Context: an optimization exercise on an open-source flow, tuned for small area. The choices shown serve that exercise and are no tape-out recipe. Function was checked by simulation only, so behaviour that the tests miss may differ from the original. Some runs may be left out. An edit can pass the tests and still lose a function that they never use. The flow treats the clock pin as an ideal source, which a real chip does not have.

===== flow/run.sh =====
#!/bin/bash
# Standard ORFS layout (standard.sh, unchanged synthesis), with two changes:
#  - port buffers use the smallest buffer cell (buf_1) instead of the default choice;
#  - clock tree: larger sink clusters and no dummy loads, so fewer clock buffers.
set -euo pipefail
bash standard.sh \
  BUFFER_PORTS_ARGS="-buffer_cell sky130_fd_sc_hd__buf_1" \
  CTS_ARGS="-sink_clustering_enable -repair_clock_nets -dont_use_dummy_load -sink_clustering_size 30 -sink_clustering_max_diameter 100" \
  finish > standard_make.log 2>&1

===== standard.sh =====
#!/bin/bash
# synth_recipe.tcl (not shown) runs the flow's synth.tcl, then flattens the netlist and writes it again
# the make line also repeats each setting of config.mk as NAME=value (left out here)
make -C /OpenROAD-flow-scripts/flow DESIGN_CONFIG=/design/flow/config.mk WORK_HOME=/design/flow/orfs CLKGATE_MAP_FILE= SYNTH_SCRIPT=/design/flow/synth_recipe.tcl "${@:-finish}"

===== config.mk =====
export PLATFORM = sky130hd
export DESIGN_NAME = dct_top
export DESIGN_NICKNAME = dct_top
export VERILOG_FILES = /design/flow/design.v
export SDC_FILE = /design/flow/constraint.sdc
export NUM_CORES = 4
export LEC_CHECK = 0
export CAP_MARGIN = 20
export CORE_MARGIN = 2
export CORE_UTILIZATION = 40
export SLEW_MARGIN = 20

===== constraint.sdc =====
create_clock -name core_clock -period 12.0 [get_ports {clk}]
set_input_delay 2.4000 -clock core_clock [delete_from_list [all_inputs] [get_ports {clk}]]
set_output_delay 2.4000 -clock core_clock [all_outputs]
set_load 0.01 [all_outputs]

===== design.v =====
`timescale 1ns / 1ps
module apadd #(parameter W = 13, parameter SUB = 0) (
    input  [W-1:0] A,
    input  [W-1:0] B,
    output [W-1:0] S,
    output C
);
    wire [W-1:0] Bp = SUB ? ~B : B;
    wire [W:2] c;
    assign c[2] = A[1];
    assign S[1:0] = Bp[1:0];
    genvar i;
    generate for (i = 2; i < W; i = i + 1) begin : g
        assign S[i] = A[i] ^ Bp[i] ^ c[i];
        assign c[i+1] = (A[i] & Bp[i]) | (A[i] & c[i]) | (Bp[i] & c[i]);
    end endgenerate
    assign C = c[W];
endmodule
module apnegsub #(parameter W = 13) (
    input  [W-1:0] A,
    input  [W-1:0] B,
    output [W-1:0] Y
);
    wire [W-1:2] h;
    wire [W:2] c, d;
    assign c[2] = ~A[1];
    assign d[2] = B[1] & B[0];
    assign Y[1:0] = {B[1] ^ B[0], ~B[0]};
    genvar i;
    generate for (i = 2; i < W; i = i + 1) begin : g
        assign h[i] = ~A[i] ^ B[i] ^ c[i];
        assign c[i+1] = (~A[i] & B[i]) | (~A[i] & c[i]) | (B[i] & c[i]);
        assign Y[i] = h[i] ^ d[i];
        assign d[i+1] = h[i] & d[i];
    end endgenerate
endmodule
module negw #(parameter W = 8) (
    input  [W-1:0] A,
    output [W-1:0] Y
);
    wire [W:0] c;
    assign c[0] = 1'b1;
    genvar i;
    generate for (i = 0; i < W; i = i + 1) begin : g
        assign Y[i] = ~A[i] ^ c[i];
        assign c[i+1] = ~A[i] & c[i];
    end endgenerate
endmodule
`timescale 1ns / 1ps
module DCT2_app(
    input [10:0] x0, input [10:0] x1, input [10:0] x2, input [10:0] x3,
    input [10:0] x4, input [10:0] x5, input [10:0] x6, input [10:0] x7,
    input col0,
    output [13:0] y0, output [13:0] y1, output [13:0] y2, output [13:0] y3,
    output [13:0] y4, output [13:0] y5, output [13:0] y6, output [13:0] y7,
    output [72:0] row
);
  wire [11:0] a1_0;
  apadd #(.W(12), .SUB(0)) u_a1_0 (.A({{1{x7[10]}}, x7}), .B({{1{x0[10]}}, x0}), .S(a1_0), .C());
  wire [11:0] a1_1;
  apadd #(.W(12), .SUB(0)) u_a1_1 (.A({{1{x6[10]}}, x6}), .B({{1{x1[10]}}, x1}), .S(a1_1), .C());
  wire [11:0] a1_2;
  apadd #(.W(12), .SUB(0)) u_a1_2 (.A({{1{x5[10]}}, x5}), .B({{1{x2[10]}}, x2}), .S(a1_2), .C());
  wire [11:0] a1_3;
  apadd #(.W(12), .SUB(0)) u_a1_3 (.A({{1{x4[10]}}, x4}), .B({{1{x3[10]}}, x3}), .S(a1_3), .C());
  wire [11:0] a1_4;
  apadd #(.W(12), .SUB(1)) u_a1_4 (.A({{1{x3[10]}}, x3}), .B({{1{x4[10]}}, x4}), .S(a1_4), .C());
  wire [11:0] a1_5;
  apadd #(.W(12), .SUB(1)) u_a1_5 (.A({{1{x2[10]}}, x2}), .B({{1{x5[10]}}, x5}), .S(a1_5), .C());
  wire [11:0] a1_6;
  apadd #(.W(12), .SUB(1)) u_a1_6 (.A({{1{x1[10]}}, x1}), .B({{1{x6[10]}}, x6}), .S(a1_6), .C());
  wire [11:0] a1_7;
  apadd #(.W(12), .SUB(1)) u_a1_7 (.A({{1{x0[10]}}, x0}), .B({{1{x7[10]}}, x7}), .S(a1_7), .C());
  wire [12:0] a2_0;
  apadd #(.W(13), .SUB(0)) u_a2_0 (.A({{1{a1_0[11]}}, a1_0}), .B({{1{a1_3[11]}}, a1_3}), .S(a2_0), .C());
  wire [12:0] a2_1;
  apadd #(.W(13), .SUB(0)) u_a2_1 (.A({{1{a1_1[11]}}, a1_1}), .B({{1{a1_2[11]}}, a1_2}), .S(a2_1), .C());
  wire [12:0] a2_3;
  apadd #(.W(13), .SUB(1)) u_a2_3 (.A({{1{a1_0[11]}}, a1_0}), .B({{1{a1_3[11]}}, a1_3}), .S(a2_3), .C());
  wire [12:0] a2_6;
  apadd #(.W(13), .SUB(0)) u_a2_6 (.A({{1{a1_6[11]}}, a1_6}), .B({{1{a1_7[11]}}, a1_7}), .S(a2_6), .C());
  wire [12:0] p0 = a2_0;
  wire [12:0] p1 = a2_1;
  wire [12:0] s0, s1; wire k0, k1;
  apadd #(.W(13), .SUB(0)) u_s0 (.A(p0), .B(p1), .S(s0), .C(k0));
  apadd #(.W(13), .SUB(1)) u_s1 (.A(p0), .B(p1), .S(s1), .C(k1));
  wire [13:0] n_7;
  apnegsub #(.W(14)) u_n_7 (.A({{2{a1_6[11]}}, a1_6}), .B({{2{a1_7[11]}}, a1_7}), .Y(n_7));
  wire [13:0] n_2;
  apnegsub #(.W(14)) u_n_2 (.A({{2{a1_1[11]}}, a1_1}), .B({{2{a1_2[11]}}, a1_2}), .Y(n_2));
  wire ci0 = s0[12] ^ p0[12] ^ p1[12];
  wire ci1 = s1[12] ^ p0[12] ^ ~p1[12];
  wire u0 = (~p0[12] & ~p1[12]) | (~p0[12] & ci0) | (~p1[12] & ci0);
  wire u1 = (~p0[12] & p1[12]) | (~p0[12] & ci1) | (p1[12] & ci1);
  assign y0 = {col0 ? u0 : (p0[12] ^ p1[12] ^ k0), s0};
  assign y4 = {col0 ? (u1 ^ (p1 != 13'h1000)) : (p0[12] ^ ~p1[12] ^ k1), s1};
  assign y1 = {{1{a2_6[12]}}, a2_6};
  assign y2 = {{1{a2_3[12]}}, a2_3};
  assign y3 = {{2{a1_5[11]}}, a1_5};
  assign y5 = {{2{a1_4[11]}}, a1_4};
  assign y6 = n_7;
  assign y7 = n_2;
  assign row = {n_2[10:2], n_7[10:3], a1_4[8:0], s1[10:4], a1_5[8:0], a2_3[9:0], a2_6[9:0], s0[10:0]};
endmodule
`timescale 1ns / 1ps
module dct_ram(
    input clk,
    input wp,
    input we,
    input [72:0] din,
    input [7:0] col,
    input pix,
    input [63:0] px,
    output [10:0] c0, output [10:0] c1, output [10:0] c2, output [10:0] c3,
    output [10:0] c4, output [10:0] c5, output [10:0] c6, output [10:0] c7
);
  reg [72:0] st0, st1, st2, st3, st4, st5, st6, st7;
  wire [72:0] pxrow = {st7[72], st7[71], st7[70], px[63], px[62], px[61], px[60], px[59], px[58], st7[63], st7[62], st7[61], px[55], px[54], px[53], px[52], px[51], st7[55], px[47], px[46], px[45], px[44], px[43], px[42], px[41], px[40], st7[46], st7[45], px[57], px[39], px[38], px[37], px[36], px[56], px[31], px[30], px[29], px[28], px[27], px[26], px[25], px[24], px[50], px[49], px[23], px[22], px[21], px[20], px[19], px[18], px[17], px[16], px[48], px[35], px[15], px[14], px[13], px[12], px[11], px[10], px[9], px[8], px[34], px[33], px[32], px[7], px[6], px[5], px[4], px[3], px[2], px[1], px[0]};
  always @(posedge clk) begin
    st0 <= wp ? pxrow : st7;
    st1 <= we ? din : st0;
    st2 <= st1;
    st3 <= st2;
    st4 <= st3;
    st5 <= st4;
    st6 <= st5;
    st7 <= st6;
  end
  wire cp0 = col[0] | pix;
  wire cp1 = col[1] | pix;
  wire cp2 = col[2] | pix;
  wire cp3 = col[3] | pix;
  wire cp4 = col[4] | pix;
  wire cp5 = col[5] | pix;
  wire cp6 = col[6] | pix;
  wire cp7 = col[7] | pix;
  wire [10:0] o0;
  assign o0[0] = (cp0 & st0[0])
      | (col[1] & st1[11])
      | (col[2] & st2[21])
      | (col[3] & st3[31])
      | (col[4] & ~st4[0])
      | (col[5] & st5[47])
      | (col[6] & ~st6[11])
      | (col[7] & ~st7[0]);
  assign o0[1] = (cp0 & st0[1])
      | (col[1] & st1[12])
      | (col[2] & st2[22])
      | (col[3] & st3[32])
      | (col[4] & ~st4[1])
      | (col[5] & st5[48])
      | (col[6] & (st6[12] ^ st6[11]))
      | (col[7] & (st7[1] ^ st7[0]));
  assign o0[2] = (cp0 & st0[2])
      | (col[1] & st1[13])
      | (col[2] & st2[23])
      | (col[3] & st3[33])
      | (col[4] & ~st4[2])
      | (col[5] & st5[49])
      | (col[6] & (st6[13] ^ (st6[12] & st6[11])))
      | (col[7] & st7[64]);
  assign o0[3] = (cp0 & st0[3])
      | (col[1] & st1[14])
      | (col[2] & st2[24])
      | (col[3] & st3[34])
      | (col[4] & ~(st4[3] ^ st4[22] ^ st4[23]))
      | (col[5] & st5[50])
      | (col[6] & st6[56])
      | (col[7] & st7[65]);
  assign o0[4] = (cp0 & st0[4])
      | (col[1] & st1[15])
      | (col[2] & st2[25])
      | (col[3] & st3[35])
      | (col[4] & st4[40])
      | (col[5] & st5[51])
      | (col[6] & st6[57])
      | (col[7] & st7[66]);
  assign o0[5] = (cp0 & st0[5])
      | (col[1] & st1[16])
      | (col[2] & st2[26])
      | (col[3] & st3[36])
      | (col[4] & st4[41])
      | (col[5] & st5[52])
      | (col[6] & st6[58])
      | (col[7] & st7[67]);
  assign o0[6] = (cp0 & st0[6])
      | (col[1] & st1[17])
      | (col[2] & st2[27])
      | (col[3] & st3[37])
      | (col[4] & st4[42])
      | (col[5] & st5[53])
      | (col[6] & st6[59])
      | (col[7] & st7[68]);
  assign o0[7] = (cp0 & st0[7])
      | (col[1] & st1[18])
      | (col[2] & st2[28])
      | (col[3] & st3[38])
      | (col[4] & st4[43])
      | (col[5] & st5[54])
      | (col[6] & st6[60])
      | (col[7] & st7[69]);
  wire g0_8 = (col[3] & st3[39]) | (col[5] & st5[55]);
  assign o0[8] = (col[0] & st0[8])
      | (col[1] & st1[19])
      | (col[2] & st2[29])
      | (col[4] & st4[44])
      | (col[6] & st6[61])
      | (col[7] & st7[70])
      | g0_8;
  wire g0_9 = g0_8 | (col[1] & st1[20]) | (col[2] & st2[30]);
  assign o0[9] = (col[0] & st0[9])
      | (col[4] & st4[45])
      | (col[6] & st6[62])
      | (col[7] & st7[71])
      | g0_9;
  wire g0_10 = g0_9 | (col[0] & ~st0[10]) | (col[4] & st4[46]) | (col[6] & st6[63]) | (col[7] & st7[72]);
  assign o0[10] = g0_10;
  assign c0 = o0;
  wire [10:0] o1;
  assign o1[0] = (col[0] & st7[0])
      | (cp1 & st0[11])
      | (col[2] & st1[21])
      | (col[3] & st2[31])
      | (col[4] & ~st3[0])
      | (col[5] & st4[47])
      | (col[6] & ~st5[11])
      | (col[7] & ~st6[0]);
  assign o1[1] = (col[0] & st7[1])
      | (cp1 & st0[12])
      | (col[2] & st1[22])
      | (col[3] & st2[32])
      | (col[4] & ~st3[1])
      | (col[5] & st4[48])
      | (col[6] & (st5[12] ^ st5[11]))
      | (col[7] & (st6[1] ^ st6[0]));
  assign o1[2] = (col[0] & st7[2])
      | (cp1 & st0[13])
      | (col[2] & st1[23])
      | (col[3] & st2[33])
      | (col[4] & ~st3[2])
      | (col[5] & st4[49])
      | (col[6] & (st5[13] ^ (st5[12] & st5[11])))
      | (col[7] & st6[64]);
  assign o1[3] = (col[0] & st7[3])
      | (cp1 & st0[14])
      | (col[2] & st1[24])
      | (col[3] & st2[34])
      | (col[4] & ~(st3[3] ^ st3[22] ^ st3[23]))
      | (col[5] & st4[50])
      | (col[6] & st5[56])
      | (col[7] & st6[65]);
  assign o1[4] = (col[0] & st7[4])
      | (cp1 & st0[15])
      | (col[2] & st1[25])
      | (col[3] & st2[35])
      | (col[4] & st3[40])
      | (col[5] & st4[51])
      | (col[6] & st5[57])
      | (col[7] & st6[66]);
  assign o1[5] = (col[0] & st7[5])
      | (cp1 & st0[16])
      | (col[2] & st1[26])
      | (col[3] & st2[36])
      | (col[4] & st3[41])
      | (col[5] & st4[52])
      | (col[6] & st5[58])
      | (col[7] & st6[67]);
  assign o1[6] = (col[0] & st7[6])
      | (cp1 & st0[17])
      | (col[2] & st1[27])
      | (col[3] & st2[37])
      | (col[4] & st3[42])
      | (col[5] & st4[53])
      | (col[6] & st5[59])
      | (col[7] & st6[68]);
  assign o1[7] = (col[0] & st7[7])
      | (cp1 & st0[18])
      | (col[2] & st1[28])
      | (col[3] & st2[38])
      | (col[4] & st3[43])
      | (col[5] & st4[54])
      | (col[6] & st5[60])
      | (col[7] & st6[69]);
  wire g1_8 = (col[3] & st2[39]) | (col[5] & st4[55]);
  assign o1[8] = (col[0] & st7[8])
      | (col[1] & st0[19])
      | (col[2] & st1[29])
      | (col[4] & st3[44])
      | (col[6] & st5[61])
      | (col[7] & st6[70])
      | g1_8;
  wire g1_9 = g1_8 | (col[1] & st0[20]) | (col[2] & st1[30]);
  assign o1[9] = (col[0] & st7[9])
      | (col[4] & st3[45])
      | (col[6] & st5[62])
      | (col[7] & st6[71])
      | g1_9;
  wire g1_10 = g1_9 | (col[0] & ~st7[10]) | (col[4] & st3[46]) | (col[6] & st5[63]) | (col[7] & st6[72]);
  assign o1[10] = g1_10;
  assign c1 = o1;
  wire [10:0] o2;
  assign o2[0] = (col[0] & st6[0])
      | (col[1] & st7[11])
      | (cp2 & st0[21])
      | (col[3] & st1[31])
      | (col[4] & ~st2[0])
      | (col[5] & st3[47])
      | (col[6] & ~st4[11])
      | (col[7] & ~st5[0]);
  assign o2[1] = (col[0] & st6[1])
      | (col[1] & st7[12])
      | (cp2 & st0[22])
      | (col[3] & st1[32])
      | (col[4] & ~st2[1])
      | (col[5] & st3[48])
      | (col[6] & (st4[12] ^ st4[11]))
      | (col[7] & (st5[1] ^ st5[0]));
  assign o2[2] = (col[0] & st6[2])
      | (col[1] & st7[13])
      | (cp2 & st0[23])
      | (col[3] & st1[33])
      | (col[4] & ~st2[2])
      | (col[5] & st3[49])
      | (col[6] & (st4[13] ^ (st4[12] & st4[11])))
      | (col[7] & st5[64]);
  assign o2[3] = (col[0] & st6[3])
      | (col[1] & st7[14])
      | (cp2 & st0[24])
      | (col[3] & st1[34])
      | (col[4] & ~(st2[3] ^ st2[22] ^ st2[23]))
      | (col[5] & st3[50])
      | (col[6] & st4[56])
      | (col[7] & st5[65]);
  assign o2[4] = (col[0] & st6[4])
      | (col[1] & st7[15])
      | (cp2 & st0[25])
      | (col[3] & st1[35])
      | (col[4] & st2[40])
      | (col[5] & st3[51])
      | (col[6] & st4[57])
      | (col[7] & st5[66]);
  assign o2[5] = (col[0] & st6[5])
      | (col[1] & st7[16])
      | (cp2 & st0[26])
      | (col[3] & st1[36])
      | (col[4] & st2[41])
      | (col[5] & st3[52])
      | (col[6] & st4[58])
      | (col[7] & st5[67]);
  assign o2[6] = (col[0] & st6[6])
      | (col[1] & st7[17])
      | (cp2 & st0[27])
      | (col[3] & st1[37])
      | (col[4] & st2[42])
      | (col[5] & st3[53])
      | (col[6] & st4[59])
      | (col[7] & st5[68]);
  assign o2[7] = (col[0] & st6[7])
      | (col[1] & st7[18])
      | (cp2 & st0[28])
      | (col[3] & st1[38])
      | (col[4] & st2[43])
      | (col[5] & st3[54])
      | (col[6] & st4[60])
      | (col[7] & st5[69]);
  wire g2_8 = (col[3] & st1[39]) | (col[5] & st3[55]);
  assign o2[8] = (col[0] & st6[8])
      | (col[1] & st7[19])
      | (col[2] & st0[29])
      | (col[4] & st2[44])
      | (col[6] & st4[61])
      | (col[7] & st5[70])
      | g2_8;
  wire g2_9 = g2_8 | (col[1] & st7[20]) | (col[2] & st0[30]);
  assign o2[9] = (col[0] & st6[9])
      | (col[4] & st2[45])
      | (col[6] & st4[62])
      | (col[7] & st5[71])
      | g2_9;
  wire g2_10 = g2_9 | (col[0] & ~st6[10]) | (col[4] & st2[46]) | (col[6] & st4[63]) | (col[7] & st5[72]);
  assign o2[10] = g2_10;
  assign c2 = o2;
  wire [10:0] o3;
  assign o3[0] = (col[0] & st5[0])
      | (col[1] & st6[11])
      | (col[2] & st7[21])
      | (cp3 & st0[31])
      | (col[4] & ~st1[0])
      | (col[5] & st2[47])
      | (col[6] & ~st3[11])
      | (col[7] & ~st4[0]);
  assign o3[1] = (col[0] & st5[1])
      | (col[1] & st6[12])
      | (col[2] & st7[22])
      | (cp3 & st0[32])
      | (col[4] & ~st1[1])
      | (col[5] & st2[48])
      | (col[6] & (st3[12] ^ st3[11]))
      | (col[7] & (st4[1] ^ st4[0]));
  assign o3[2] = (col[0] & st5[2])
      | (col[1] & st6[13])
      | (col[2] & st7[23])
      | (cp3 & st0[33])
      | (col[4] & ~st1[2])
      | (col[5] & st2[49])
      | (col[6] & (st3[13] ^ (st3[12] & st3[11])))
      | (col[7] & st4[64]);
  assign o3[3] = (col[0] & st5[3])
      | (col[1] & st6[14])
      | (col[2] & st7[24])
      | (cp3 & st0[34])
      | (col[4] & ~(st1[3] ^ st1[22] ^ st1[23]))
      | (col[5] & st2[50])
      | (col[6] & st3[56])
      | (col[7] & st4[65]);
  assign o3[4] = (col[0] & st5[4])
      | (col[1] & st6[15])
      | (col[2] & st7[25])
      | (cp3 & st0[35])
      | (col[4] & st1[40])
      | (col[5] & st2[51])
      | (col[6] & st3[57])
      | (col[7] & st4[66]);
  assign o3[5] = (col[0] & st5[5])
      | (col[1] & st6[16])
      | (col[2] & st7[26])
      | (cp3 & st0[36])
      | (col[4] & st1[41])
      | (col[5] & st2[52])
      | (col[6] & st3[58])
      | (col[7] & st4[67]);
  assign o3[6] = (col[0] & st5[6])
      | (col[1] & st6[17])
      | (col[2] & st7[27])
      | (cp3 & st0[37])
      | (col[4] & st1[42])
      | (col[5] & st2[53])
      | (col[6] & st3[59])
      | (col[7] & st4[68]);
  assign o3[7] = (col[0] & st5[7])
      | (col[1] & st6[18])
      | (col[2] & st7[28])
      | (cp3 & st0[38])
      | (col[4] & st1[43])
      | (col[5] & st2[54])
      | (col[6] & st3[60])
      | (col[7] & st4[69]);
  wire g3_8 = (col[3] & st0[39]) | (col[5] & st2[55]);
  assign o3[8] = (col[0] & st5[8])
      | (col[1] & st6[19])
      | (col[2] & st7[29])
      | (col[4] & st1[44])
      | (col[6] & st3[61])
      | (col[7] & st4[70])
      | g3_8;
  wire g3_9 = g3_8 | (col[1] & st6[20]) | (col[2] & st7[30]);
  assign o3[9] = (col[0] & st5[9])
      | (col[4] & st1[45])
      | (col[6] & st3[62])
      | (col[7] & st4[71])
      | g3_9;
  wire g3_10 = g3_9 | (col[0] & ~st5[10]) | (col[4] & st1[46]) | (col[6] & st3[63]) | (col[7] & st4[72]);
  assign o3[10] = g3_10;
  assign c3 = o3;
  wire [10:0] o4;
  assign o4[0] = (col[0] & st4[0])
      | (col[1] & st5[11])
      | (col[2] & st6[21])
      | (col[3] & st7[31])
      | (col[4] & ~st0[0])
      | (col[5] & st1[47])
      | (col[6] & ~st2[11])
      | (col[7] & ~st3[0])
      | (pix & st0[8]);
  assign o4[1] = (col[0] & st4[1])
      | (col[1] & st5[12])
      | (col[2] & st6[22])
      | (col[3] & st7[32])
      | (col[4] & ~st0[1])
      | (col[5] & st1[48])
      | (col[6] & (st2[12] ^ st2[11]))
      | (col[7] & (st3[1] ^ st3[0]))
      | (pix & st0[9]);
  assign o4[2] = (col[0] & st4[2])
      | (col[1] & st5[13])
      | (col[2] & st6[23])
      | (col[3] & st7[33])
      | (col[4] & ~st0[2])
      | (col[5] & st1[49])
      | (col[6] & (st2[13] ^ (st2[12] & st2[11])))
      | (col[7] & st3[64])
      | (pix & st0[10]);
  assign o4[3] = (col[0] & st4[3])
      | (col[1] & st5[14])
      | (col[2] & st6[24])
      | (col[3] & st7[34])
      | (col[4] & ~(st0[3] ^ st0[22] ^ st0[23]))
      | (col[5] & st1[50])
      | (col[6] & st2[56])
      | (col[7] & st3[65])
      | (pix & st0[19]);
  assign o4[4] = (col[0] & st4[4])
      | (col[1] & st5[15])
      | (col[2] & st6[25])
      | (col[3] & st7[35])
      | (cp4 & st0[40])
      | (col[5] & st1[51])
      | (col[6] & st2[57])
      | (col[7] & st3[66]);
  assign o4[5] = (col[0] & st4[5])
      | (col[1] & st5[16])
      | (col[2] & st6[26])
      | (col[3] & st7[36])
      | (cp4 & st0[41])
      | (col[5] & st1[52])
      | (col[6] & st2[58])
      | (col[7] & st3[67]);
  assign o4[6] = (col[0] & st4[6])
      | (col[1] & st5[17])
      | (col[2] & st6[27])
      | (col[3] & st7[37])
      | (cp4 & st0[42])
      | (col[5] & st1[53])
      | (col[6] & st2[59])
      | (col[7] & st3[68]);
  assign o4[7] = (col[0] & st4[7])
      | (col[1] & st5[18])
      | (col[2] & st6[28])
      | (col[3] & st7[38])
      | (cp4 & st0[43])
      | (col[5] & st1[54])
      | (col[6] & st2[60])
      | (col[7] & st3[69]);
  wire g4_8 = (col[3] & st7[39]) | (col[5] & st1[55]);
  assign o4[8] = (col[0] & st4[8])
      | (col[1] & st5[19])
      | (col[2] & st6[29])
      | (col[4] & st0[44])
      | (col[6] & st2[61])
      | (col[7] & st3[70])
      | g4_8;
  wire g4_9 = g4_8 | (col[1] & st5[20]) | (col[2] & st6[30]);
  assign o4[9] = (col[0] & st4[9])
      | (col[4] & st0[45])
      | (col[6] & st2[62])
      | (col[7] & st3[71])
      | g4_9;
  wire g4_10 = g4_9 | (col[0] & ~st4[10]) | (col[4] & st0[46]) | (col[6] & st2[63]) | (col[7] & st3[72]);
  assign o4[10] = g4_10;
  assign c4 = o4;
  wire [10:0] o5;
  assign o5[0] = (col[0] & st3[0])
      | (col[1] & st4[11])
      | (col[2] & st5[21])
      | (col[3] & st6[31])
      | (col[4] & ~st7[0])
      | (cp5 & st0[47])
      | (col[6] & ~st1[11])
      | (col[7] & ~st2[0]);
  assign o5[1] = (col[0] & st3[1])
      | (col[1] & st4[12])
      | (col[2] & st5[22])
      | (col[3] & st6[32])
      | (col[4] & ~st7[1])
      | (cp5 & st0[48])
      | (col[6] & (st1[12] ^ st1[11]))
      | (col[7] & (st2[1] ^ st2[0]));
  assign o5[2] = (col[0] & st3[2])
      | (col[1] & st4[13])
      | (col[2] & st5[23])
      | (col[3] & st6[33])
      | (col[4] & ~st7[2])
      | (cp5 & st0[49])
      | (col[6] & (st1[13] ^ (st1[12] & st1[11])))
      | (col[7] & st2[64]);
  assign o5[3] = (col[0] & st3[3])
      | (col[1] & st4[14])
      | (col[2] & st5[24])
      | (col[3] & st6[34])
      | (col[4] & ~(st7[3] ^ st7[22] ^ st7[23]))
      | (cp5 & st0[50])
      | (col[6] & st1[56])
      | (col[7] & st2[65]);
  assign o5[4] = (col[0] & st3[4])
      | (col[1] & st4[15])
      | (col[2] & st5[25])
      | (col[3] & st6[35])
      | (col[4] & st7[40])
      | (cp5 & st0[51])
      | (col[6] & st1[57])
      | (col[7] & st2[66]);
  assign o5[5] = (col[0] & st3[5])
      | (col[1] & st4[16])
      | (col[2] & st5[26])
      | (col[3] & st6[36])
      | (col[4] & st7[41])
      | (cp5 & st0[52])
      | (col[6] & st1[58])
      | (col[7] & st2[67]);
  assign o5[6] = (col[0] & st3[6])
      | (col[1] & st4[17])
      | (col[2] & st5[27])
      | (col[3] & st6[37])
      | (col[4] & st7[42])
      | (cp5 & st0[53])
      | (col[6] & st1[59])
      | (col[7] & st2[68]);
  assign o5[7] = (col[0] & st3[7])
      | (col[1] & st4[18])
      | (col[2] & st5[28])
      | (col[3] & st6[38])
      | (col[4] & st7[43])
      | (cp5 & st0[54])
      | (col[6] & st1[60])
      | (col[7] & st2[69]);
  wire g5_8 = (col[3] & st6[39]) | (col[5] & st0[55]);
  assign o5[8] = (col[0] & st3[8])
      | (col[1] & st4[19])
      | (col[2] & st5[29])
      | (col[4] & st7[44])
      | (col[6] & st1[61])
      | (col[7] & st2[70])
      | g5_8;
  wire g5_9 = g5_8 | (col[1] & st4[20]) | (col[2] & st5[30]);
  assign o5[9] = (col[0] & st3[9])
      | (col[4] & st7[45])
      | (col[6] & st1[62])
      | (col[7] & st2[71])
      | g5_9;
  wire g5_10 = g5_9 | (col[0] & ~st3[10]) | (col[4] & st7[46]) | (col[6] & st1[63]) | (col[7] & st2[72]);
  assign o5[10] = g5_10;
  assign c5 = o5;
  wire [10:0] o6;
  assign o6[0] = (col[0] & st2[0])
      | (col[1] & st3[11])
      | (col[2] & st4[21])
      | (col[3] & st5[31])
      | (col[4] & ~st6[0])
      | (col[5] & st7[47])
      | (col[6] & ~st0[11])
      | (col[7] & ~st1[0])
      | (pix & st0[20]);
  assign o6[1] = (col[0] & st2[1])
      | (col[1] & st3[12])
      | (col[2] & st4[22])
      | (col[3] & st5[32])
      | (col[4] & ~st6[1])
      | (col[5] & st7[48])
      | (col[6] & (st0[12] ^ st0[11]))
      | (col[7] & (st1[1] ^ st1[0]))
      | (pix & st0[29]);
  assign o6[2] = (col[0] & st2[2])
      | (col[1] & st3[13])
      | (col[2] & st4[23])
      | (col[3] & st5[33])
      | (col[4] & ~st6[2])
      | (col[5] & st7[49])
      | (col[6] & (st0[13] ^ (st0[12] & st0[11])))
      | (col[7] & st1[64])
      | (pix & st0[30]);
  assign o6[3] = (col[0] & st2[3])
      | (col[1] & st3[14])
      | (col[2] & st4[24])
      | (col[3] & st5[34])
      | (col[4] & ~(st6[3] ^ st6[22] ^ st6[23]))
      | (col[5] & st7[50])
      | (cp6 & st0[56])
      | (col[7] & st1[65]);
  assign o6[4] = (col[0] & st2[4])
      | (col[1] & st3[15])
      | (col[2] & st4[25])
      | (col[3] & st5[35])
      | (col[4] & st6[40])
      | (col[5] & st7[51])
      | (cp6 & st0[57])
      | (col[7] & st1[66]);
  assign o6[5] = (col[0] & st2[5])
      | (col[1] & st3[16])
      | (col[2] & st4[26])
      | (col[3] & st5[36])
      | (col[4] & st6[41])
      | (col[5] & st7[52])
      | (cp6 & st0[58])
      | (col[7] & st1[67]);
  assign o6[6] = (col[0] & st2[6])
      | (col[1] & st3[17])
      | (col[2] & st4[27])
      | (col[3] & st5[37])
      | (col[4] & st6[42])
      | (col[5] & st7[53])
      | (cp6 & st0[59])
      | (col[7] & st1[68]);
  assign o6[7] = (col[0] & st2[7])
      | (col[1] & st3[18])
      | (col[2] & st4[28])
      | (col[3] & st5[38])
      | (col[4] & st6[43])
      | (col[5] & st7[54])
      | (cp6 & st0[60])
      | (col[7] & st1[69]);
  wire g6_8 = (col[3] & st5[39]) | (col[5] & st7[55]);
  assign o6[8] = (col[0] & st2[8])
      | (col[1] & st3[19])
      | (col[2] & st4[29])
      | (col[4] & st6[44])
      | (col[6] & st0[61])
      | (col[7] & st1[70])
      | g6_8;
  wire g6_9 = g6_8 | (col[1] & st3[20]) | (col[2] & st4[30]);
  assign o6[9] = (col[0] & st2[9])
      | (col[4] & st6[45])
      | (col[6] & st0[62])
      | (col[7] & st1[71])
      | g6_9;
  wire g6_10 = g6_9 | (col[0] & ~st2[10]) | (col[4] & st6[46]) | (col[6] & st0[63]) | (col[7] & st1[72]);
  assign o6[10] = g6_10;
  assign c6 = o6;
  wire [10:0] o7;
  assign o7[0] = (col[0] & st1[0])
      | (col[1] & st2[11])
      | (col[2] & st3[21])
      | (col[3] & st4[31])
      | (col[4] & ~st5[0])
      | (col[5] & st6[47])
      | (col[6] & ~st7[11])
      | (col[7] & ~st0[0])
      | (pix & st0[39]);
  assign o7[1] = (col[0] & st1[1])
      | (col[1] & st2[12])
      | (col[2] & st3[22])
      | (col[3] & st4[32])
      | (col[4] & ~st5[1])
      | (col[5] & st6[48])
      | (col[6] & (st7[12] ^ st7[11]))
      | (col[7] & (st0[1] ^ st0[0]))
      | (pix & st0[44]);
  assign o7[2] = (col[0] & st1[2])
      | (col[1] & st2[13])
      | (col[2] & st3[23])
      | (col[3] & st4[33])
      | (col[4] & ~st5[2])
      | (col[5] & st6[49])
      | (col[6] & (st7[13] ^ (st7[12] & st7[11])))
      | (cp7 & st0[64]);
  assign o7[3] = (col[0] & st1[3])
      | (col[1] & st2[14])
      | (col[2] & st3[24])
      | (col[3] & st4[34])
      | (col[4] & ~(st5[3] ^ st5[22] ^ st5[23]))
      | (col[5] & st6[50])
      | (col[6] & st7[56])
      | (cp7 & st0[65]);
  assign o7[4] = (col[0] & st1[4])
      | (col[1] & st2[15])
      | (col[2] & st3[25])
      | (col[3] & st4[35])
      | (col[4] & st5[40])
      | (col[5] & st6[51])
      | (col[6] & st7[57])
      | (cp7 & st0[66]);
  assign o7[5] = (col[0] & st1[5])
      | (col[1] & st2[16])
      | (col[2] & st3[26])
      | (col[3] & st4[36])
      | (col[4] & st5[41])
      | (col[5] & st6[52])
      | (col[6] & st7[58])
      | (cp7 & st0[67]);
  assign o7[6] = (col[0] & st1[6])
      | (col[1] & st2[17])
      | (col[2] & st3[27])
      | (col[3] & st4[37])
      | (col[4] & st5[42])
      | (col[5] & st6[53])
      | (col[6] & st7[59])
      | (cp7 & st0[68]);
  assign o7[7] = (col[0] & st1[7])
      | (col[1] & st2[18])
      | (col[2] & st3[28])
      | (col[3] & st4[38])
      | (col[4] & st5[43])
      | (col[5] & st6[54])
      | (col[6] & st7[60])
      | (cp7 & st0[69]);
  wire g7_8 = (col[3] & st4[39]) | (col[5] & st6[55]);
  assign o7[8] = (col[0] & st1[8])
      | (col[1] & st2[19])
      | (col[2] & st3[29])
      | (col[4] & st5[44])
      | (col[6] & st7[61])
      | (col[7] & st0[70])
      | g7_8;
  wire g7_9 = g7_8 | (col[1] & st2[20]) | (col[2] & st3[30]);
  assign o7[9] = (col[0] & st1[9])
      | (col[4] & st5[45])
      | (col[6] & st7[62])
      | (col[7] & st0[71])
      | g7_9;
  wire g7_10 = g7_9 | (col[0] & ~st1[10]) | (col[4] & st5[46]) | (col[6] & st7[63]) | (col[7] & st0[72]);
  assign o7[10] = g7_10;
  assign c7 = o7;
endmodule
`timescale 1ns / 1ps
module dct_top(
	 input [7:0]x0,
	 input [7:0]x1,
	 input [7:0]x2,
	 input [7:0]x3,
	 input [7:0]x4,
	 input [7:0]x5,
	 input [7:0]x6,
	 input [7:0]x7,
	 input en,
	 input clk,
	 input rst,
	 output [13:0]y0,
	 output [13:0]y1,
	 output [13:0]y2,
	 output [13:0]y3,
	 output [13:0]y4,
	 output [13:0]y5,
	 output [13:0]y6,
	 output [13:0]y7
    );
	reg [7:0]addr;
	reg wr;
	wire [72:0] row;
	wire [10:0] c0, c1, c2, c3, c4, c5, c6, c7;
	wire [7:0] col = {addr[0], addr[7:1]} & {8{~wr}};
	dct_ram dctRAM(clk,en,wr,row,col,wr,{x7,x6,x5,x4,x3,x2,x1,x0},c0,c1,c2,c3,c4,c5,c6,c7);
	DCT2_app dct2(c0,c1,c2,c3,c4,c5,c6,c7,col[0],y0,y1,y2,y3,y4,y5,y6,y7,row);
	always@(posedge clk) begin
		if (rst) addr <= 8'd1;
		else addr <= {addr[6:0], addr[7]};
		wr <= en;
	end
endmodule

Fig. 1: run 1, placement density heat map
The die is cut into 24 by 24 equal tiles; black is low, pale yellow is high, 0 to 100% covered.
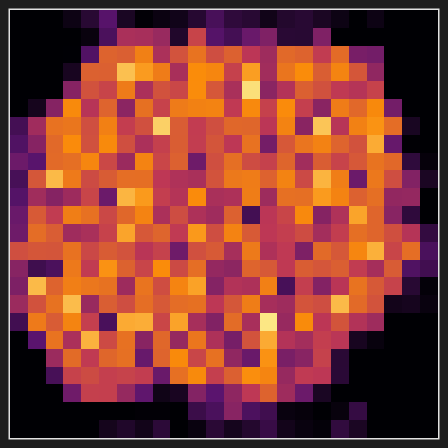
nearly empty tiles = 18%
tiles over 75% full = 5.4%
fullest tile = 95%
emptiest ninth of the die = lower right
core area: 56300 µm²
Starting Density: 0.404
Final Core Density: 0.440

Fig. 2: run 1, drive-strength map
Scale bar: 50 µm.
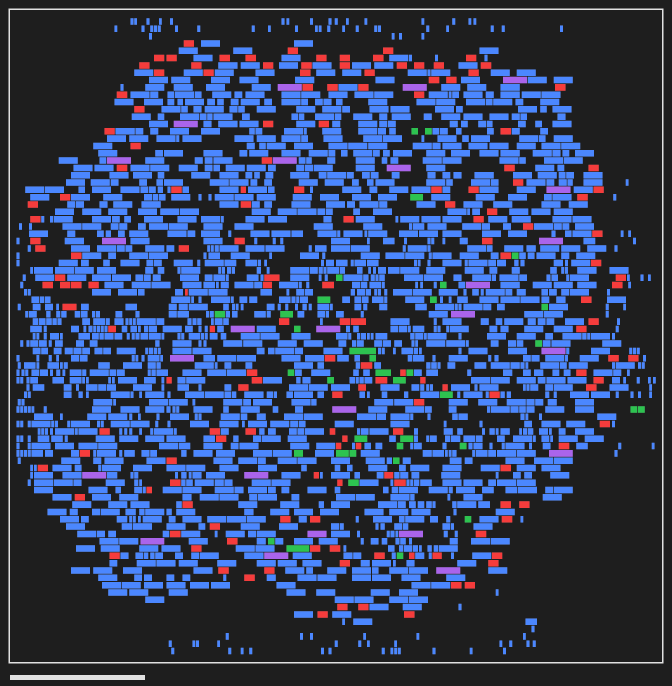
x1 and smaller -> blue  # cells 1800, most used dfxtp_1
x6 and larger -> purple  # cells 25, most used clkbuf_16
x3 and x4 -> green  # cells 36, most used buf_4
x2 -> red  # cells 159, most used mux2_2

==> results.sh, run 1 <==
export IMPL_fillers=5337
export IMPL_setup_tns_ps=0
export IMPL_synth_common_cells="dfxtp_1, inv_1, mux2_2, a22o_1, fa_1"
export IMPL_clk_pin_slew_ps=110
export IMPL_ys_flop_type="dfxtp_1"
export IMPL_clock_skew_ps=43.6
export IMPL_final_common_cell="dfxtp_1"
export IMPL_wl_met2_um=31600
export IMPL_synth_compound_area_frac=0.134
export IMPL_cp_endpoint="y4[13]"
export IMPL_numCtsBuffers=24
export IMPL_reg2reg_depth=24
export IMPL_max_freq_mhz=86.9
export IMPL_vias=15200
export IMPL_antenna_found_initial=0
export IMPL_grtUsageMet1=0.318
export IMPL_portBuffers=178
export IMPL_synth_warnings=2
export IMPL_synth_top_area_share=0.523
export IMPL_slew_violations=0
export IMPL_hold_class="reg -> reg"
export IMPL_track_usage=0.229
export IMPL_hold_violations=0
export IMPL_synth_most_common_cell="dfxtp_1"
export IMPL_largest_cell_class="registers"
export IMPL_area_growth_syn_to_layout_pct=9.06
export IMPL_synth_cell_types=73
export IMPL_nClkBuffers=24
export IMPL_cp_data_required_time_ps=9600
export IMPL_synth_top_area_cell="dfxtp_1"
export IMPL_layout_nets=2267
export IMPL_wl_um=68900
export IMPL_synthMuxAreaShare=0.0654
export IMPL_synth_fa_ha_area_frac=0.139
export IMPL_rows=87
export IMPL_tightest_slew_ps=1090
export IMPL_setup_viol=0
export IMPL_final_clk_cell_share=0.0242
export IMPL_hold_buffers=0
export IMPL_multi_input_cells=1047
export IMPL_ctsRootBufferMaster="clkbuf_16"
export IMPL_taps=756
export IMPL_busiest_layer="met2"
export IMPL_cp_num_buf_inv=4
export IMPL_synth_area_um2=22700
export IMPL_n_all_inverters=156
export IMPL_multi_input_area_share=0.400
export IMPL_r2r_end="dctRAM.st1[46]"
export IMPL_critPathTopFamily="adder cells"
export IMPL_outcome="complete, no violations"
export IMPL_startpoint="wr"
export IMPL_post_cts_resized=0
export IMPL_cp_start_kind="register"
export IMPL_drt_iter0_markers=1682
export IMPL_cts_tree="done"
export IMPL_crit_fanout=26
export IMPL_drt_vias_per_instance=5.48
export IMPL_routed_top_layer="met4"
export IMPL_io_pins=179
export IMPL_worstPathArrival_ps=9110
export IMPL_ys_seq_elements=593
export IMPL_most_common_layout_cells="dfxtp_1, buf_1, inv_1"
export IMPL_slowest_stage="dfxtp_4"
export IMPL_ant_nets=0
export IMPL_crit_cells=28
export IMPL_r2r_setup_slack_ps=4040
export IMPL_die_width_um=242
export IMPL_min_path_cells=0
export IMPL_seq_area_frac=0.479
export IMPL_setup_ws_ps=490
export IMPL_reg2reg_from="wr"
export IMPL_syn_area_per_cell_um2=12.0
export IMPL_cts_htree_levels=1
export IMPL_nNonClkBuffers=200
export IMPL_synth_edf_count=0
export IMPL_syn_num_nets=2136
export IMPL_hold_ws_ps=311
export IMPL_cts_sinks=593
export IMPL_maxSlewHeadroom=0.272
export IMPL_grt_overflow_total=0
export IMPL_antennaDiodeCount=0
export IMPL_die_h_um=242
export IMPL_drc=0
export IMPL_async_reset_ff_frac=0
export IMPL_ff_latch_area_um2=11900
Fig. 3: run 1, wires at chosen ports, followed through buffers
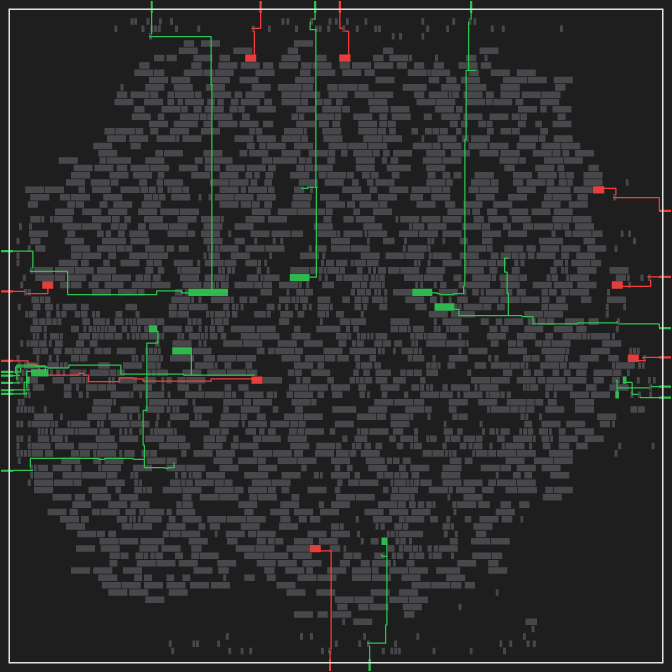
y2 -> green  # direction output, edge 7 left, 3 right, 3 top, 1 bottom, end cells 13, buffers 14, wire 944 µm
x7 -> red  # direction input, edge 3 right, 2 left, 2 top, 1 bottom, end cells 8, buffers 8, wire 261 µm

--- run 2 (diff from run 1) ---
--- a/design.v
+++ b/design.v
@@ -115,7 +115,7 @@
     output [10:0] c4, output [10:0] c5, output [10:0] c6, output [10:0] c7
 );
   reg [72:0] st0, st1, st2, st3, st4, st5, st6, st7;
-  wire [72:0] pxrow = {st7[72], st7[71], st7[70], px[63], px[62], px[61], px[60], px[59], px[58], st7[63], st7[62], st7[61], px[55], px[54], px[53], px[52], px[51], st7[55], px[47], px[46], px[45], px[44], px[43], px[42], px[41], px[40], st7[46], st7[45], px[57], px[39], px[38], px[37], px[36], px[56], px[31], px[30], px[29], px[28], px[27], px[26], px[25], px[24], px[50], px[49], px[23], px[22], px[21], px[20], px[19], px[18], px[17], px[16], px[48], px[35], px[15], px[14], px[13], px[12], px[11], px[10], px[9], px[8], px[34], px[33], px[32], px[7], px[6], px[5], px[4], px[3], px[2], px[1], px[0]};
+  wire [72:0] pxrow = {st7[72], st7[71], st7[70], px[63], px[62], px[61], px[60], px[59], px[58], st7[63], st7[62], st7[61], px[55], px[54], px[53], px[52], px[51], st7[55], px[47], px[46], px[45], px[44], px[43], px[42], px[41], px[40], st7[46], st7[45], px[57], px[39], px[38], px[37], px[36], px[56], px[31], px[30], px[29], px[28], px[27], px[26], px[25], px[24], px[50], px[49], px[23], px[22], px[21], px[20], px[19], px[18], px[17], px[16], st7[20], px[35], px[15], px[14], px[13], px[12], px[11], px[10], px[9], st7[11], px[34], px[33], px[32], px[7], px[6], px[5], px[4], px[3], px[2], px[1], st7[0]};
   always @(posedge clk) begin
     st0 <= wp ? pxrow : st7;
     st1 <= we ? din : st0;
@@ -822,16 +822,20 @@
 	 output [13:0]y6,
 	 output [13:0]y7
     );
-	reg [7:0]addr;
+	reg [2:0]addr;
 	reg wr;
 	wire [72:0] row;
 	wire [10:0] c0, c1, c2, c3, c4, c5, c6, c7;
-	wire [7:0] col = {addr[0], addr[7:1]} & {8{~wr}};
+	wire [7:0] col;
+	genvar i;
+	generate for (i = 0; i < 8; i = i + 1) begin : g
+		assign col[i] = ~wr & (addr == ((i + 1) & 7));
+	end endgenerate
 	dct_ram dctRAM(clk,en,wr,row,col,wr,{x7,x6,x5,x4,x3,x2,x1,x0},c0,c1,c2,c3,c4,c5,c6,c7);
 	DCT2_app dct2(c0,c1,c2,c3,c4,c5,c6,c7,col[0],y0,y1,y2,y3,y4,y5,y6,y7,row);
 	always@(posedge clk) begin
-		if (rst) addr <= 8'd1;
-		else addr <= {addr[6:0], addr[7]};
+		if (rst) addr <= 3'd0;
+		else addr <= addr + 3'd1;
 		wr <= en;
 	end
 endmodule
==> flow/run.sh (replaced) <==
#!/bin/bash
# Standard ORFS layout (standard.sh: ORFS synthesis and place-and-route), with:
#  - an area-oriented ABC mapping script (flow/abc_area_nf.script) in place of ORFS's
#    abc_speed.script, in a copy of ORFS's scripts folder; everything else in that
#    copy is ORFS's own, so the registers and the rest of synthesis are unchanged;
#  - port buffers of the smallest buffer cell (buf_1);
#  - clock tree: larger sink clusters and no dummy loads, so fewer clock buffers.
set -euo pipefail
SM="$PWD/scripts_abc"
rm -rf "$SM"
cp -r "$FLOW_HOME/scripts" "$SM"
cp flow/abc_area_nf.script "$SM/abc_speed.script"
bash standard.sh \
  SCRIPTS_DIR="$SM" \
  BUFFER_PORTS_ARGS="-buffer_cell sky130_fd_sc_hd__buf_1" \
  CTS_ARGS="-sink_clustering_enable -repair_clock_nets -dont_use_dummy_load -sink_clustering_size 30 -sink_clustering_max_diameter 100" \
  finish > standard_make.log 2>&1
==> flow/abc_area_nf.script (new file) <==
&get -n
&st
&dch -f
&nf -a -F 4 -A 4
&put
topo
stime -c
Fig. 4: run 2, track usage over the die
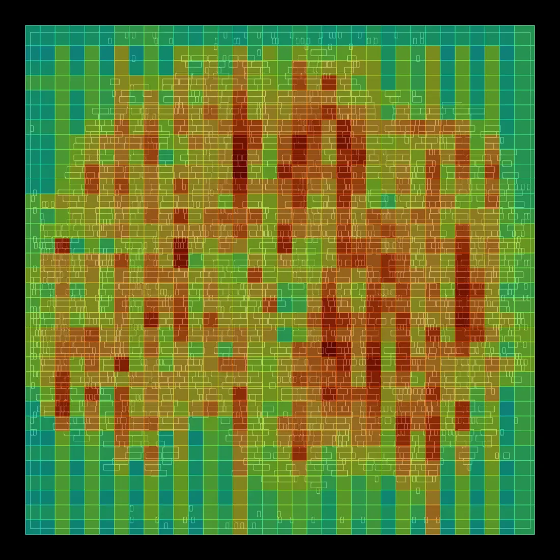
Final Core Density: 0.448
met3 Usage GRT: 0.0406
gr busiest metal: met2
gr usage total: 0.224
met2 Resource Use GR: 0.361

==> results.sh, run 2 <==
export IMPL_synth_top_family_by_area="adder cells"
export IMPL_startpoint="addr[0]"
export IMPL_synth_most_common_cell="dfxtp_1"
export IMPL_synth_top_area_cell="dfxtp_1"
export IMPL_r2r_setup_slack_ps=4150
export IMPL_syn_num_nets=2043
export IMPL_synth_warnings=2
export IMPL_numCtsBuffers=23
export IMPL_antenna_found_initial=3
export IMPL_cp_start_kind="register"
export IMPL_syn_area_per_cell_um2=12.1
export IMPL_ys_seq_elements=588
export IMPL_ctsRootBufferMaster="clkbuf_16"
export IMPL_nNonClkBuffers=206
export IMPL_cp_data_required_time_ps=9600
export IMPL_reg2reg_from="addr[2]"
export IMPL_period_needed_ps=11520
export IMPL_reg2reg_depth=24
export IMPL_setup_viol=0
export IMPL_ff_latch_area_um2=11800
export IMPL_grt_max_degree=47
export IMPL_crit_fanout=11
export IMPL_vias=14800
export IMPL_slowest_stage="nor3b_4"
export IMPL_synth_fa_ha_area_frac=0.149
export IMPL_post_cts_resized=0
export IMPL_cp_num_buf_inv=7
export IMPL_cp_endpoint="y4[13]"
export IMPL_drive_gt1_frac=0.0323
export IMPL_maxSlewHeadroom=0.421
export IMPL_grtUsageMet1=0.307
export IMPL_flops_and_latches=588
export IMPL_synth_edf_count=0
export IMPL_final_cells=2709
export IMPL_antennaDiodeCount=1
export IMPL_cts_tree="done"
export IMPL_tightest_slew_ps=868
export IMPL_nClkBuffers=23
export IMPL_design_area_um2=24100
export IMPL_initial_core_util=0.404
export IMPL_layout_nets=2267
export IMPL_hold_ws_ps=334
export IMPL_cp_end_kind="output port"
export IMPL_hold_class="reg -> reg"
export IMPL_hold_buffers=0
export IMPL_critPathTopFamily="adder cells"
export IMPL_multi_input_cells=1034
export IMPL_hold_violations=0
export IMPL_die_h_um=237
export IMPL_clockBufferDepth=3
export IMPL_drt_vias_per_instance=5.45
export IMPL_cts_htree_levels=1
export IMPL_fillers=5014
export IMPL_most_common_layout_cells="dfxtp_1, buf_1, nand2_1, clkinv_1, mux2_1"
export IMPL_die_width_um=237
export IMPL_max_freq_mhz=86.8
export IMPL_synth_area_um2=21700
export IMPL_coreArea_um2=53800
export IMPL_final_common_cell="dfxtp_1"
export IMPL_clk_pin_slew_ps=110
export IMPL_slew_violations=0
export IMPL_drc=0
export IMPL_async_reset_ff_frac=0
export IMPL_seq_area_frac=0.489
export IMPL_synth_compound_area_frac=0.110
export IMPL_routed_top_layer="met5"
export IMPL_ys_flop_type="dfxtp_1"
export IMPL_worstPathArrival_ps=9120
export IMPL_cts_sinks=588
export IMPL_largest_cell_class="registers"
export IMPL_hold_start="dctRAM.st3[45]"
export IMPL_area_growth_syn_to_layout_pct=10.8
export IMPL_crit_cells=29
export IMPL_drt_iter0_markers=1745
export IMPL_r2r_end="dctRAM.st1[46]"
export IMPL_grt_overflow_total=0
export IMPL_ant_nets=0
export IMPL_taps=696
export IMPL_grt_pass1_wl_um=93900
export IMPL_rows=85
export IMPL_clock_skew_ps=48.6
export IMPL_setup_ws_ps=479
export IMPL_synth_common_cells="dfxtp_1, clkinv_1, nand2_1, mux2_1, fa_1"
export IMPL_wl_met2_um=29000
export IMPL_final_clk_cell_share=0.0239
export IMPL_synthMuxAreaShare=0.0621
export IMPL_synth_cell_types=55
export IMPL_outcome="complete, no violations"
export IMPL_n_all_inverters=161
export IMPL_syn_instance_count=1790
export IMPL_synth_top_area_share=0.542
export IMPL_multi_input_area_share=0.389
export IMPL_wl_um=63400
export IMPL_min_path_cells=0
export IMPL_setup_tns_ps=0
Fig. 5: run 2, wires at chosen ports, followed through buffers
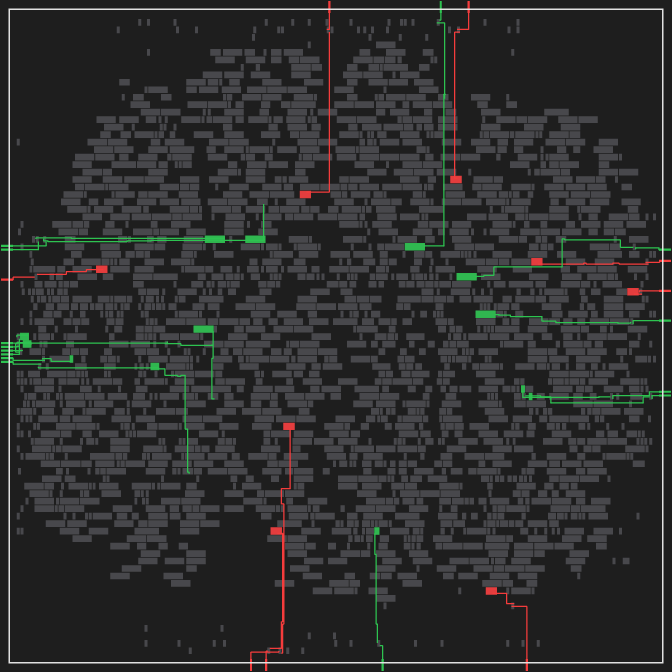
total I/O pin count: 179
IO Port Bufs: 175

--- run 3 (diff from run 2) ---
--- a/flow/run.sh
+++ b/flow/run.sh
@@ -13,5 +13,5 @@
 bash standard.sh \
   SCRIPTS_DIR="$SM" \
   BUFFER_PORTS_ARGS="-buffer_cell sky130_fd_sc_hd__buf_1" \
-  CTS_ARGS="-sink_clustering_enable -repair_clock_nets -dont_use_dummy_load -sink_clustering_size 30 -sink_clustering_max_diameter 100" \
+  CTS_ARGS="-sink_clustering_enable -repair_clock_nets -dont_use_dummy_load -sink_clustering_size 28 -sink_clustering_max_diameter 90" \
   finish > standard_make.log 2>&1
Fig. 6: run 3, selected gate families
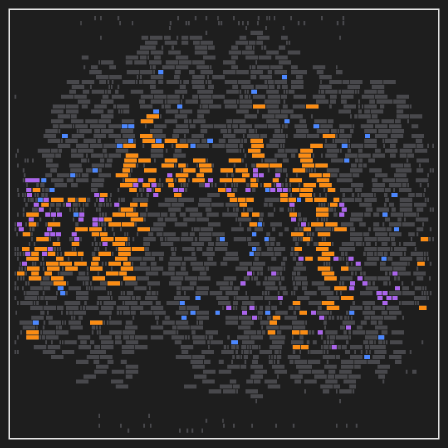
xor and xnor cells -> purple  # cells 87
non-inverting ao/oa cells -> blue  # cells 49
fa/ha/maj cells -> orange  # cells 192

==> results.sh, run 3 <==
export IMPL_final_clk_cell_share=0.0269
export IMPL_setup_tns_ps=0
export IMPL_path_common_cell="fa_1"
export IMPL_grt_overflow_total=0
export IMPL_worstPathArrival_ps=9090
export IMPL_drive_gt1_frac=0.0333
export IMPL_grt_pass1_wl_um=94000
export IMPL_crit_type="reg -> out"
export IMPL_maxSlewHeadroom=0.420
export IMPL_synth_xor_area_frac=0.0357
export IMPL_seq_area_frac=0.488
export IMPL_critPathTopFamily="adder cells"
export IMPL_hold_buffers=0
export IMPL_synth_most_common_cell="dfxtp_1"
export IMPL_post_cts_resized=0
export IMPL_period_share=0.957
export IMPL_synth_area_um2=21700
export IMPL_cp_start_kind="register"
export IMPL_clock_skew_ps=35.9
export IMPL_hold_violations=0
export IMPL_slew_violations=0
export IMPL_hold_ws_ps=318
export IMPL_drv_cap=0
export IMPL_flops_and_latches=588
export IMPL_synth_top_family_by_area="adder cells"
export IMPL_antennaDiodeCount=1
export IMPL_syn_area_per_cell_um2=12.1
export IMPL_cp_num_buf_inv=7
export IMPL_drt_iter0_markers=1796
export IMPL_cp_end_kind="output port"
export IMPL_reg2reg_from="addr[2]"
export IMPL_synth_top_area_cell="dfxtp_1"
export IMPL_first_pass_iters=6
export IMPL_multi_input_area_um2=9360
export IMPL_rows=85
export IMPL_ctsRootBufferMaster="clkbuf_16"
export IMPL_multi_input_area_share=0.388
export IMPL_clk_insertion_delay_late_ps=590
export IMPL_vias=14900
export IMPL_track_usage=0.224
export IMPL_outcome="complete, no violations"
export IMPL_met3_length_um=5090
export IMPL_max_freq_mhz=87.0
export IMPL_r2r_end="dctRAM.st1[46]"
export IMPL_synthSimpleGateAreaFrac=0.0708
export IMPL_antenna_found_initial=3
export IMPL_grtUsageMet1=0.308
export IMPL_wl_per_cell_um=23.4
export IMPL_ant_nets=0
export IMPL_cp_endpoint="y4[13]"
export IMPL_hold_class="reg -> reg"
export IMPL_hold_end="dctRAM.st2[61]"
export IMPL_most_common_layout_cells="dfxtp_1, buf_1, nand2_1, clkinv_1, mux2_1"
export IMPL_n_all_inverters=161
export IMPL_period_needed_ps=11490
export IMPL_synthMuxAreaShare=0.0621
export IMPL_synth_edf_count=0
export IMPL_wl_um=63500
export IMPL_grtUsageMet3=0.0398
export IMPL_synth_cell_types=55
export IMPL_io_pins=179
export IMPL_min_path_cells=0
export IMPL_grt_pass1_vias=15000
export IMPL_die_width_um=237
export IMPL_drc=0
export IMPL_synth_top_area_share=0.542
export IMPL_area_growth_syn_to_layout_pct=11.1
export IMPL_routed_top_layer="met5"
export IMPL_synth_warnings=2
export IMPL_pre_cts_ws_ps=849
export IMPL_nNonClkBuffers=205
export IMPL_ys_seq_elements=588
export IMPL_drt_met1_wl_um=27300
export IMPL_clockBufferDepth=3
export IMPL_synth_common_cells="dfxtp_1, clkinv_1, nand2_1, mux2_1, fa_1"
export IMPL_hold_start="dctRAM.st1[61]"
export IMPL_startpoint="addr[0]"
export IMPL_reg2reg_depth=24
export IMPL_ff_latch_area_um2=11800
export IMPL_place_hpwl_um=48600
export IMPL_crit_cells=29
export IMPL_grt_max_degree=47
export IMPL_die_h_um=237
export IMPL_numCtsBuffers=26
export IMPL_multi_input_cells=1034
export IMPL_buffer_area_frac=0.0367
export IMPL_synth_fa_ha_area_frac=0.149
export IMPL_fillers=5018
export IMPL_rsz0062_at_grt="no"
export IMPL_synthTopCellsByArea="dfxtp_1, fa_1, mux2_1"
export IMPL_setup_viol=0
export IMPL_largest_cell_class="registers"
export IMPL_busiest_layer="met2"
export IMPL_dp_cells=2679
export IMPL_place_congestion=0.899
export IMPL_synth_compound_area_frac=0.110
export IMPL_clk_pin_slew_ps=100
export IMPL_r2r_setup_slack_ps=4240
export IMPL_cp_data_required_time_ps=9600
export IMPL_setup_ws_ps=511
export IMPL_final_cells=2711
export IMPL_slowest_stage="nor3b_4"
export IMPL_cts_htree_levels=1
export IMPL_nClkBuffers=26
export IMPL_slowest_delay_ps=550
export IMPL_grt_util_met2=0.362
export IMPL_dieArea_um2=56200
export IMPL_seq_area_frac_synth=0.542
export IMPL_async_reset_ff_frac=0
export IMPL_tightest_slew_ps=848
export IMPL_cts_tree="done"
export IMPL_layout_nets=2269
export IMPL_ys_flop_type="dfxtp_1"
export IMPL_taps=696
export IMPL_placed_cell_area_um2=23500
export IMPL_drt_vias_per_instance=5.49
export IMPL_cts_sinks=588
export IMPL_final_common_cell="dfxtp_1"
export IMPL_crit_fanout=11
export IMPL_post_cts_setup_buffer_count=0
export IMPL_wl_met2_um=29100
export IMPL_portBuffers=175
export IMPL_syn_num_nets=2043
export IMPL_design_area_um2=24200
export IMPL_syn_instance_count=1790
Fig. 7: run 3, placement density heat map
The die is cut into 24 by 24 equal tiles; black is low, pale yellow is high, 0 to 100% covered.
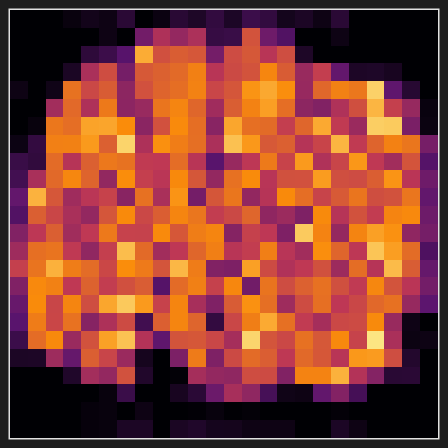
Final Core Density: 0.449
Starting Density: 0.404
core area: 53800 µm²

--- run 4 (diff from run 3) ---
==> flow/run.sh (replaced) <==
#!/bin/bash
# Standard ORFS layout (standard.sh: ORFS synthesis and place-and-route), with:
#  - an area-oriented ABC mapping script (flow/abc_area_nf.script) in place of ORFS's
#    abc_speed.script, in a copy of ORFS's scripts folder; everything else in that
#    copy is ORFS's own, so the registers and the rest of synthesis are unchanged;
#  - port buffers of the smallest buffer cell (buf_1);
#  - clock tree: clkbuf_8 buffers, sink clusters of up to 18, no dummy loads.
set -euo pipefail
SM="$PWD/scripts_abc"
rm -rf "$SM"
cp -r "$FLOW_HOME/scripts" "$SM"
cp flow/abc_area_nf.script "$SM/abc_speed.script"
bash standard.sh \
  SCRIPTS_DIR="$SM" \
  BUFFER_PORTS_ARGS="-buffer_cell sky130_fd_sc_hd__buf_1" \
  CTS_ARGS="-sink_clustering_enable -repair_clock_nets -dont_use_dummy_load -buf_list sky130_fd_sc_hd__clkbuf_8 -sink_clustering_size 18 -sink_clustering_max_diameter 60" \
  finish > standard_make.log 2>&1
Fig. 8: run 4, selected gate families
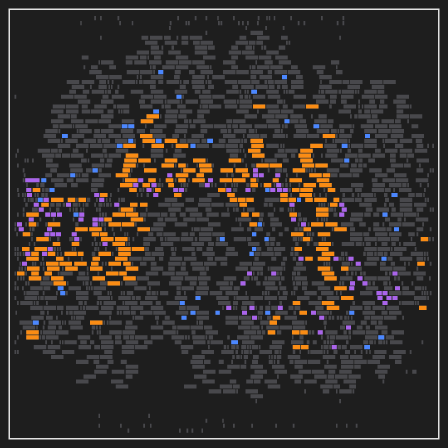
fa/ha/maj cells -> orange  # cells 192
non-inverting ao/oa cells -> blue  # cells 49
xor and xnor cells -> purple  # cells 87

==> results.sh, run 4 <==
export IMPL_largest_cell_class="registers"
export IMPL_drt_iter0_markers=1843
export IMPL_track_usage=0.226
export IMPL_cp_data_required_time_ps=9600
export IMPL_routed_top_layer="met5"
export IMPL_ff_latch_area_um2=11800
export IMPL_wl_per_cell_um=23.4
export IMPL_ant_nets=0
export IMPL_synthMuxAreaShare=0.0621
export IMPL_place_hpwl_um=48600
export IMPL_worstPathArrival_ps=9160
export IMPL_synth_most_common_cell="dfxtp_1"
export IMPL_maxSlewHeadroom=0.432
export IMPL_crit_fanout=11
export IMPL_final_common_cell="dfxtp_1"
export IMPL_syn_area_per_cell_um2=12.1
export IMPL_final_core_util=0.448
export IMPL_taps=696
export IMPL_busiest_layer="met2"
export IMPL_setup_viol=0
export IMPL_clk_pin_slew_ps=100
export IMPL_synth_cell_types=55
export IMPL_slew_violations=0
export IMPL_grt_pass1_vias=15100
export IMPL_slowest_stage="nor3b_4"
export IMPL_clock_skew_ps=88.7
export IMPL_flops_and_latches=588
export IMPL_final_cells=2727
export IMPL_cts_tree="done"
export IMPL_ys_flop_type="dfxtp_1"
export IMPL_post_cts_setup_buffer_count=0
export IMPL_wl_met2_um=29500
export IMPL_cp_endpoint="y4[13]"
export IMPL_place_congestion=0.899
export IMPL_drt_met1_wl_um=27400
export IMPL_pre_cts_ws_ps=849
export IMPL_synthSimpleGateAreaFrac=0.0708
export IMPL_n_all_inverters=161
export IMPL_hold_end="dctRAM.st7[8]"
export IMPL_async_reset_ff_frac=0
export IMPL_grt_pass1_wl_um=94400
export IMPL_synth_common_cells="dfxtp_1, clkinv_1, nand2_1, mux2_1, fa_1"
export IMPL_drv_cap=0
export IMPL_hold_ws_ps=294
export IMPL_most_common_layout_cells="dfxtp_1, buf_1, nand2_1, clkinv_1, mux2_1"
export IMPL_cp_num_buf_inv=6
export IMPL_die_width_um=237
export IMPL_max_freq_mhz=86.5
export IMPL_dp_cells=2679
export IMPL_crit_cells=28
export IMPL_ctsRootBufferMaster="clkbuf_8"
export IMPL_hold_start="dctRAM.st6[8]"
export IMPL_grtUsageMet3=0.0412
export IMPL_seq_area_frac=0.489
export IMPL_setup_tns_ps=0
export IMPL_fillers=5036
export IMPL_cts_htree_levels=2
export IMPL_clockBufferDepth=3
export IMPL_cp_end_kind="output port"
export IMPL_hold_buffers=0
export IMPL_synth_top_family_by_area="adder cells"
export IMPL_grt_overflow_total=0
export IMPL_synth_edf_count=0
export IMPL_antenna_found_initial=3
export IMPL_cts_sinks=588
export IMPL_nClkBuffers=42
export IMPL_startpoint="addr[1]"
export IMPL_synth_xor_area_frac=0.0357
export IMPL_first_pass_iters=9
export IMPL_slowest_delay_ps=550
export IMPL_rows=85
export IMPL_hold_violations=0
export IMPL_ys_seq_elements=588
export IMPL_wl_um=63900
export IMPL_multi_input_cells=1034
export IMPL_synthTopCellsByArea="dfxtp_1, fa_1, mux2_1"
export IMPL_min_path_cells=0
export IMPL_reg2reg_depth=24
export IMPL_final_clk_cell_share=0.0240
export IMPL_drt_vias_per_instance=5.48
export IMPL_buffer_area_frac=0.0368
export IMPL_grtUsageMet1=0.308
export IMPL_hold_class="reg -> reg"
export IMPL_layout_nets=2285
export IMPL_placed_cell_area_um2=23500
export IMPL_post_cts_resized=0
export IMPL_grt_max_degree=47
export IMPL_r2r_setup_slack_ps=4200
export IMPL_met3_length_um=5230
export IMPL_clk_insertion_delay_late_ps=670
export IMPL_vias=14900
export IMPL_crit_type="reg -> out"
export IMPL_outcome="complete, no violations"
export IMPL_cp_start_kind="register"
export IMPL_seq_area_frac_synth=0.542
export IMPL_r2r_end="dctRAM.st1[46]"
export IMPL_grt_util_met2=0.367
export IMPL_io_pins=179
export IMPL_period_share=0.964
export IMPL_syn_num_nets=2043
export IMPL_multi_input_area_share=0.389
export IMPL_synth_top_area_cell="dfxtp_1"
export IMPL_antennaDiodeCount=1
export IMPL_critPathTopFamily="adder cells"
export IMPL_die_h_um=237
export IMPL_syn_instance_count=1790
export IMPL_synth_compound_area_frac=0.110
export IMPL_coreArea_um2=53800
export IMPL_synth_warnings=2
export IMPL_tightest_slew_ps=831
export IMPL_rsz0062_at_grt="no"
export IMPL_period_needed_ps=11560
export IMPL_dieArea_um2=56200
export IMPL_synth_top_area_share=0.542
export IMPL_multi_input_area_um2=9360
export IMPL_initial_core_util=0.404
export IMPL_path_common_cell="fa_1"
export IMPL_reg2reg_from="addr[2]"
export IMPL_numCtsBuffers=42
export IMPL_drc=0
export IMPL_portBuffers=175
export IMPL_drive_gt1_frac=0.0409
export IMPL_synth_fa_ha_area_frac=0.149
export IMPL_synth_area_um2=21700
Fig. 9: run 4, drive-strength map
Scale bar: 50 µm.
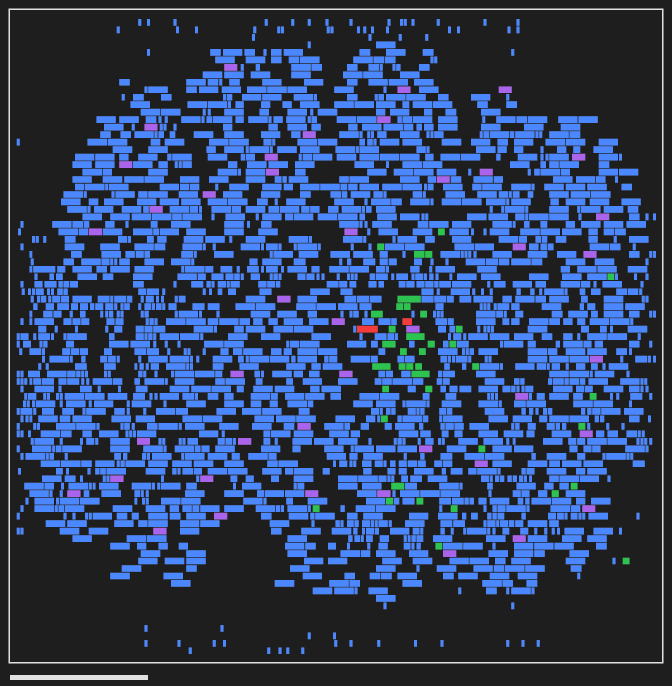
x6 and larger -> purple  # cells 42, most used clkbuf_8
x2 -> red  # cells 2
x3 and x4 -> green  # cells 39, most used buf_4
x1 and smaller -> blue  # cells 1947, most used dfxtp_1
fin area: 24100 µm²
Plain + repair buffers: 205
Layout area overhead: 10.8%
final worst slack: 437 ps

--- run 5 (diff from run 4) ---
==> flow/run.sh (replaced) <==
#!/bin/bash
# Standard ORFS layout (standard.sh, unchanged synthesis), with two changes:
#  - port buffers use the smallest buffer cell (buf_1) instead of the default choice;
#  - clock tree: clkbuf_8 buffers, sink clusters of up to 18, no dummy loads.
set -euo pipefail
bash standard.sh \
  BUFFER_PORTS_ARGS="-buffer_cell sky130_fd_sc_hd__buf_1" \
  CTS_ARGS="-sink_clustering_enable -repair_clock_nets -dont_use_dummy_load -buf_list sky130_fd_sc_hd__clkbuf_8 -sink_clustering_size 18 -sink_clustering_max_diameter 60" \
  finish > standard_make.log 2>&1
removed: flow/abc_area_nf.script
Fig. 10: run 5, drive-strength map
Scale bar: 50 µm.
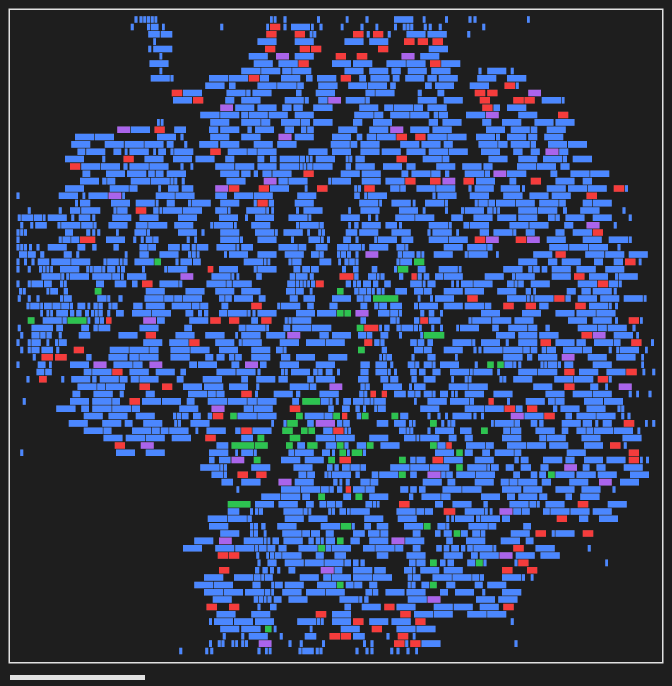
x2 -> red  # cells 143, most used mux2_2
x6 and larger -> purple  # cells 46, most used clkbuf_8
x3 and x4 -> green  # cells 58, most used buf_4
x1 and smaller -> blue  # cells 1823, most used dfxtp_1
fin area: 24900 µm²
Layout area overhead: 10.1%
Plain + repair buffers: 217
final worst slack: 378 ps

==> results.sh, run 5 <==
export IMPL_ys_flop_type="dfxtp_1"
export IMPL_syn_area_per_cell_um2=11.9
export IMPL_crit_type="reg -> out"
export IMPL_ctsRootBufferMaster="clkbuf_8"
export IMPL_clockBufferDepth=3
export IMPL_cp_end_kind="output port"
export IMPL_multi_input_area_share=0.399
export IMPL_synth_fa_ha_area_frac=0.143
export IMPL_place_hpwl_um=51800
export IMPL_synth_area_um2=22600
export IMPL_tightest_slew_ps=1110
export IMPL_synth_compound_area_frac=0.133
export IMPL_wl_met2_um=32400
export IMPL_slew_violations=0
export IMPL_ff_latch_area_um2=11800
export IMPL_max_freq_mhz=86.0
export IMPL_cts_sinks=588
export IMPL_coreArea_um2=56100
export IMPL_seq_area_frac=0.474
export IMPL_wl_per_cell_um=24.6
export IMPL_io_pins=179
export IMPL_startpoint="addr[0]"
export IMPL_portBuffers=175
export IMPL_buffer_area_frac=0.0398
export IMPL_pre_cts_ws_ps=511
export IMPL_busiest_layer="met2"
export IMPL_multi_input_cells=1059
export IMPL_cp_data_required_time_ps=9600
export IMPL_grt_util_met2=0.380
export IMPL_antennaDiodeCount=1
export IMPL_period_needed_ps=11620
export IMPL_outcome="complete, no violations"
export IMPL_slowest_delay_ps=550
export IMPL_ant_nets=0
export IMPL_async_reset_ff_frac=0
export IMPL_flops_and_latches=588
export IMPL_taps=756
export IMPL_critPathTopFamily="adder cells"
export IMPL_cts_tree="done"
export IMPL_met3_length_um=5110
export IMPL_hold_ws_ps=283
export IMPL_placed_cell_area_um2=24100
export IMPL_vias=15700
export IMPL_n_all_inverters=161
export IMPL_r2r_end="dctRAM.st1[46]"
export IMPL_final_core_util=0.443
export IMPL_ys_seq_elements=588
export IMPL_synth_top_area_cell="dfxtp_1"
export IMPL_routed_top_layer="met4"
export IMPL_maxSlewHeadroom=0.258
export IMPL_reg2reg_from="addr[0]"
export IMPL_cts_htree_levels=2
export IMPL_multi_input_area_um2=9910
export IMPL_setup_viol=0
export IMPL_grt_pass1_wl_um=102000
export IMPL_min_path_cells=0
export IMPL_initial_core_util=0.403
export IMPL_drt_vias_per_instance=5.55
export IMPL_dieArea_um2=58300
export IMPL_hold_end="dctRAM.st7[62]"
export IMPL_clk_pin_slew_ps=110
export IMPL_setup_tns_ps=0
export IMPL_r2r_setup_slack_ps=3980
export IMPL_synthMuxAreaShare=0.0626
export IMPL_drt_met1_wl_um=30000
export IMPL_synth_most_common_cell="dfxtp_1"
export IMPL_seq_area_frac_synth=0.522
export IMPL_slowest_stage="fa_1"
export IMPL_synthTopCellsByArea="dfxtp_1, fa_1, mux2_2"
export IMPL_hold_class="reg -> reg"
export IMPL_grt_max_degree=63
export IMPL_synth_top_area_share=0.522
export IMPL_grtUsageMet3=0.0402
export IMPL_crit_fanout=16
export IMPL_drv_cap=0
export IMPL_synth_cell_types=80
export IMPL_hold_buffers=0
export IMPL_grt_overflow_total=0
export IMPL_grtUsageMet1=0.316
export IMPL_reg2reg_depth=23
export IMPL_fillers=5254
export IMPL_most_common_layout_cells="dfxtp_1, buf_1, inv_1"
export IMPL_numCtsBuffers=45
export IMPL_synth_xor_area_frac=0.0351
export IMPL_rows=87
export IMPL_final_clk_cell_share=0.0249
export IMPL_nClkBuffers=45
export IMPL_period_share=0.969
export IMPL_hold_start="dctRAM.st6[62]"
export IMPL_synth_warnings=2
export IMPL_die_h_um=242
Fig. 11: run 5, selected gate families
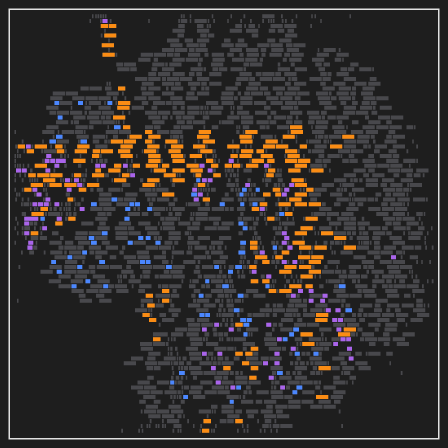
fin cells: 2827
most common cell after layout, fill and taps aside: dfxtp_1

--- run 6: outline of the changes from run 5 ---
design.v: 841 -> 884 lines; modules unchanged: 3
  DCT2_app: edited, 55 -> 55 lines
  dct_ram: edited, 697 -> 742 lines
  dct_top: edited, 38 -> 36 lines
==> module dct_top as of run 6 <==
module dct_top(
	 input [7:0]x0,
	 input [7:0]x1,
	 input [7:0]x2,
	 input [7:0]x3,
	 input [7:0]x4,
	 input [7:0]x5,
	 input [7:0]x6,
	 input [7:0]x7,
	 input en,
	 input clk,
	 input rst,
	 output [13:0]y0,
	 output [13:0]y1,
	 output [13:0]y2,
	 output [13:0]y3,
	 output [13:0]y4,
	 output [13:0]y5,
	 output [13:0]y6,
	 output [13:0]y7
    );
	reg [7:0]addr;
	reg [63:0]xr;
	reg wr;
	wire [74:0] row;
	wire [10:0] c0, c1, c2, c3, c4, c5, c6, c7;
	wire [7:0] col = {addr[0], addr[7:1]} & {8{~wr}};
	dct_ram dctRAM(clk,wr,row,col,wr,xr,c0,c1,c2,c3,c4,c5,c6,c7);
	DCT2_app dct2(c0,c1,c2,c3,c4,c5,c6,c7,col[0],y0,y1,y2,y3,y4,y5,y6,y7,row);
	always@(posedge clk) begin
		if (rst) addr <= 8'd1;
		else addr <= {addr[6:0], addr[7]};
		xr <= {x7,x6,x5,x4,x3,x2,x1,x0};
		wr <= en;
	end
endmodule
==> module DCT2_app as of run 6 <==
module DCT2_app(
    input [10:0] x0, input [10:0] x1, input [10:0] x2, input [10:0] x3,
    input [10:0] x4, input [10:0] x5, input [10:0] x6, input [10:0] x7,
    input col0,
    output [13:0] y0, output [13:0] y1, output [13:0] y2, output [13:0] y3,
    output [13:0] y4, output [13:0] y5, output [13:0] y6, output [13:0] y7,
    output [74:0] row
);
  wire [11:0] a1_0;
  apadd #(.W(12), .SUB(0)) u_a1_0 (.A({{1{x7[10]}}, x7}), .B({{1{x0[10]}}, x0}), .S(a1_0), .C());
  wire [11:0] a1_1;
  apadd #(.W(12), .SUB(0)) u_a1_1 (.A({{1{x6[10]}}, x6}), .B({{1{x1[10]}}, x1}), .S(a1_1), .C());
  wire [11:0] a1_2;
  apadd #(.W(12), .SUB(0)) u_a1_2 (.A({{1{x5[10]}}, x5}), .B({{1{x2[10]}}, x2}), .S(a1_2), .C());
  wire [11:0] a1_3;
  apadd #(.W(12), .SUB(0)) u_a1_3 (.A({{1{x4[10]}}, x4}), .B({{1{x3[10]}}, x3}), .S(a1_3), .C());
  wire [11:0] a1_4;
  apadd #(.W(12), .SUB(1)) u_a1_4 (.A({{1{x3[10]}}, x3}), .B({{1{x4[10]}}, x4}), .S(a1_4), .C());
  wire [11:0] a1_5;
  apadd #(.W(12), .SUB(1)) u_a1_5 (.A({{1{x2[10]}}, x2}), .B({{1{x5[10]}}, x5}), .S(a1_5), .C());
  wire [11:0] a1_6;
  apadd #(.W(12), .SUB(1)) u_a1_6 (.A({{1{x1[10]}}, x1}), .B({{1{x6[10]}}, x6}), .S(a1_6), .C());
  wire [11:0] a1_7;
  apadd #(.W(12), .SUB(1)) u_a1_7 (.A({{1{x0[10]}}, x0}), .B({{1{x7[10]}}, x7}), .S(a1_7), .C());
  wire [12:0] a2_0;
  apadd #(.W(13), .SUB(0)) u_a2_0 (.A({{1{a1_0[11]}}, a1_0}), .B({{1{a1_3[11]}}, a1_3}), .S(a2_0), .C());
  wire [12:0] a2_1;
  apadd #(.W(13), .SUB(0)) u_a2_1 (.A({{1{a1_1[11]}}, a1_1}), .B({{1{a1_2[11]}}, a1_2}), .S(a2_1), .C());
  wire [12:0] a2_3;
  apadd #(.W(13), .SUB(1)) u_a2_3 (.A({{1{a1_0[11]}}, a1_0}), .B({{1{a1_3[11]}}, a1_3}), .S(a2_3), .C());
  wire [12:0] a2_6;
  apadd #(.W(13), .SUB(0)) u_a2_6 (.A({{1{a1_6[11]}}, a1_6}), .B({{1{a1_7[11]}}, a1_7}), .S(a2_6), .C());
  wire [12:0] p0 = a2_0;
  wire [12:0] p1 = a2_1;
  wire [12:0] s0, s1; wire k0, k1;
  apadd #(.W(13), .SUB(0)) u_s0 (.A(p0), .B(p1), .S(s0), .C(k0));
  apadd #(.W(13), .SUB(1)) u_s1 (.A(p0), .B(p1), .S(s1), .C(k1));
  wire [13:0] n_7;
  apnegsub #(.W(14)) u_n_7 (.A({{2{a1_6[11]}}, a1_6}), .B({{2{a1_7[11]}}, a1_7}), .Y(n_7));
  wire [13:0] n_2;
  apnegsub #(.W(14)) u_n_2 (.A({{2{a1_1[11]}}, a1_1}), .B({{2{a1_2[11]}}, a1_2}), .Y(n_2));
  wire ci0 = s0[12] ^ p0[12] ^ p1[12];
  wire ci1 = s1[12] ^ p0[12] ^ ~p1[12];
  wire u0 = (~p0[12] & ~p1[12]) | (~p0[12] & ci0) | (~p1[12] & ci0);
  wire u1 = (~p0[12] & p1[12]) | (~p0[12] & ci1) | (p1[12] & ci1);
  assign y0 = {col0 ? u0 : (p0[12] ^ p1[12] ^ k0), s0};
  assign y4 = {col0 ? (u1 ^ (p1 != 13'h1000)) : (p0[12] ^ ~p1[12] ^ k1), s1};
  assign y1 = {{1{a2_6[12]}}, a2_6};
  assign y2 = {{1{a2_3[12]}}, a2_3};
  assign y3 = {{2{a1_5[11]}}, a1_5};
  assign y5 = {{2{a1_4[11]}}, a1_4};
  assign y6 = n_7;
  assign y7 = n_2;
  assign row = {n_2[10:2], n_7[10:2], a1_4[8:0], s1[10:3], a1_5[8:0], a2_3[9:0], a2_6[9:0], s0[10:0]};
endmodule
==> flow/run.sh (replaced) <==
#!/bin/bash
# Standard ORFS layout (standard.sh, unchanged synthesis), with two changes:
#  - port buffers use the smallest buffer cell (buf_1) instead of the default choice;
#  - clock tree: larger sink clusters and no dummy loads, so fewer clock buffers.
set -euo pipefail
bash standard.sh \
  BUFFER_PORTS_ARGS="-buffer_cell sky130_fd_sc_hd__buf_1" \
  CTS_ARGS="-sink_clustering_enable -repair_clock_nets -dont_use_dummy_load -sink_clustering_size 30 -sink_clustering_max_diameter 100" \
  finish > standard_make.log 2>&1
Fig. 12: run 6, track usage over the die
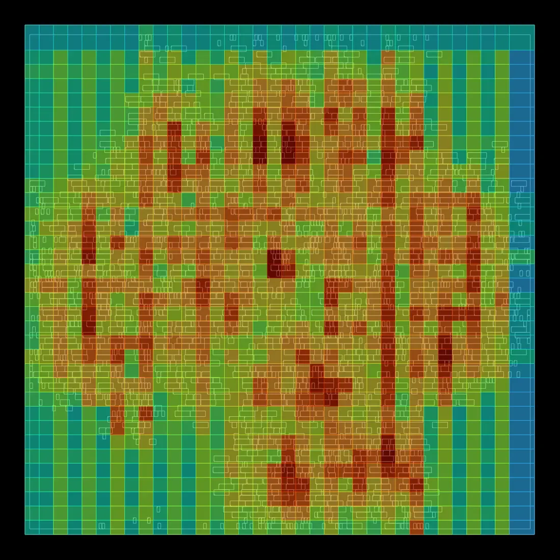
Final Core Density: 0.444
met1 Use GR: 0.296
met3 Usage GRT: 0.0397
met2 Resource Use GR: 0.338
gr usage total: 0.215

==> results.sh, run 6 <==
export IMPL_flops_and_latches=670
export IMPL_drc=0
export IMPL_n_all_inverters=169
export IMPL_async_reset_ff_frac=0
export IMPL_nClkBuffers=27
export IMPL_slowest_delay_ps=600
export IMPL_first_pass_iters=5
export IMPL_setup_viol=0
export IMPL_wl_um=66600
export IMPL_cts_sinks=670
export IMPL_ys_flop_type="dfxtp_1"
export IMPL_reg2reg_depth=22
export IMPL_outcome="complete, no violations"
export IMPL_period_share=0.970
export IMPL_ctsRootBufferMaster="clkbuf_16"
export IMPL_initial_core_util=0.406
export IMPL_cp_end_kind="output port"
export IMPL_routed_top_layer="met4"
export IMPL_place_hpwl_um=50300
export IMPL_crit_cells=28
export IMPL_seq_area_frac=0.521
export IMPL_largest_cell_class="registers"
export IMPL_setup_tns_ps=0
export IMPL_hold_class="reg -> reg"
export IMPL_synth_compound_area_frac=0.139
export IMPL_ys_seq_elements=670
export IMPL_r2r_end="dctRAM.st0[10]"
export IMPL_place_congestion=0.918
export IMPL_drt_iter0_markers=1253
export IMPL_area_growth_syn_to_layout_pct=9.29
export IMPL_max_freq_mhz=85.9
export IMPL_antennaDiodeCount=0
export IMPL_hold_ws_ps=304
export IMPL_grt_overflow_total=0
export IMPL_synth_top_area_cell="dfxtp_1"
export IMPL_synthTopCellsByArea="dfxtp_1, fa_1, a22oi_1"
export IMPL_multi_input_area_um2=9190
export IMPL_coreArea_um2=58000
export IMPL_dp_cells=2849
export IMPL_drive_gt1_frac=0.0720
export IMPL_reg2reg_from="wr"
export IMPL_tightest_slew_ps=938
export IMPL_slowest_stage="dfxtp_4"
export IMPL_synth_warnings=2
export IMPL_synth_most_common_cell="dfxtp_1"
export IMPL_crit_type="reg -> out"
export IMPL_clk_pin_slew_ps=110
export IMPL_startpoint="wr"
export IMPL_hold_violations=0
export IMPL_synth_cell_types=71
export IMPL_design_area_um2=25800
export IMPL_drt_vias_per_instance=5.35
export IMPL_path_common_cell="fa_1"
export IMPL_most_common_layout_cells="dfxtp_1, buf_1, inv_1"
export IMPL_die_h_um=247
export IMPL_ant_nets=0
export IMPL_cts_tree="done"
export IMPL_syn_num_nets=2217
export IMPL_hold_start="dctRAM.st3[31]"
export IMPL_synth_top_area_share=0.569
export IMPL_synthMuxAreaShare=0.0283
export IMPL_multi_input_area_share=0.356
export IMPL_met3_length_um=5290
export IMPL_cp_endpoint="y0[13]"
export IMPL_die_width_um=247
export IMPL_syn_area_per_cell_um2=11.9
export IMPL_synth_common_cells="dfxtp_1, inv_1, fa_1, a22oi_1, nand2_1"
export IMPL_period_needed_ps=11650
export IMPL_clock_skew_ps=115
export IMPL_synthSimpleGateAreaFrac=0.0628
export IMPL_critPathTopFamily="adder cells"
export IMPL_portBuffers=175
export IMPL_io_pins=179
export IMPL_grt_pass1_wl_um=97100
export IMPL_ff_latch_area_um2=13400
export IMPL_worstPathArrival_ps=9250
export IMPL_taps=765
export IMPL_synth_xor_area_frac=0.0256
export IMPL_seq_area_frac_synth=0.569
export IMPL_grt_max_degree=52
export IMPL_dieArea_um2=60900
export IMPL_synth_fa_ha_area_frac=0.131
export IMPL_post_cts_resized=0
Fig. 13: run 6, drive-strength map
Scale bar: 50 µm.
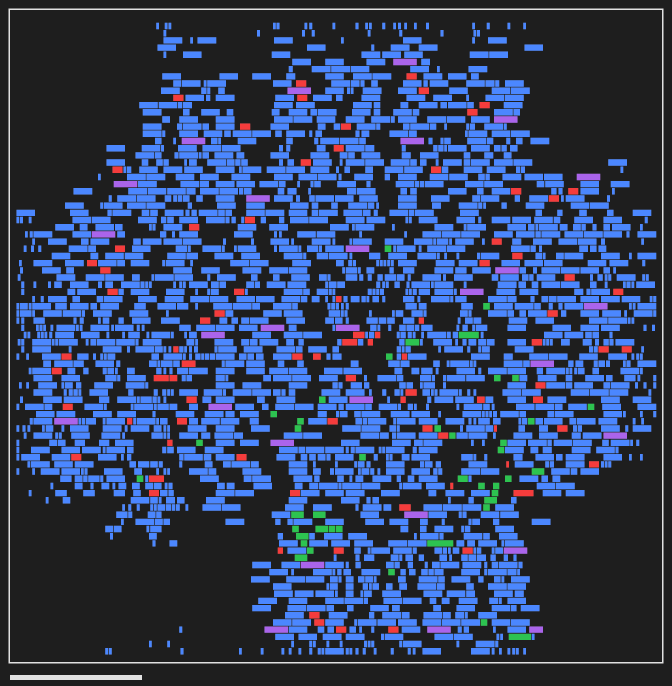
x1 and smaller -> blue  # cells 1960, most used dfxtp_1
x2 -> red  # cells 82, most used mux2_2
x3 and x4 -> green  # cells 42, most used buf_4
x6 and larger -> purple  # cells 28, most used clkbuf_16


==> screenshots <==
Wires at chosen ports, followed through buffers.
shot_01.png
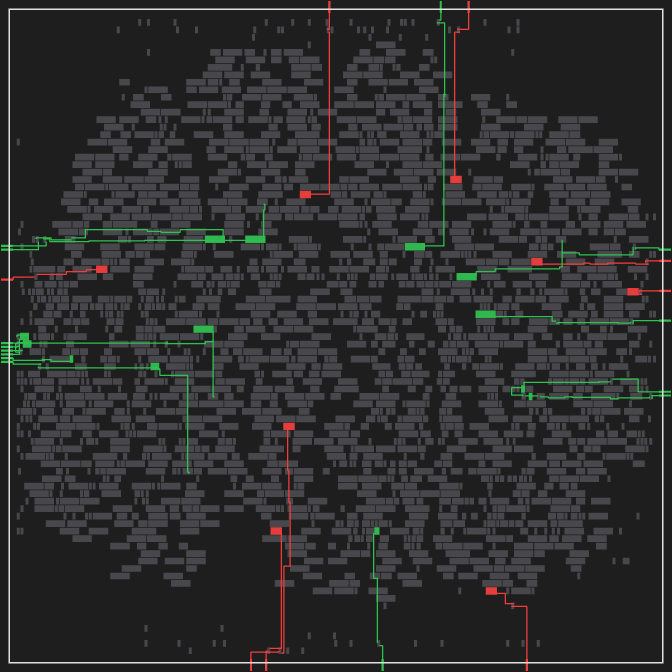
shot_02.png
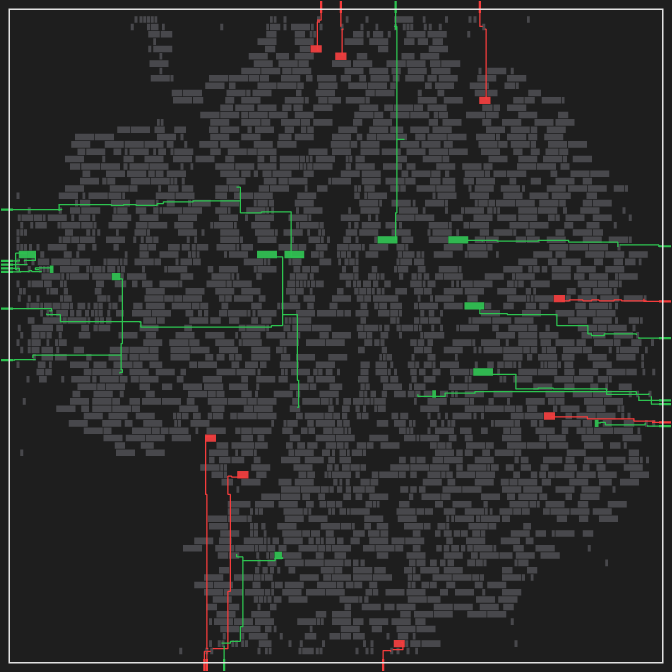
shot_03.png
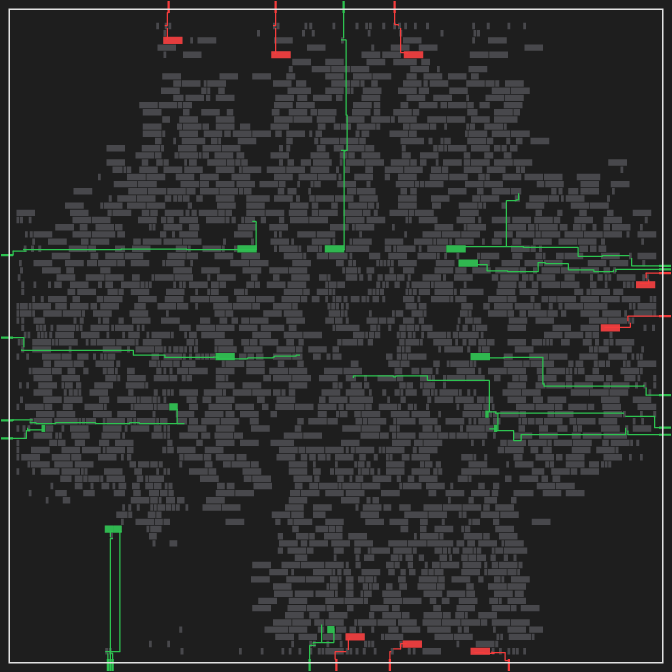
- shot_03.png = run 6
- shot_01.png = run 3
- shot_02.png = run 5

Key to shot_02.png:
y2 -> green  # direction output, edge 7 left, 5 right, 1 bottom, 1 top, end cells 13, buffers 14, wire 954 µm
x7 -> red  # direction input, edge 3 bottom, 3 top, 2 right, end cells 8, buffers 8, wire 333 µm

[what the ideal ports hide]
In the flow no input, the clock included, has a driving cell. The finished layouts below were timed again as built, in two steps. Step 1 sets driving cells, clkbuf_16 on the clock port and buf_2 on the other inputs (assumed; they add their load-dependent delay and slew). Step 2 times the ports against the registers' clock, not the clock port: input delays grow and output delays shrink by t, the midpoint of the rising clock arrivals with the driver on. a / b / c = ideal / step 1 / step 2; a / b = the first two.
| run | t, ns | setup WS [ns] | worst hold slack (ns) | worst setup path after step 2 | worst register clock-pin slew, ns |
|---|---|---|---|---|---|
| run 1 | 0.634 | 0.490 / 0.431 / 1.065 | 0.311 / 0.311 / 0.311 | register to output | 0.12 / 0.12 |
| run 2 | 0.636 | 0.479 / 0.422 / 1.058 | 0.334 / 0.334 / 0.334 | register to output | 0.12 / 0.12 |
| run 3 | 0.628 | 0.511 / 0.454 / 1.082 | 0.318 / 0.318 / 0.318 | register to output | 0.11 / 0.11 |
| run 4 | 0.681 | 0.437 / 0.384 / 1.065 | 0.294 / 0.294 / 0.294 | register to output | 0.11 / 0.11 |
| run 5 | 0.686 | 0.378 / 0.324 / 1.010 | 0.283 / 0.283 / 0.283 | register to output | 0.11 / 0.11 |
| run 6 | 0.632 | 0.355 / 0.299 / 0.932 | 0.304 / 0.304 / 0.304 | register to output | 0.12 / 0.12 |
After both steps every run listed still meets setup and hold.
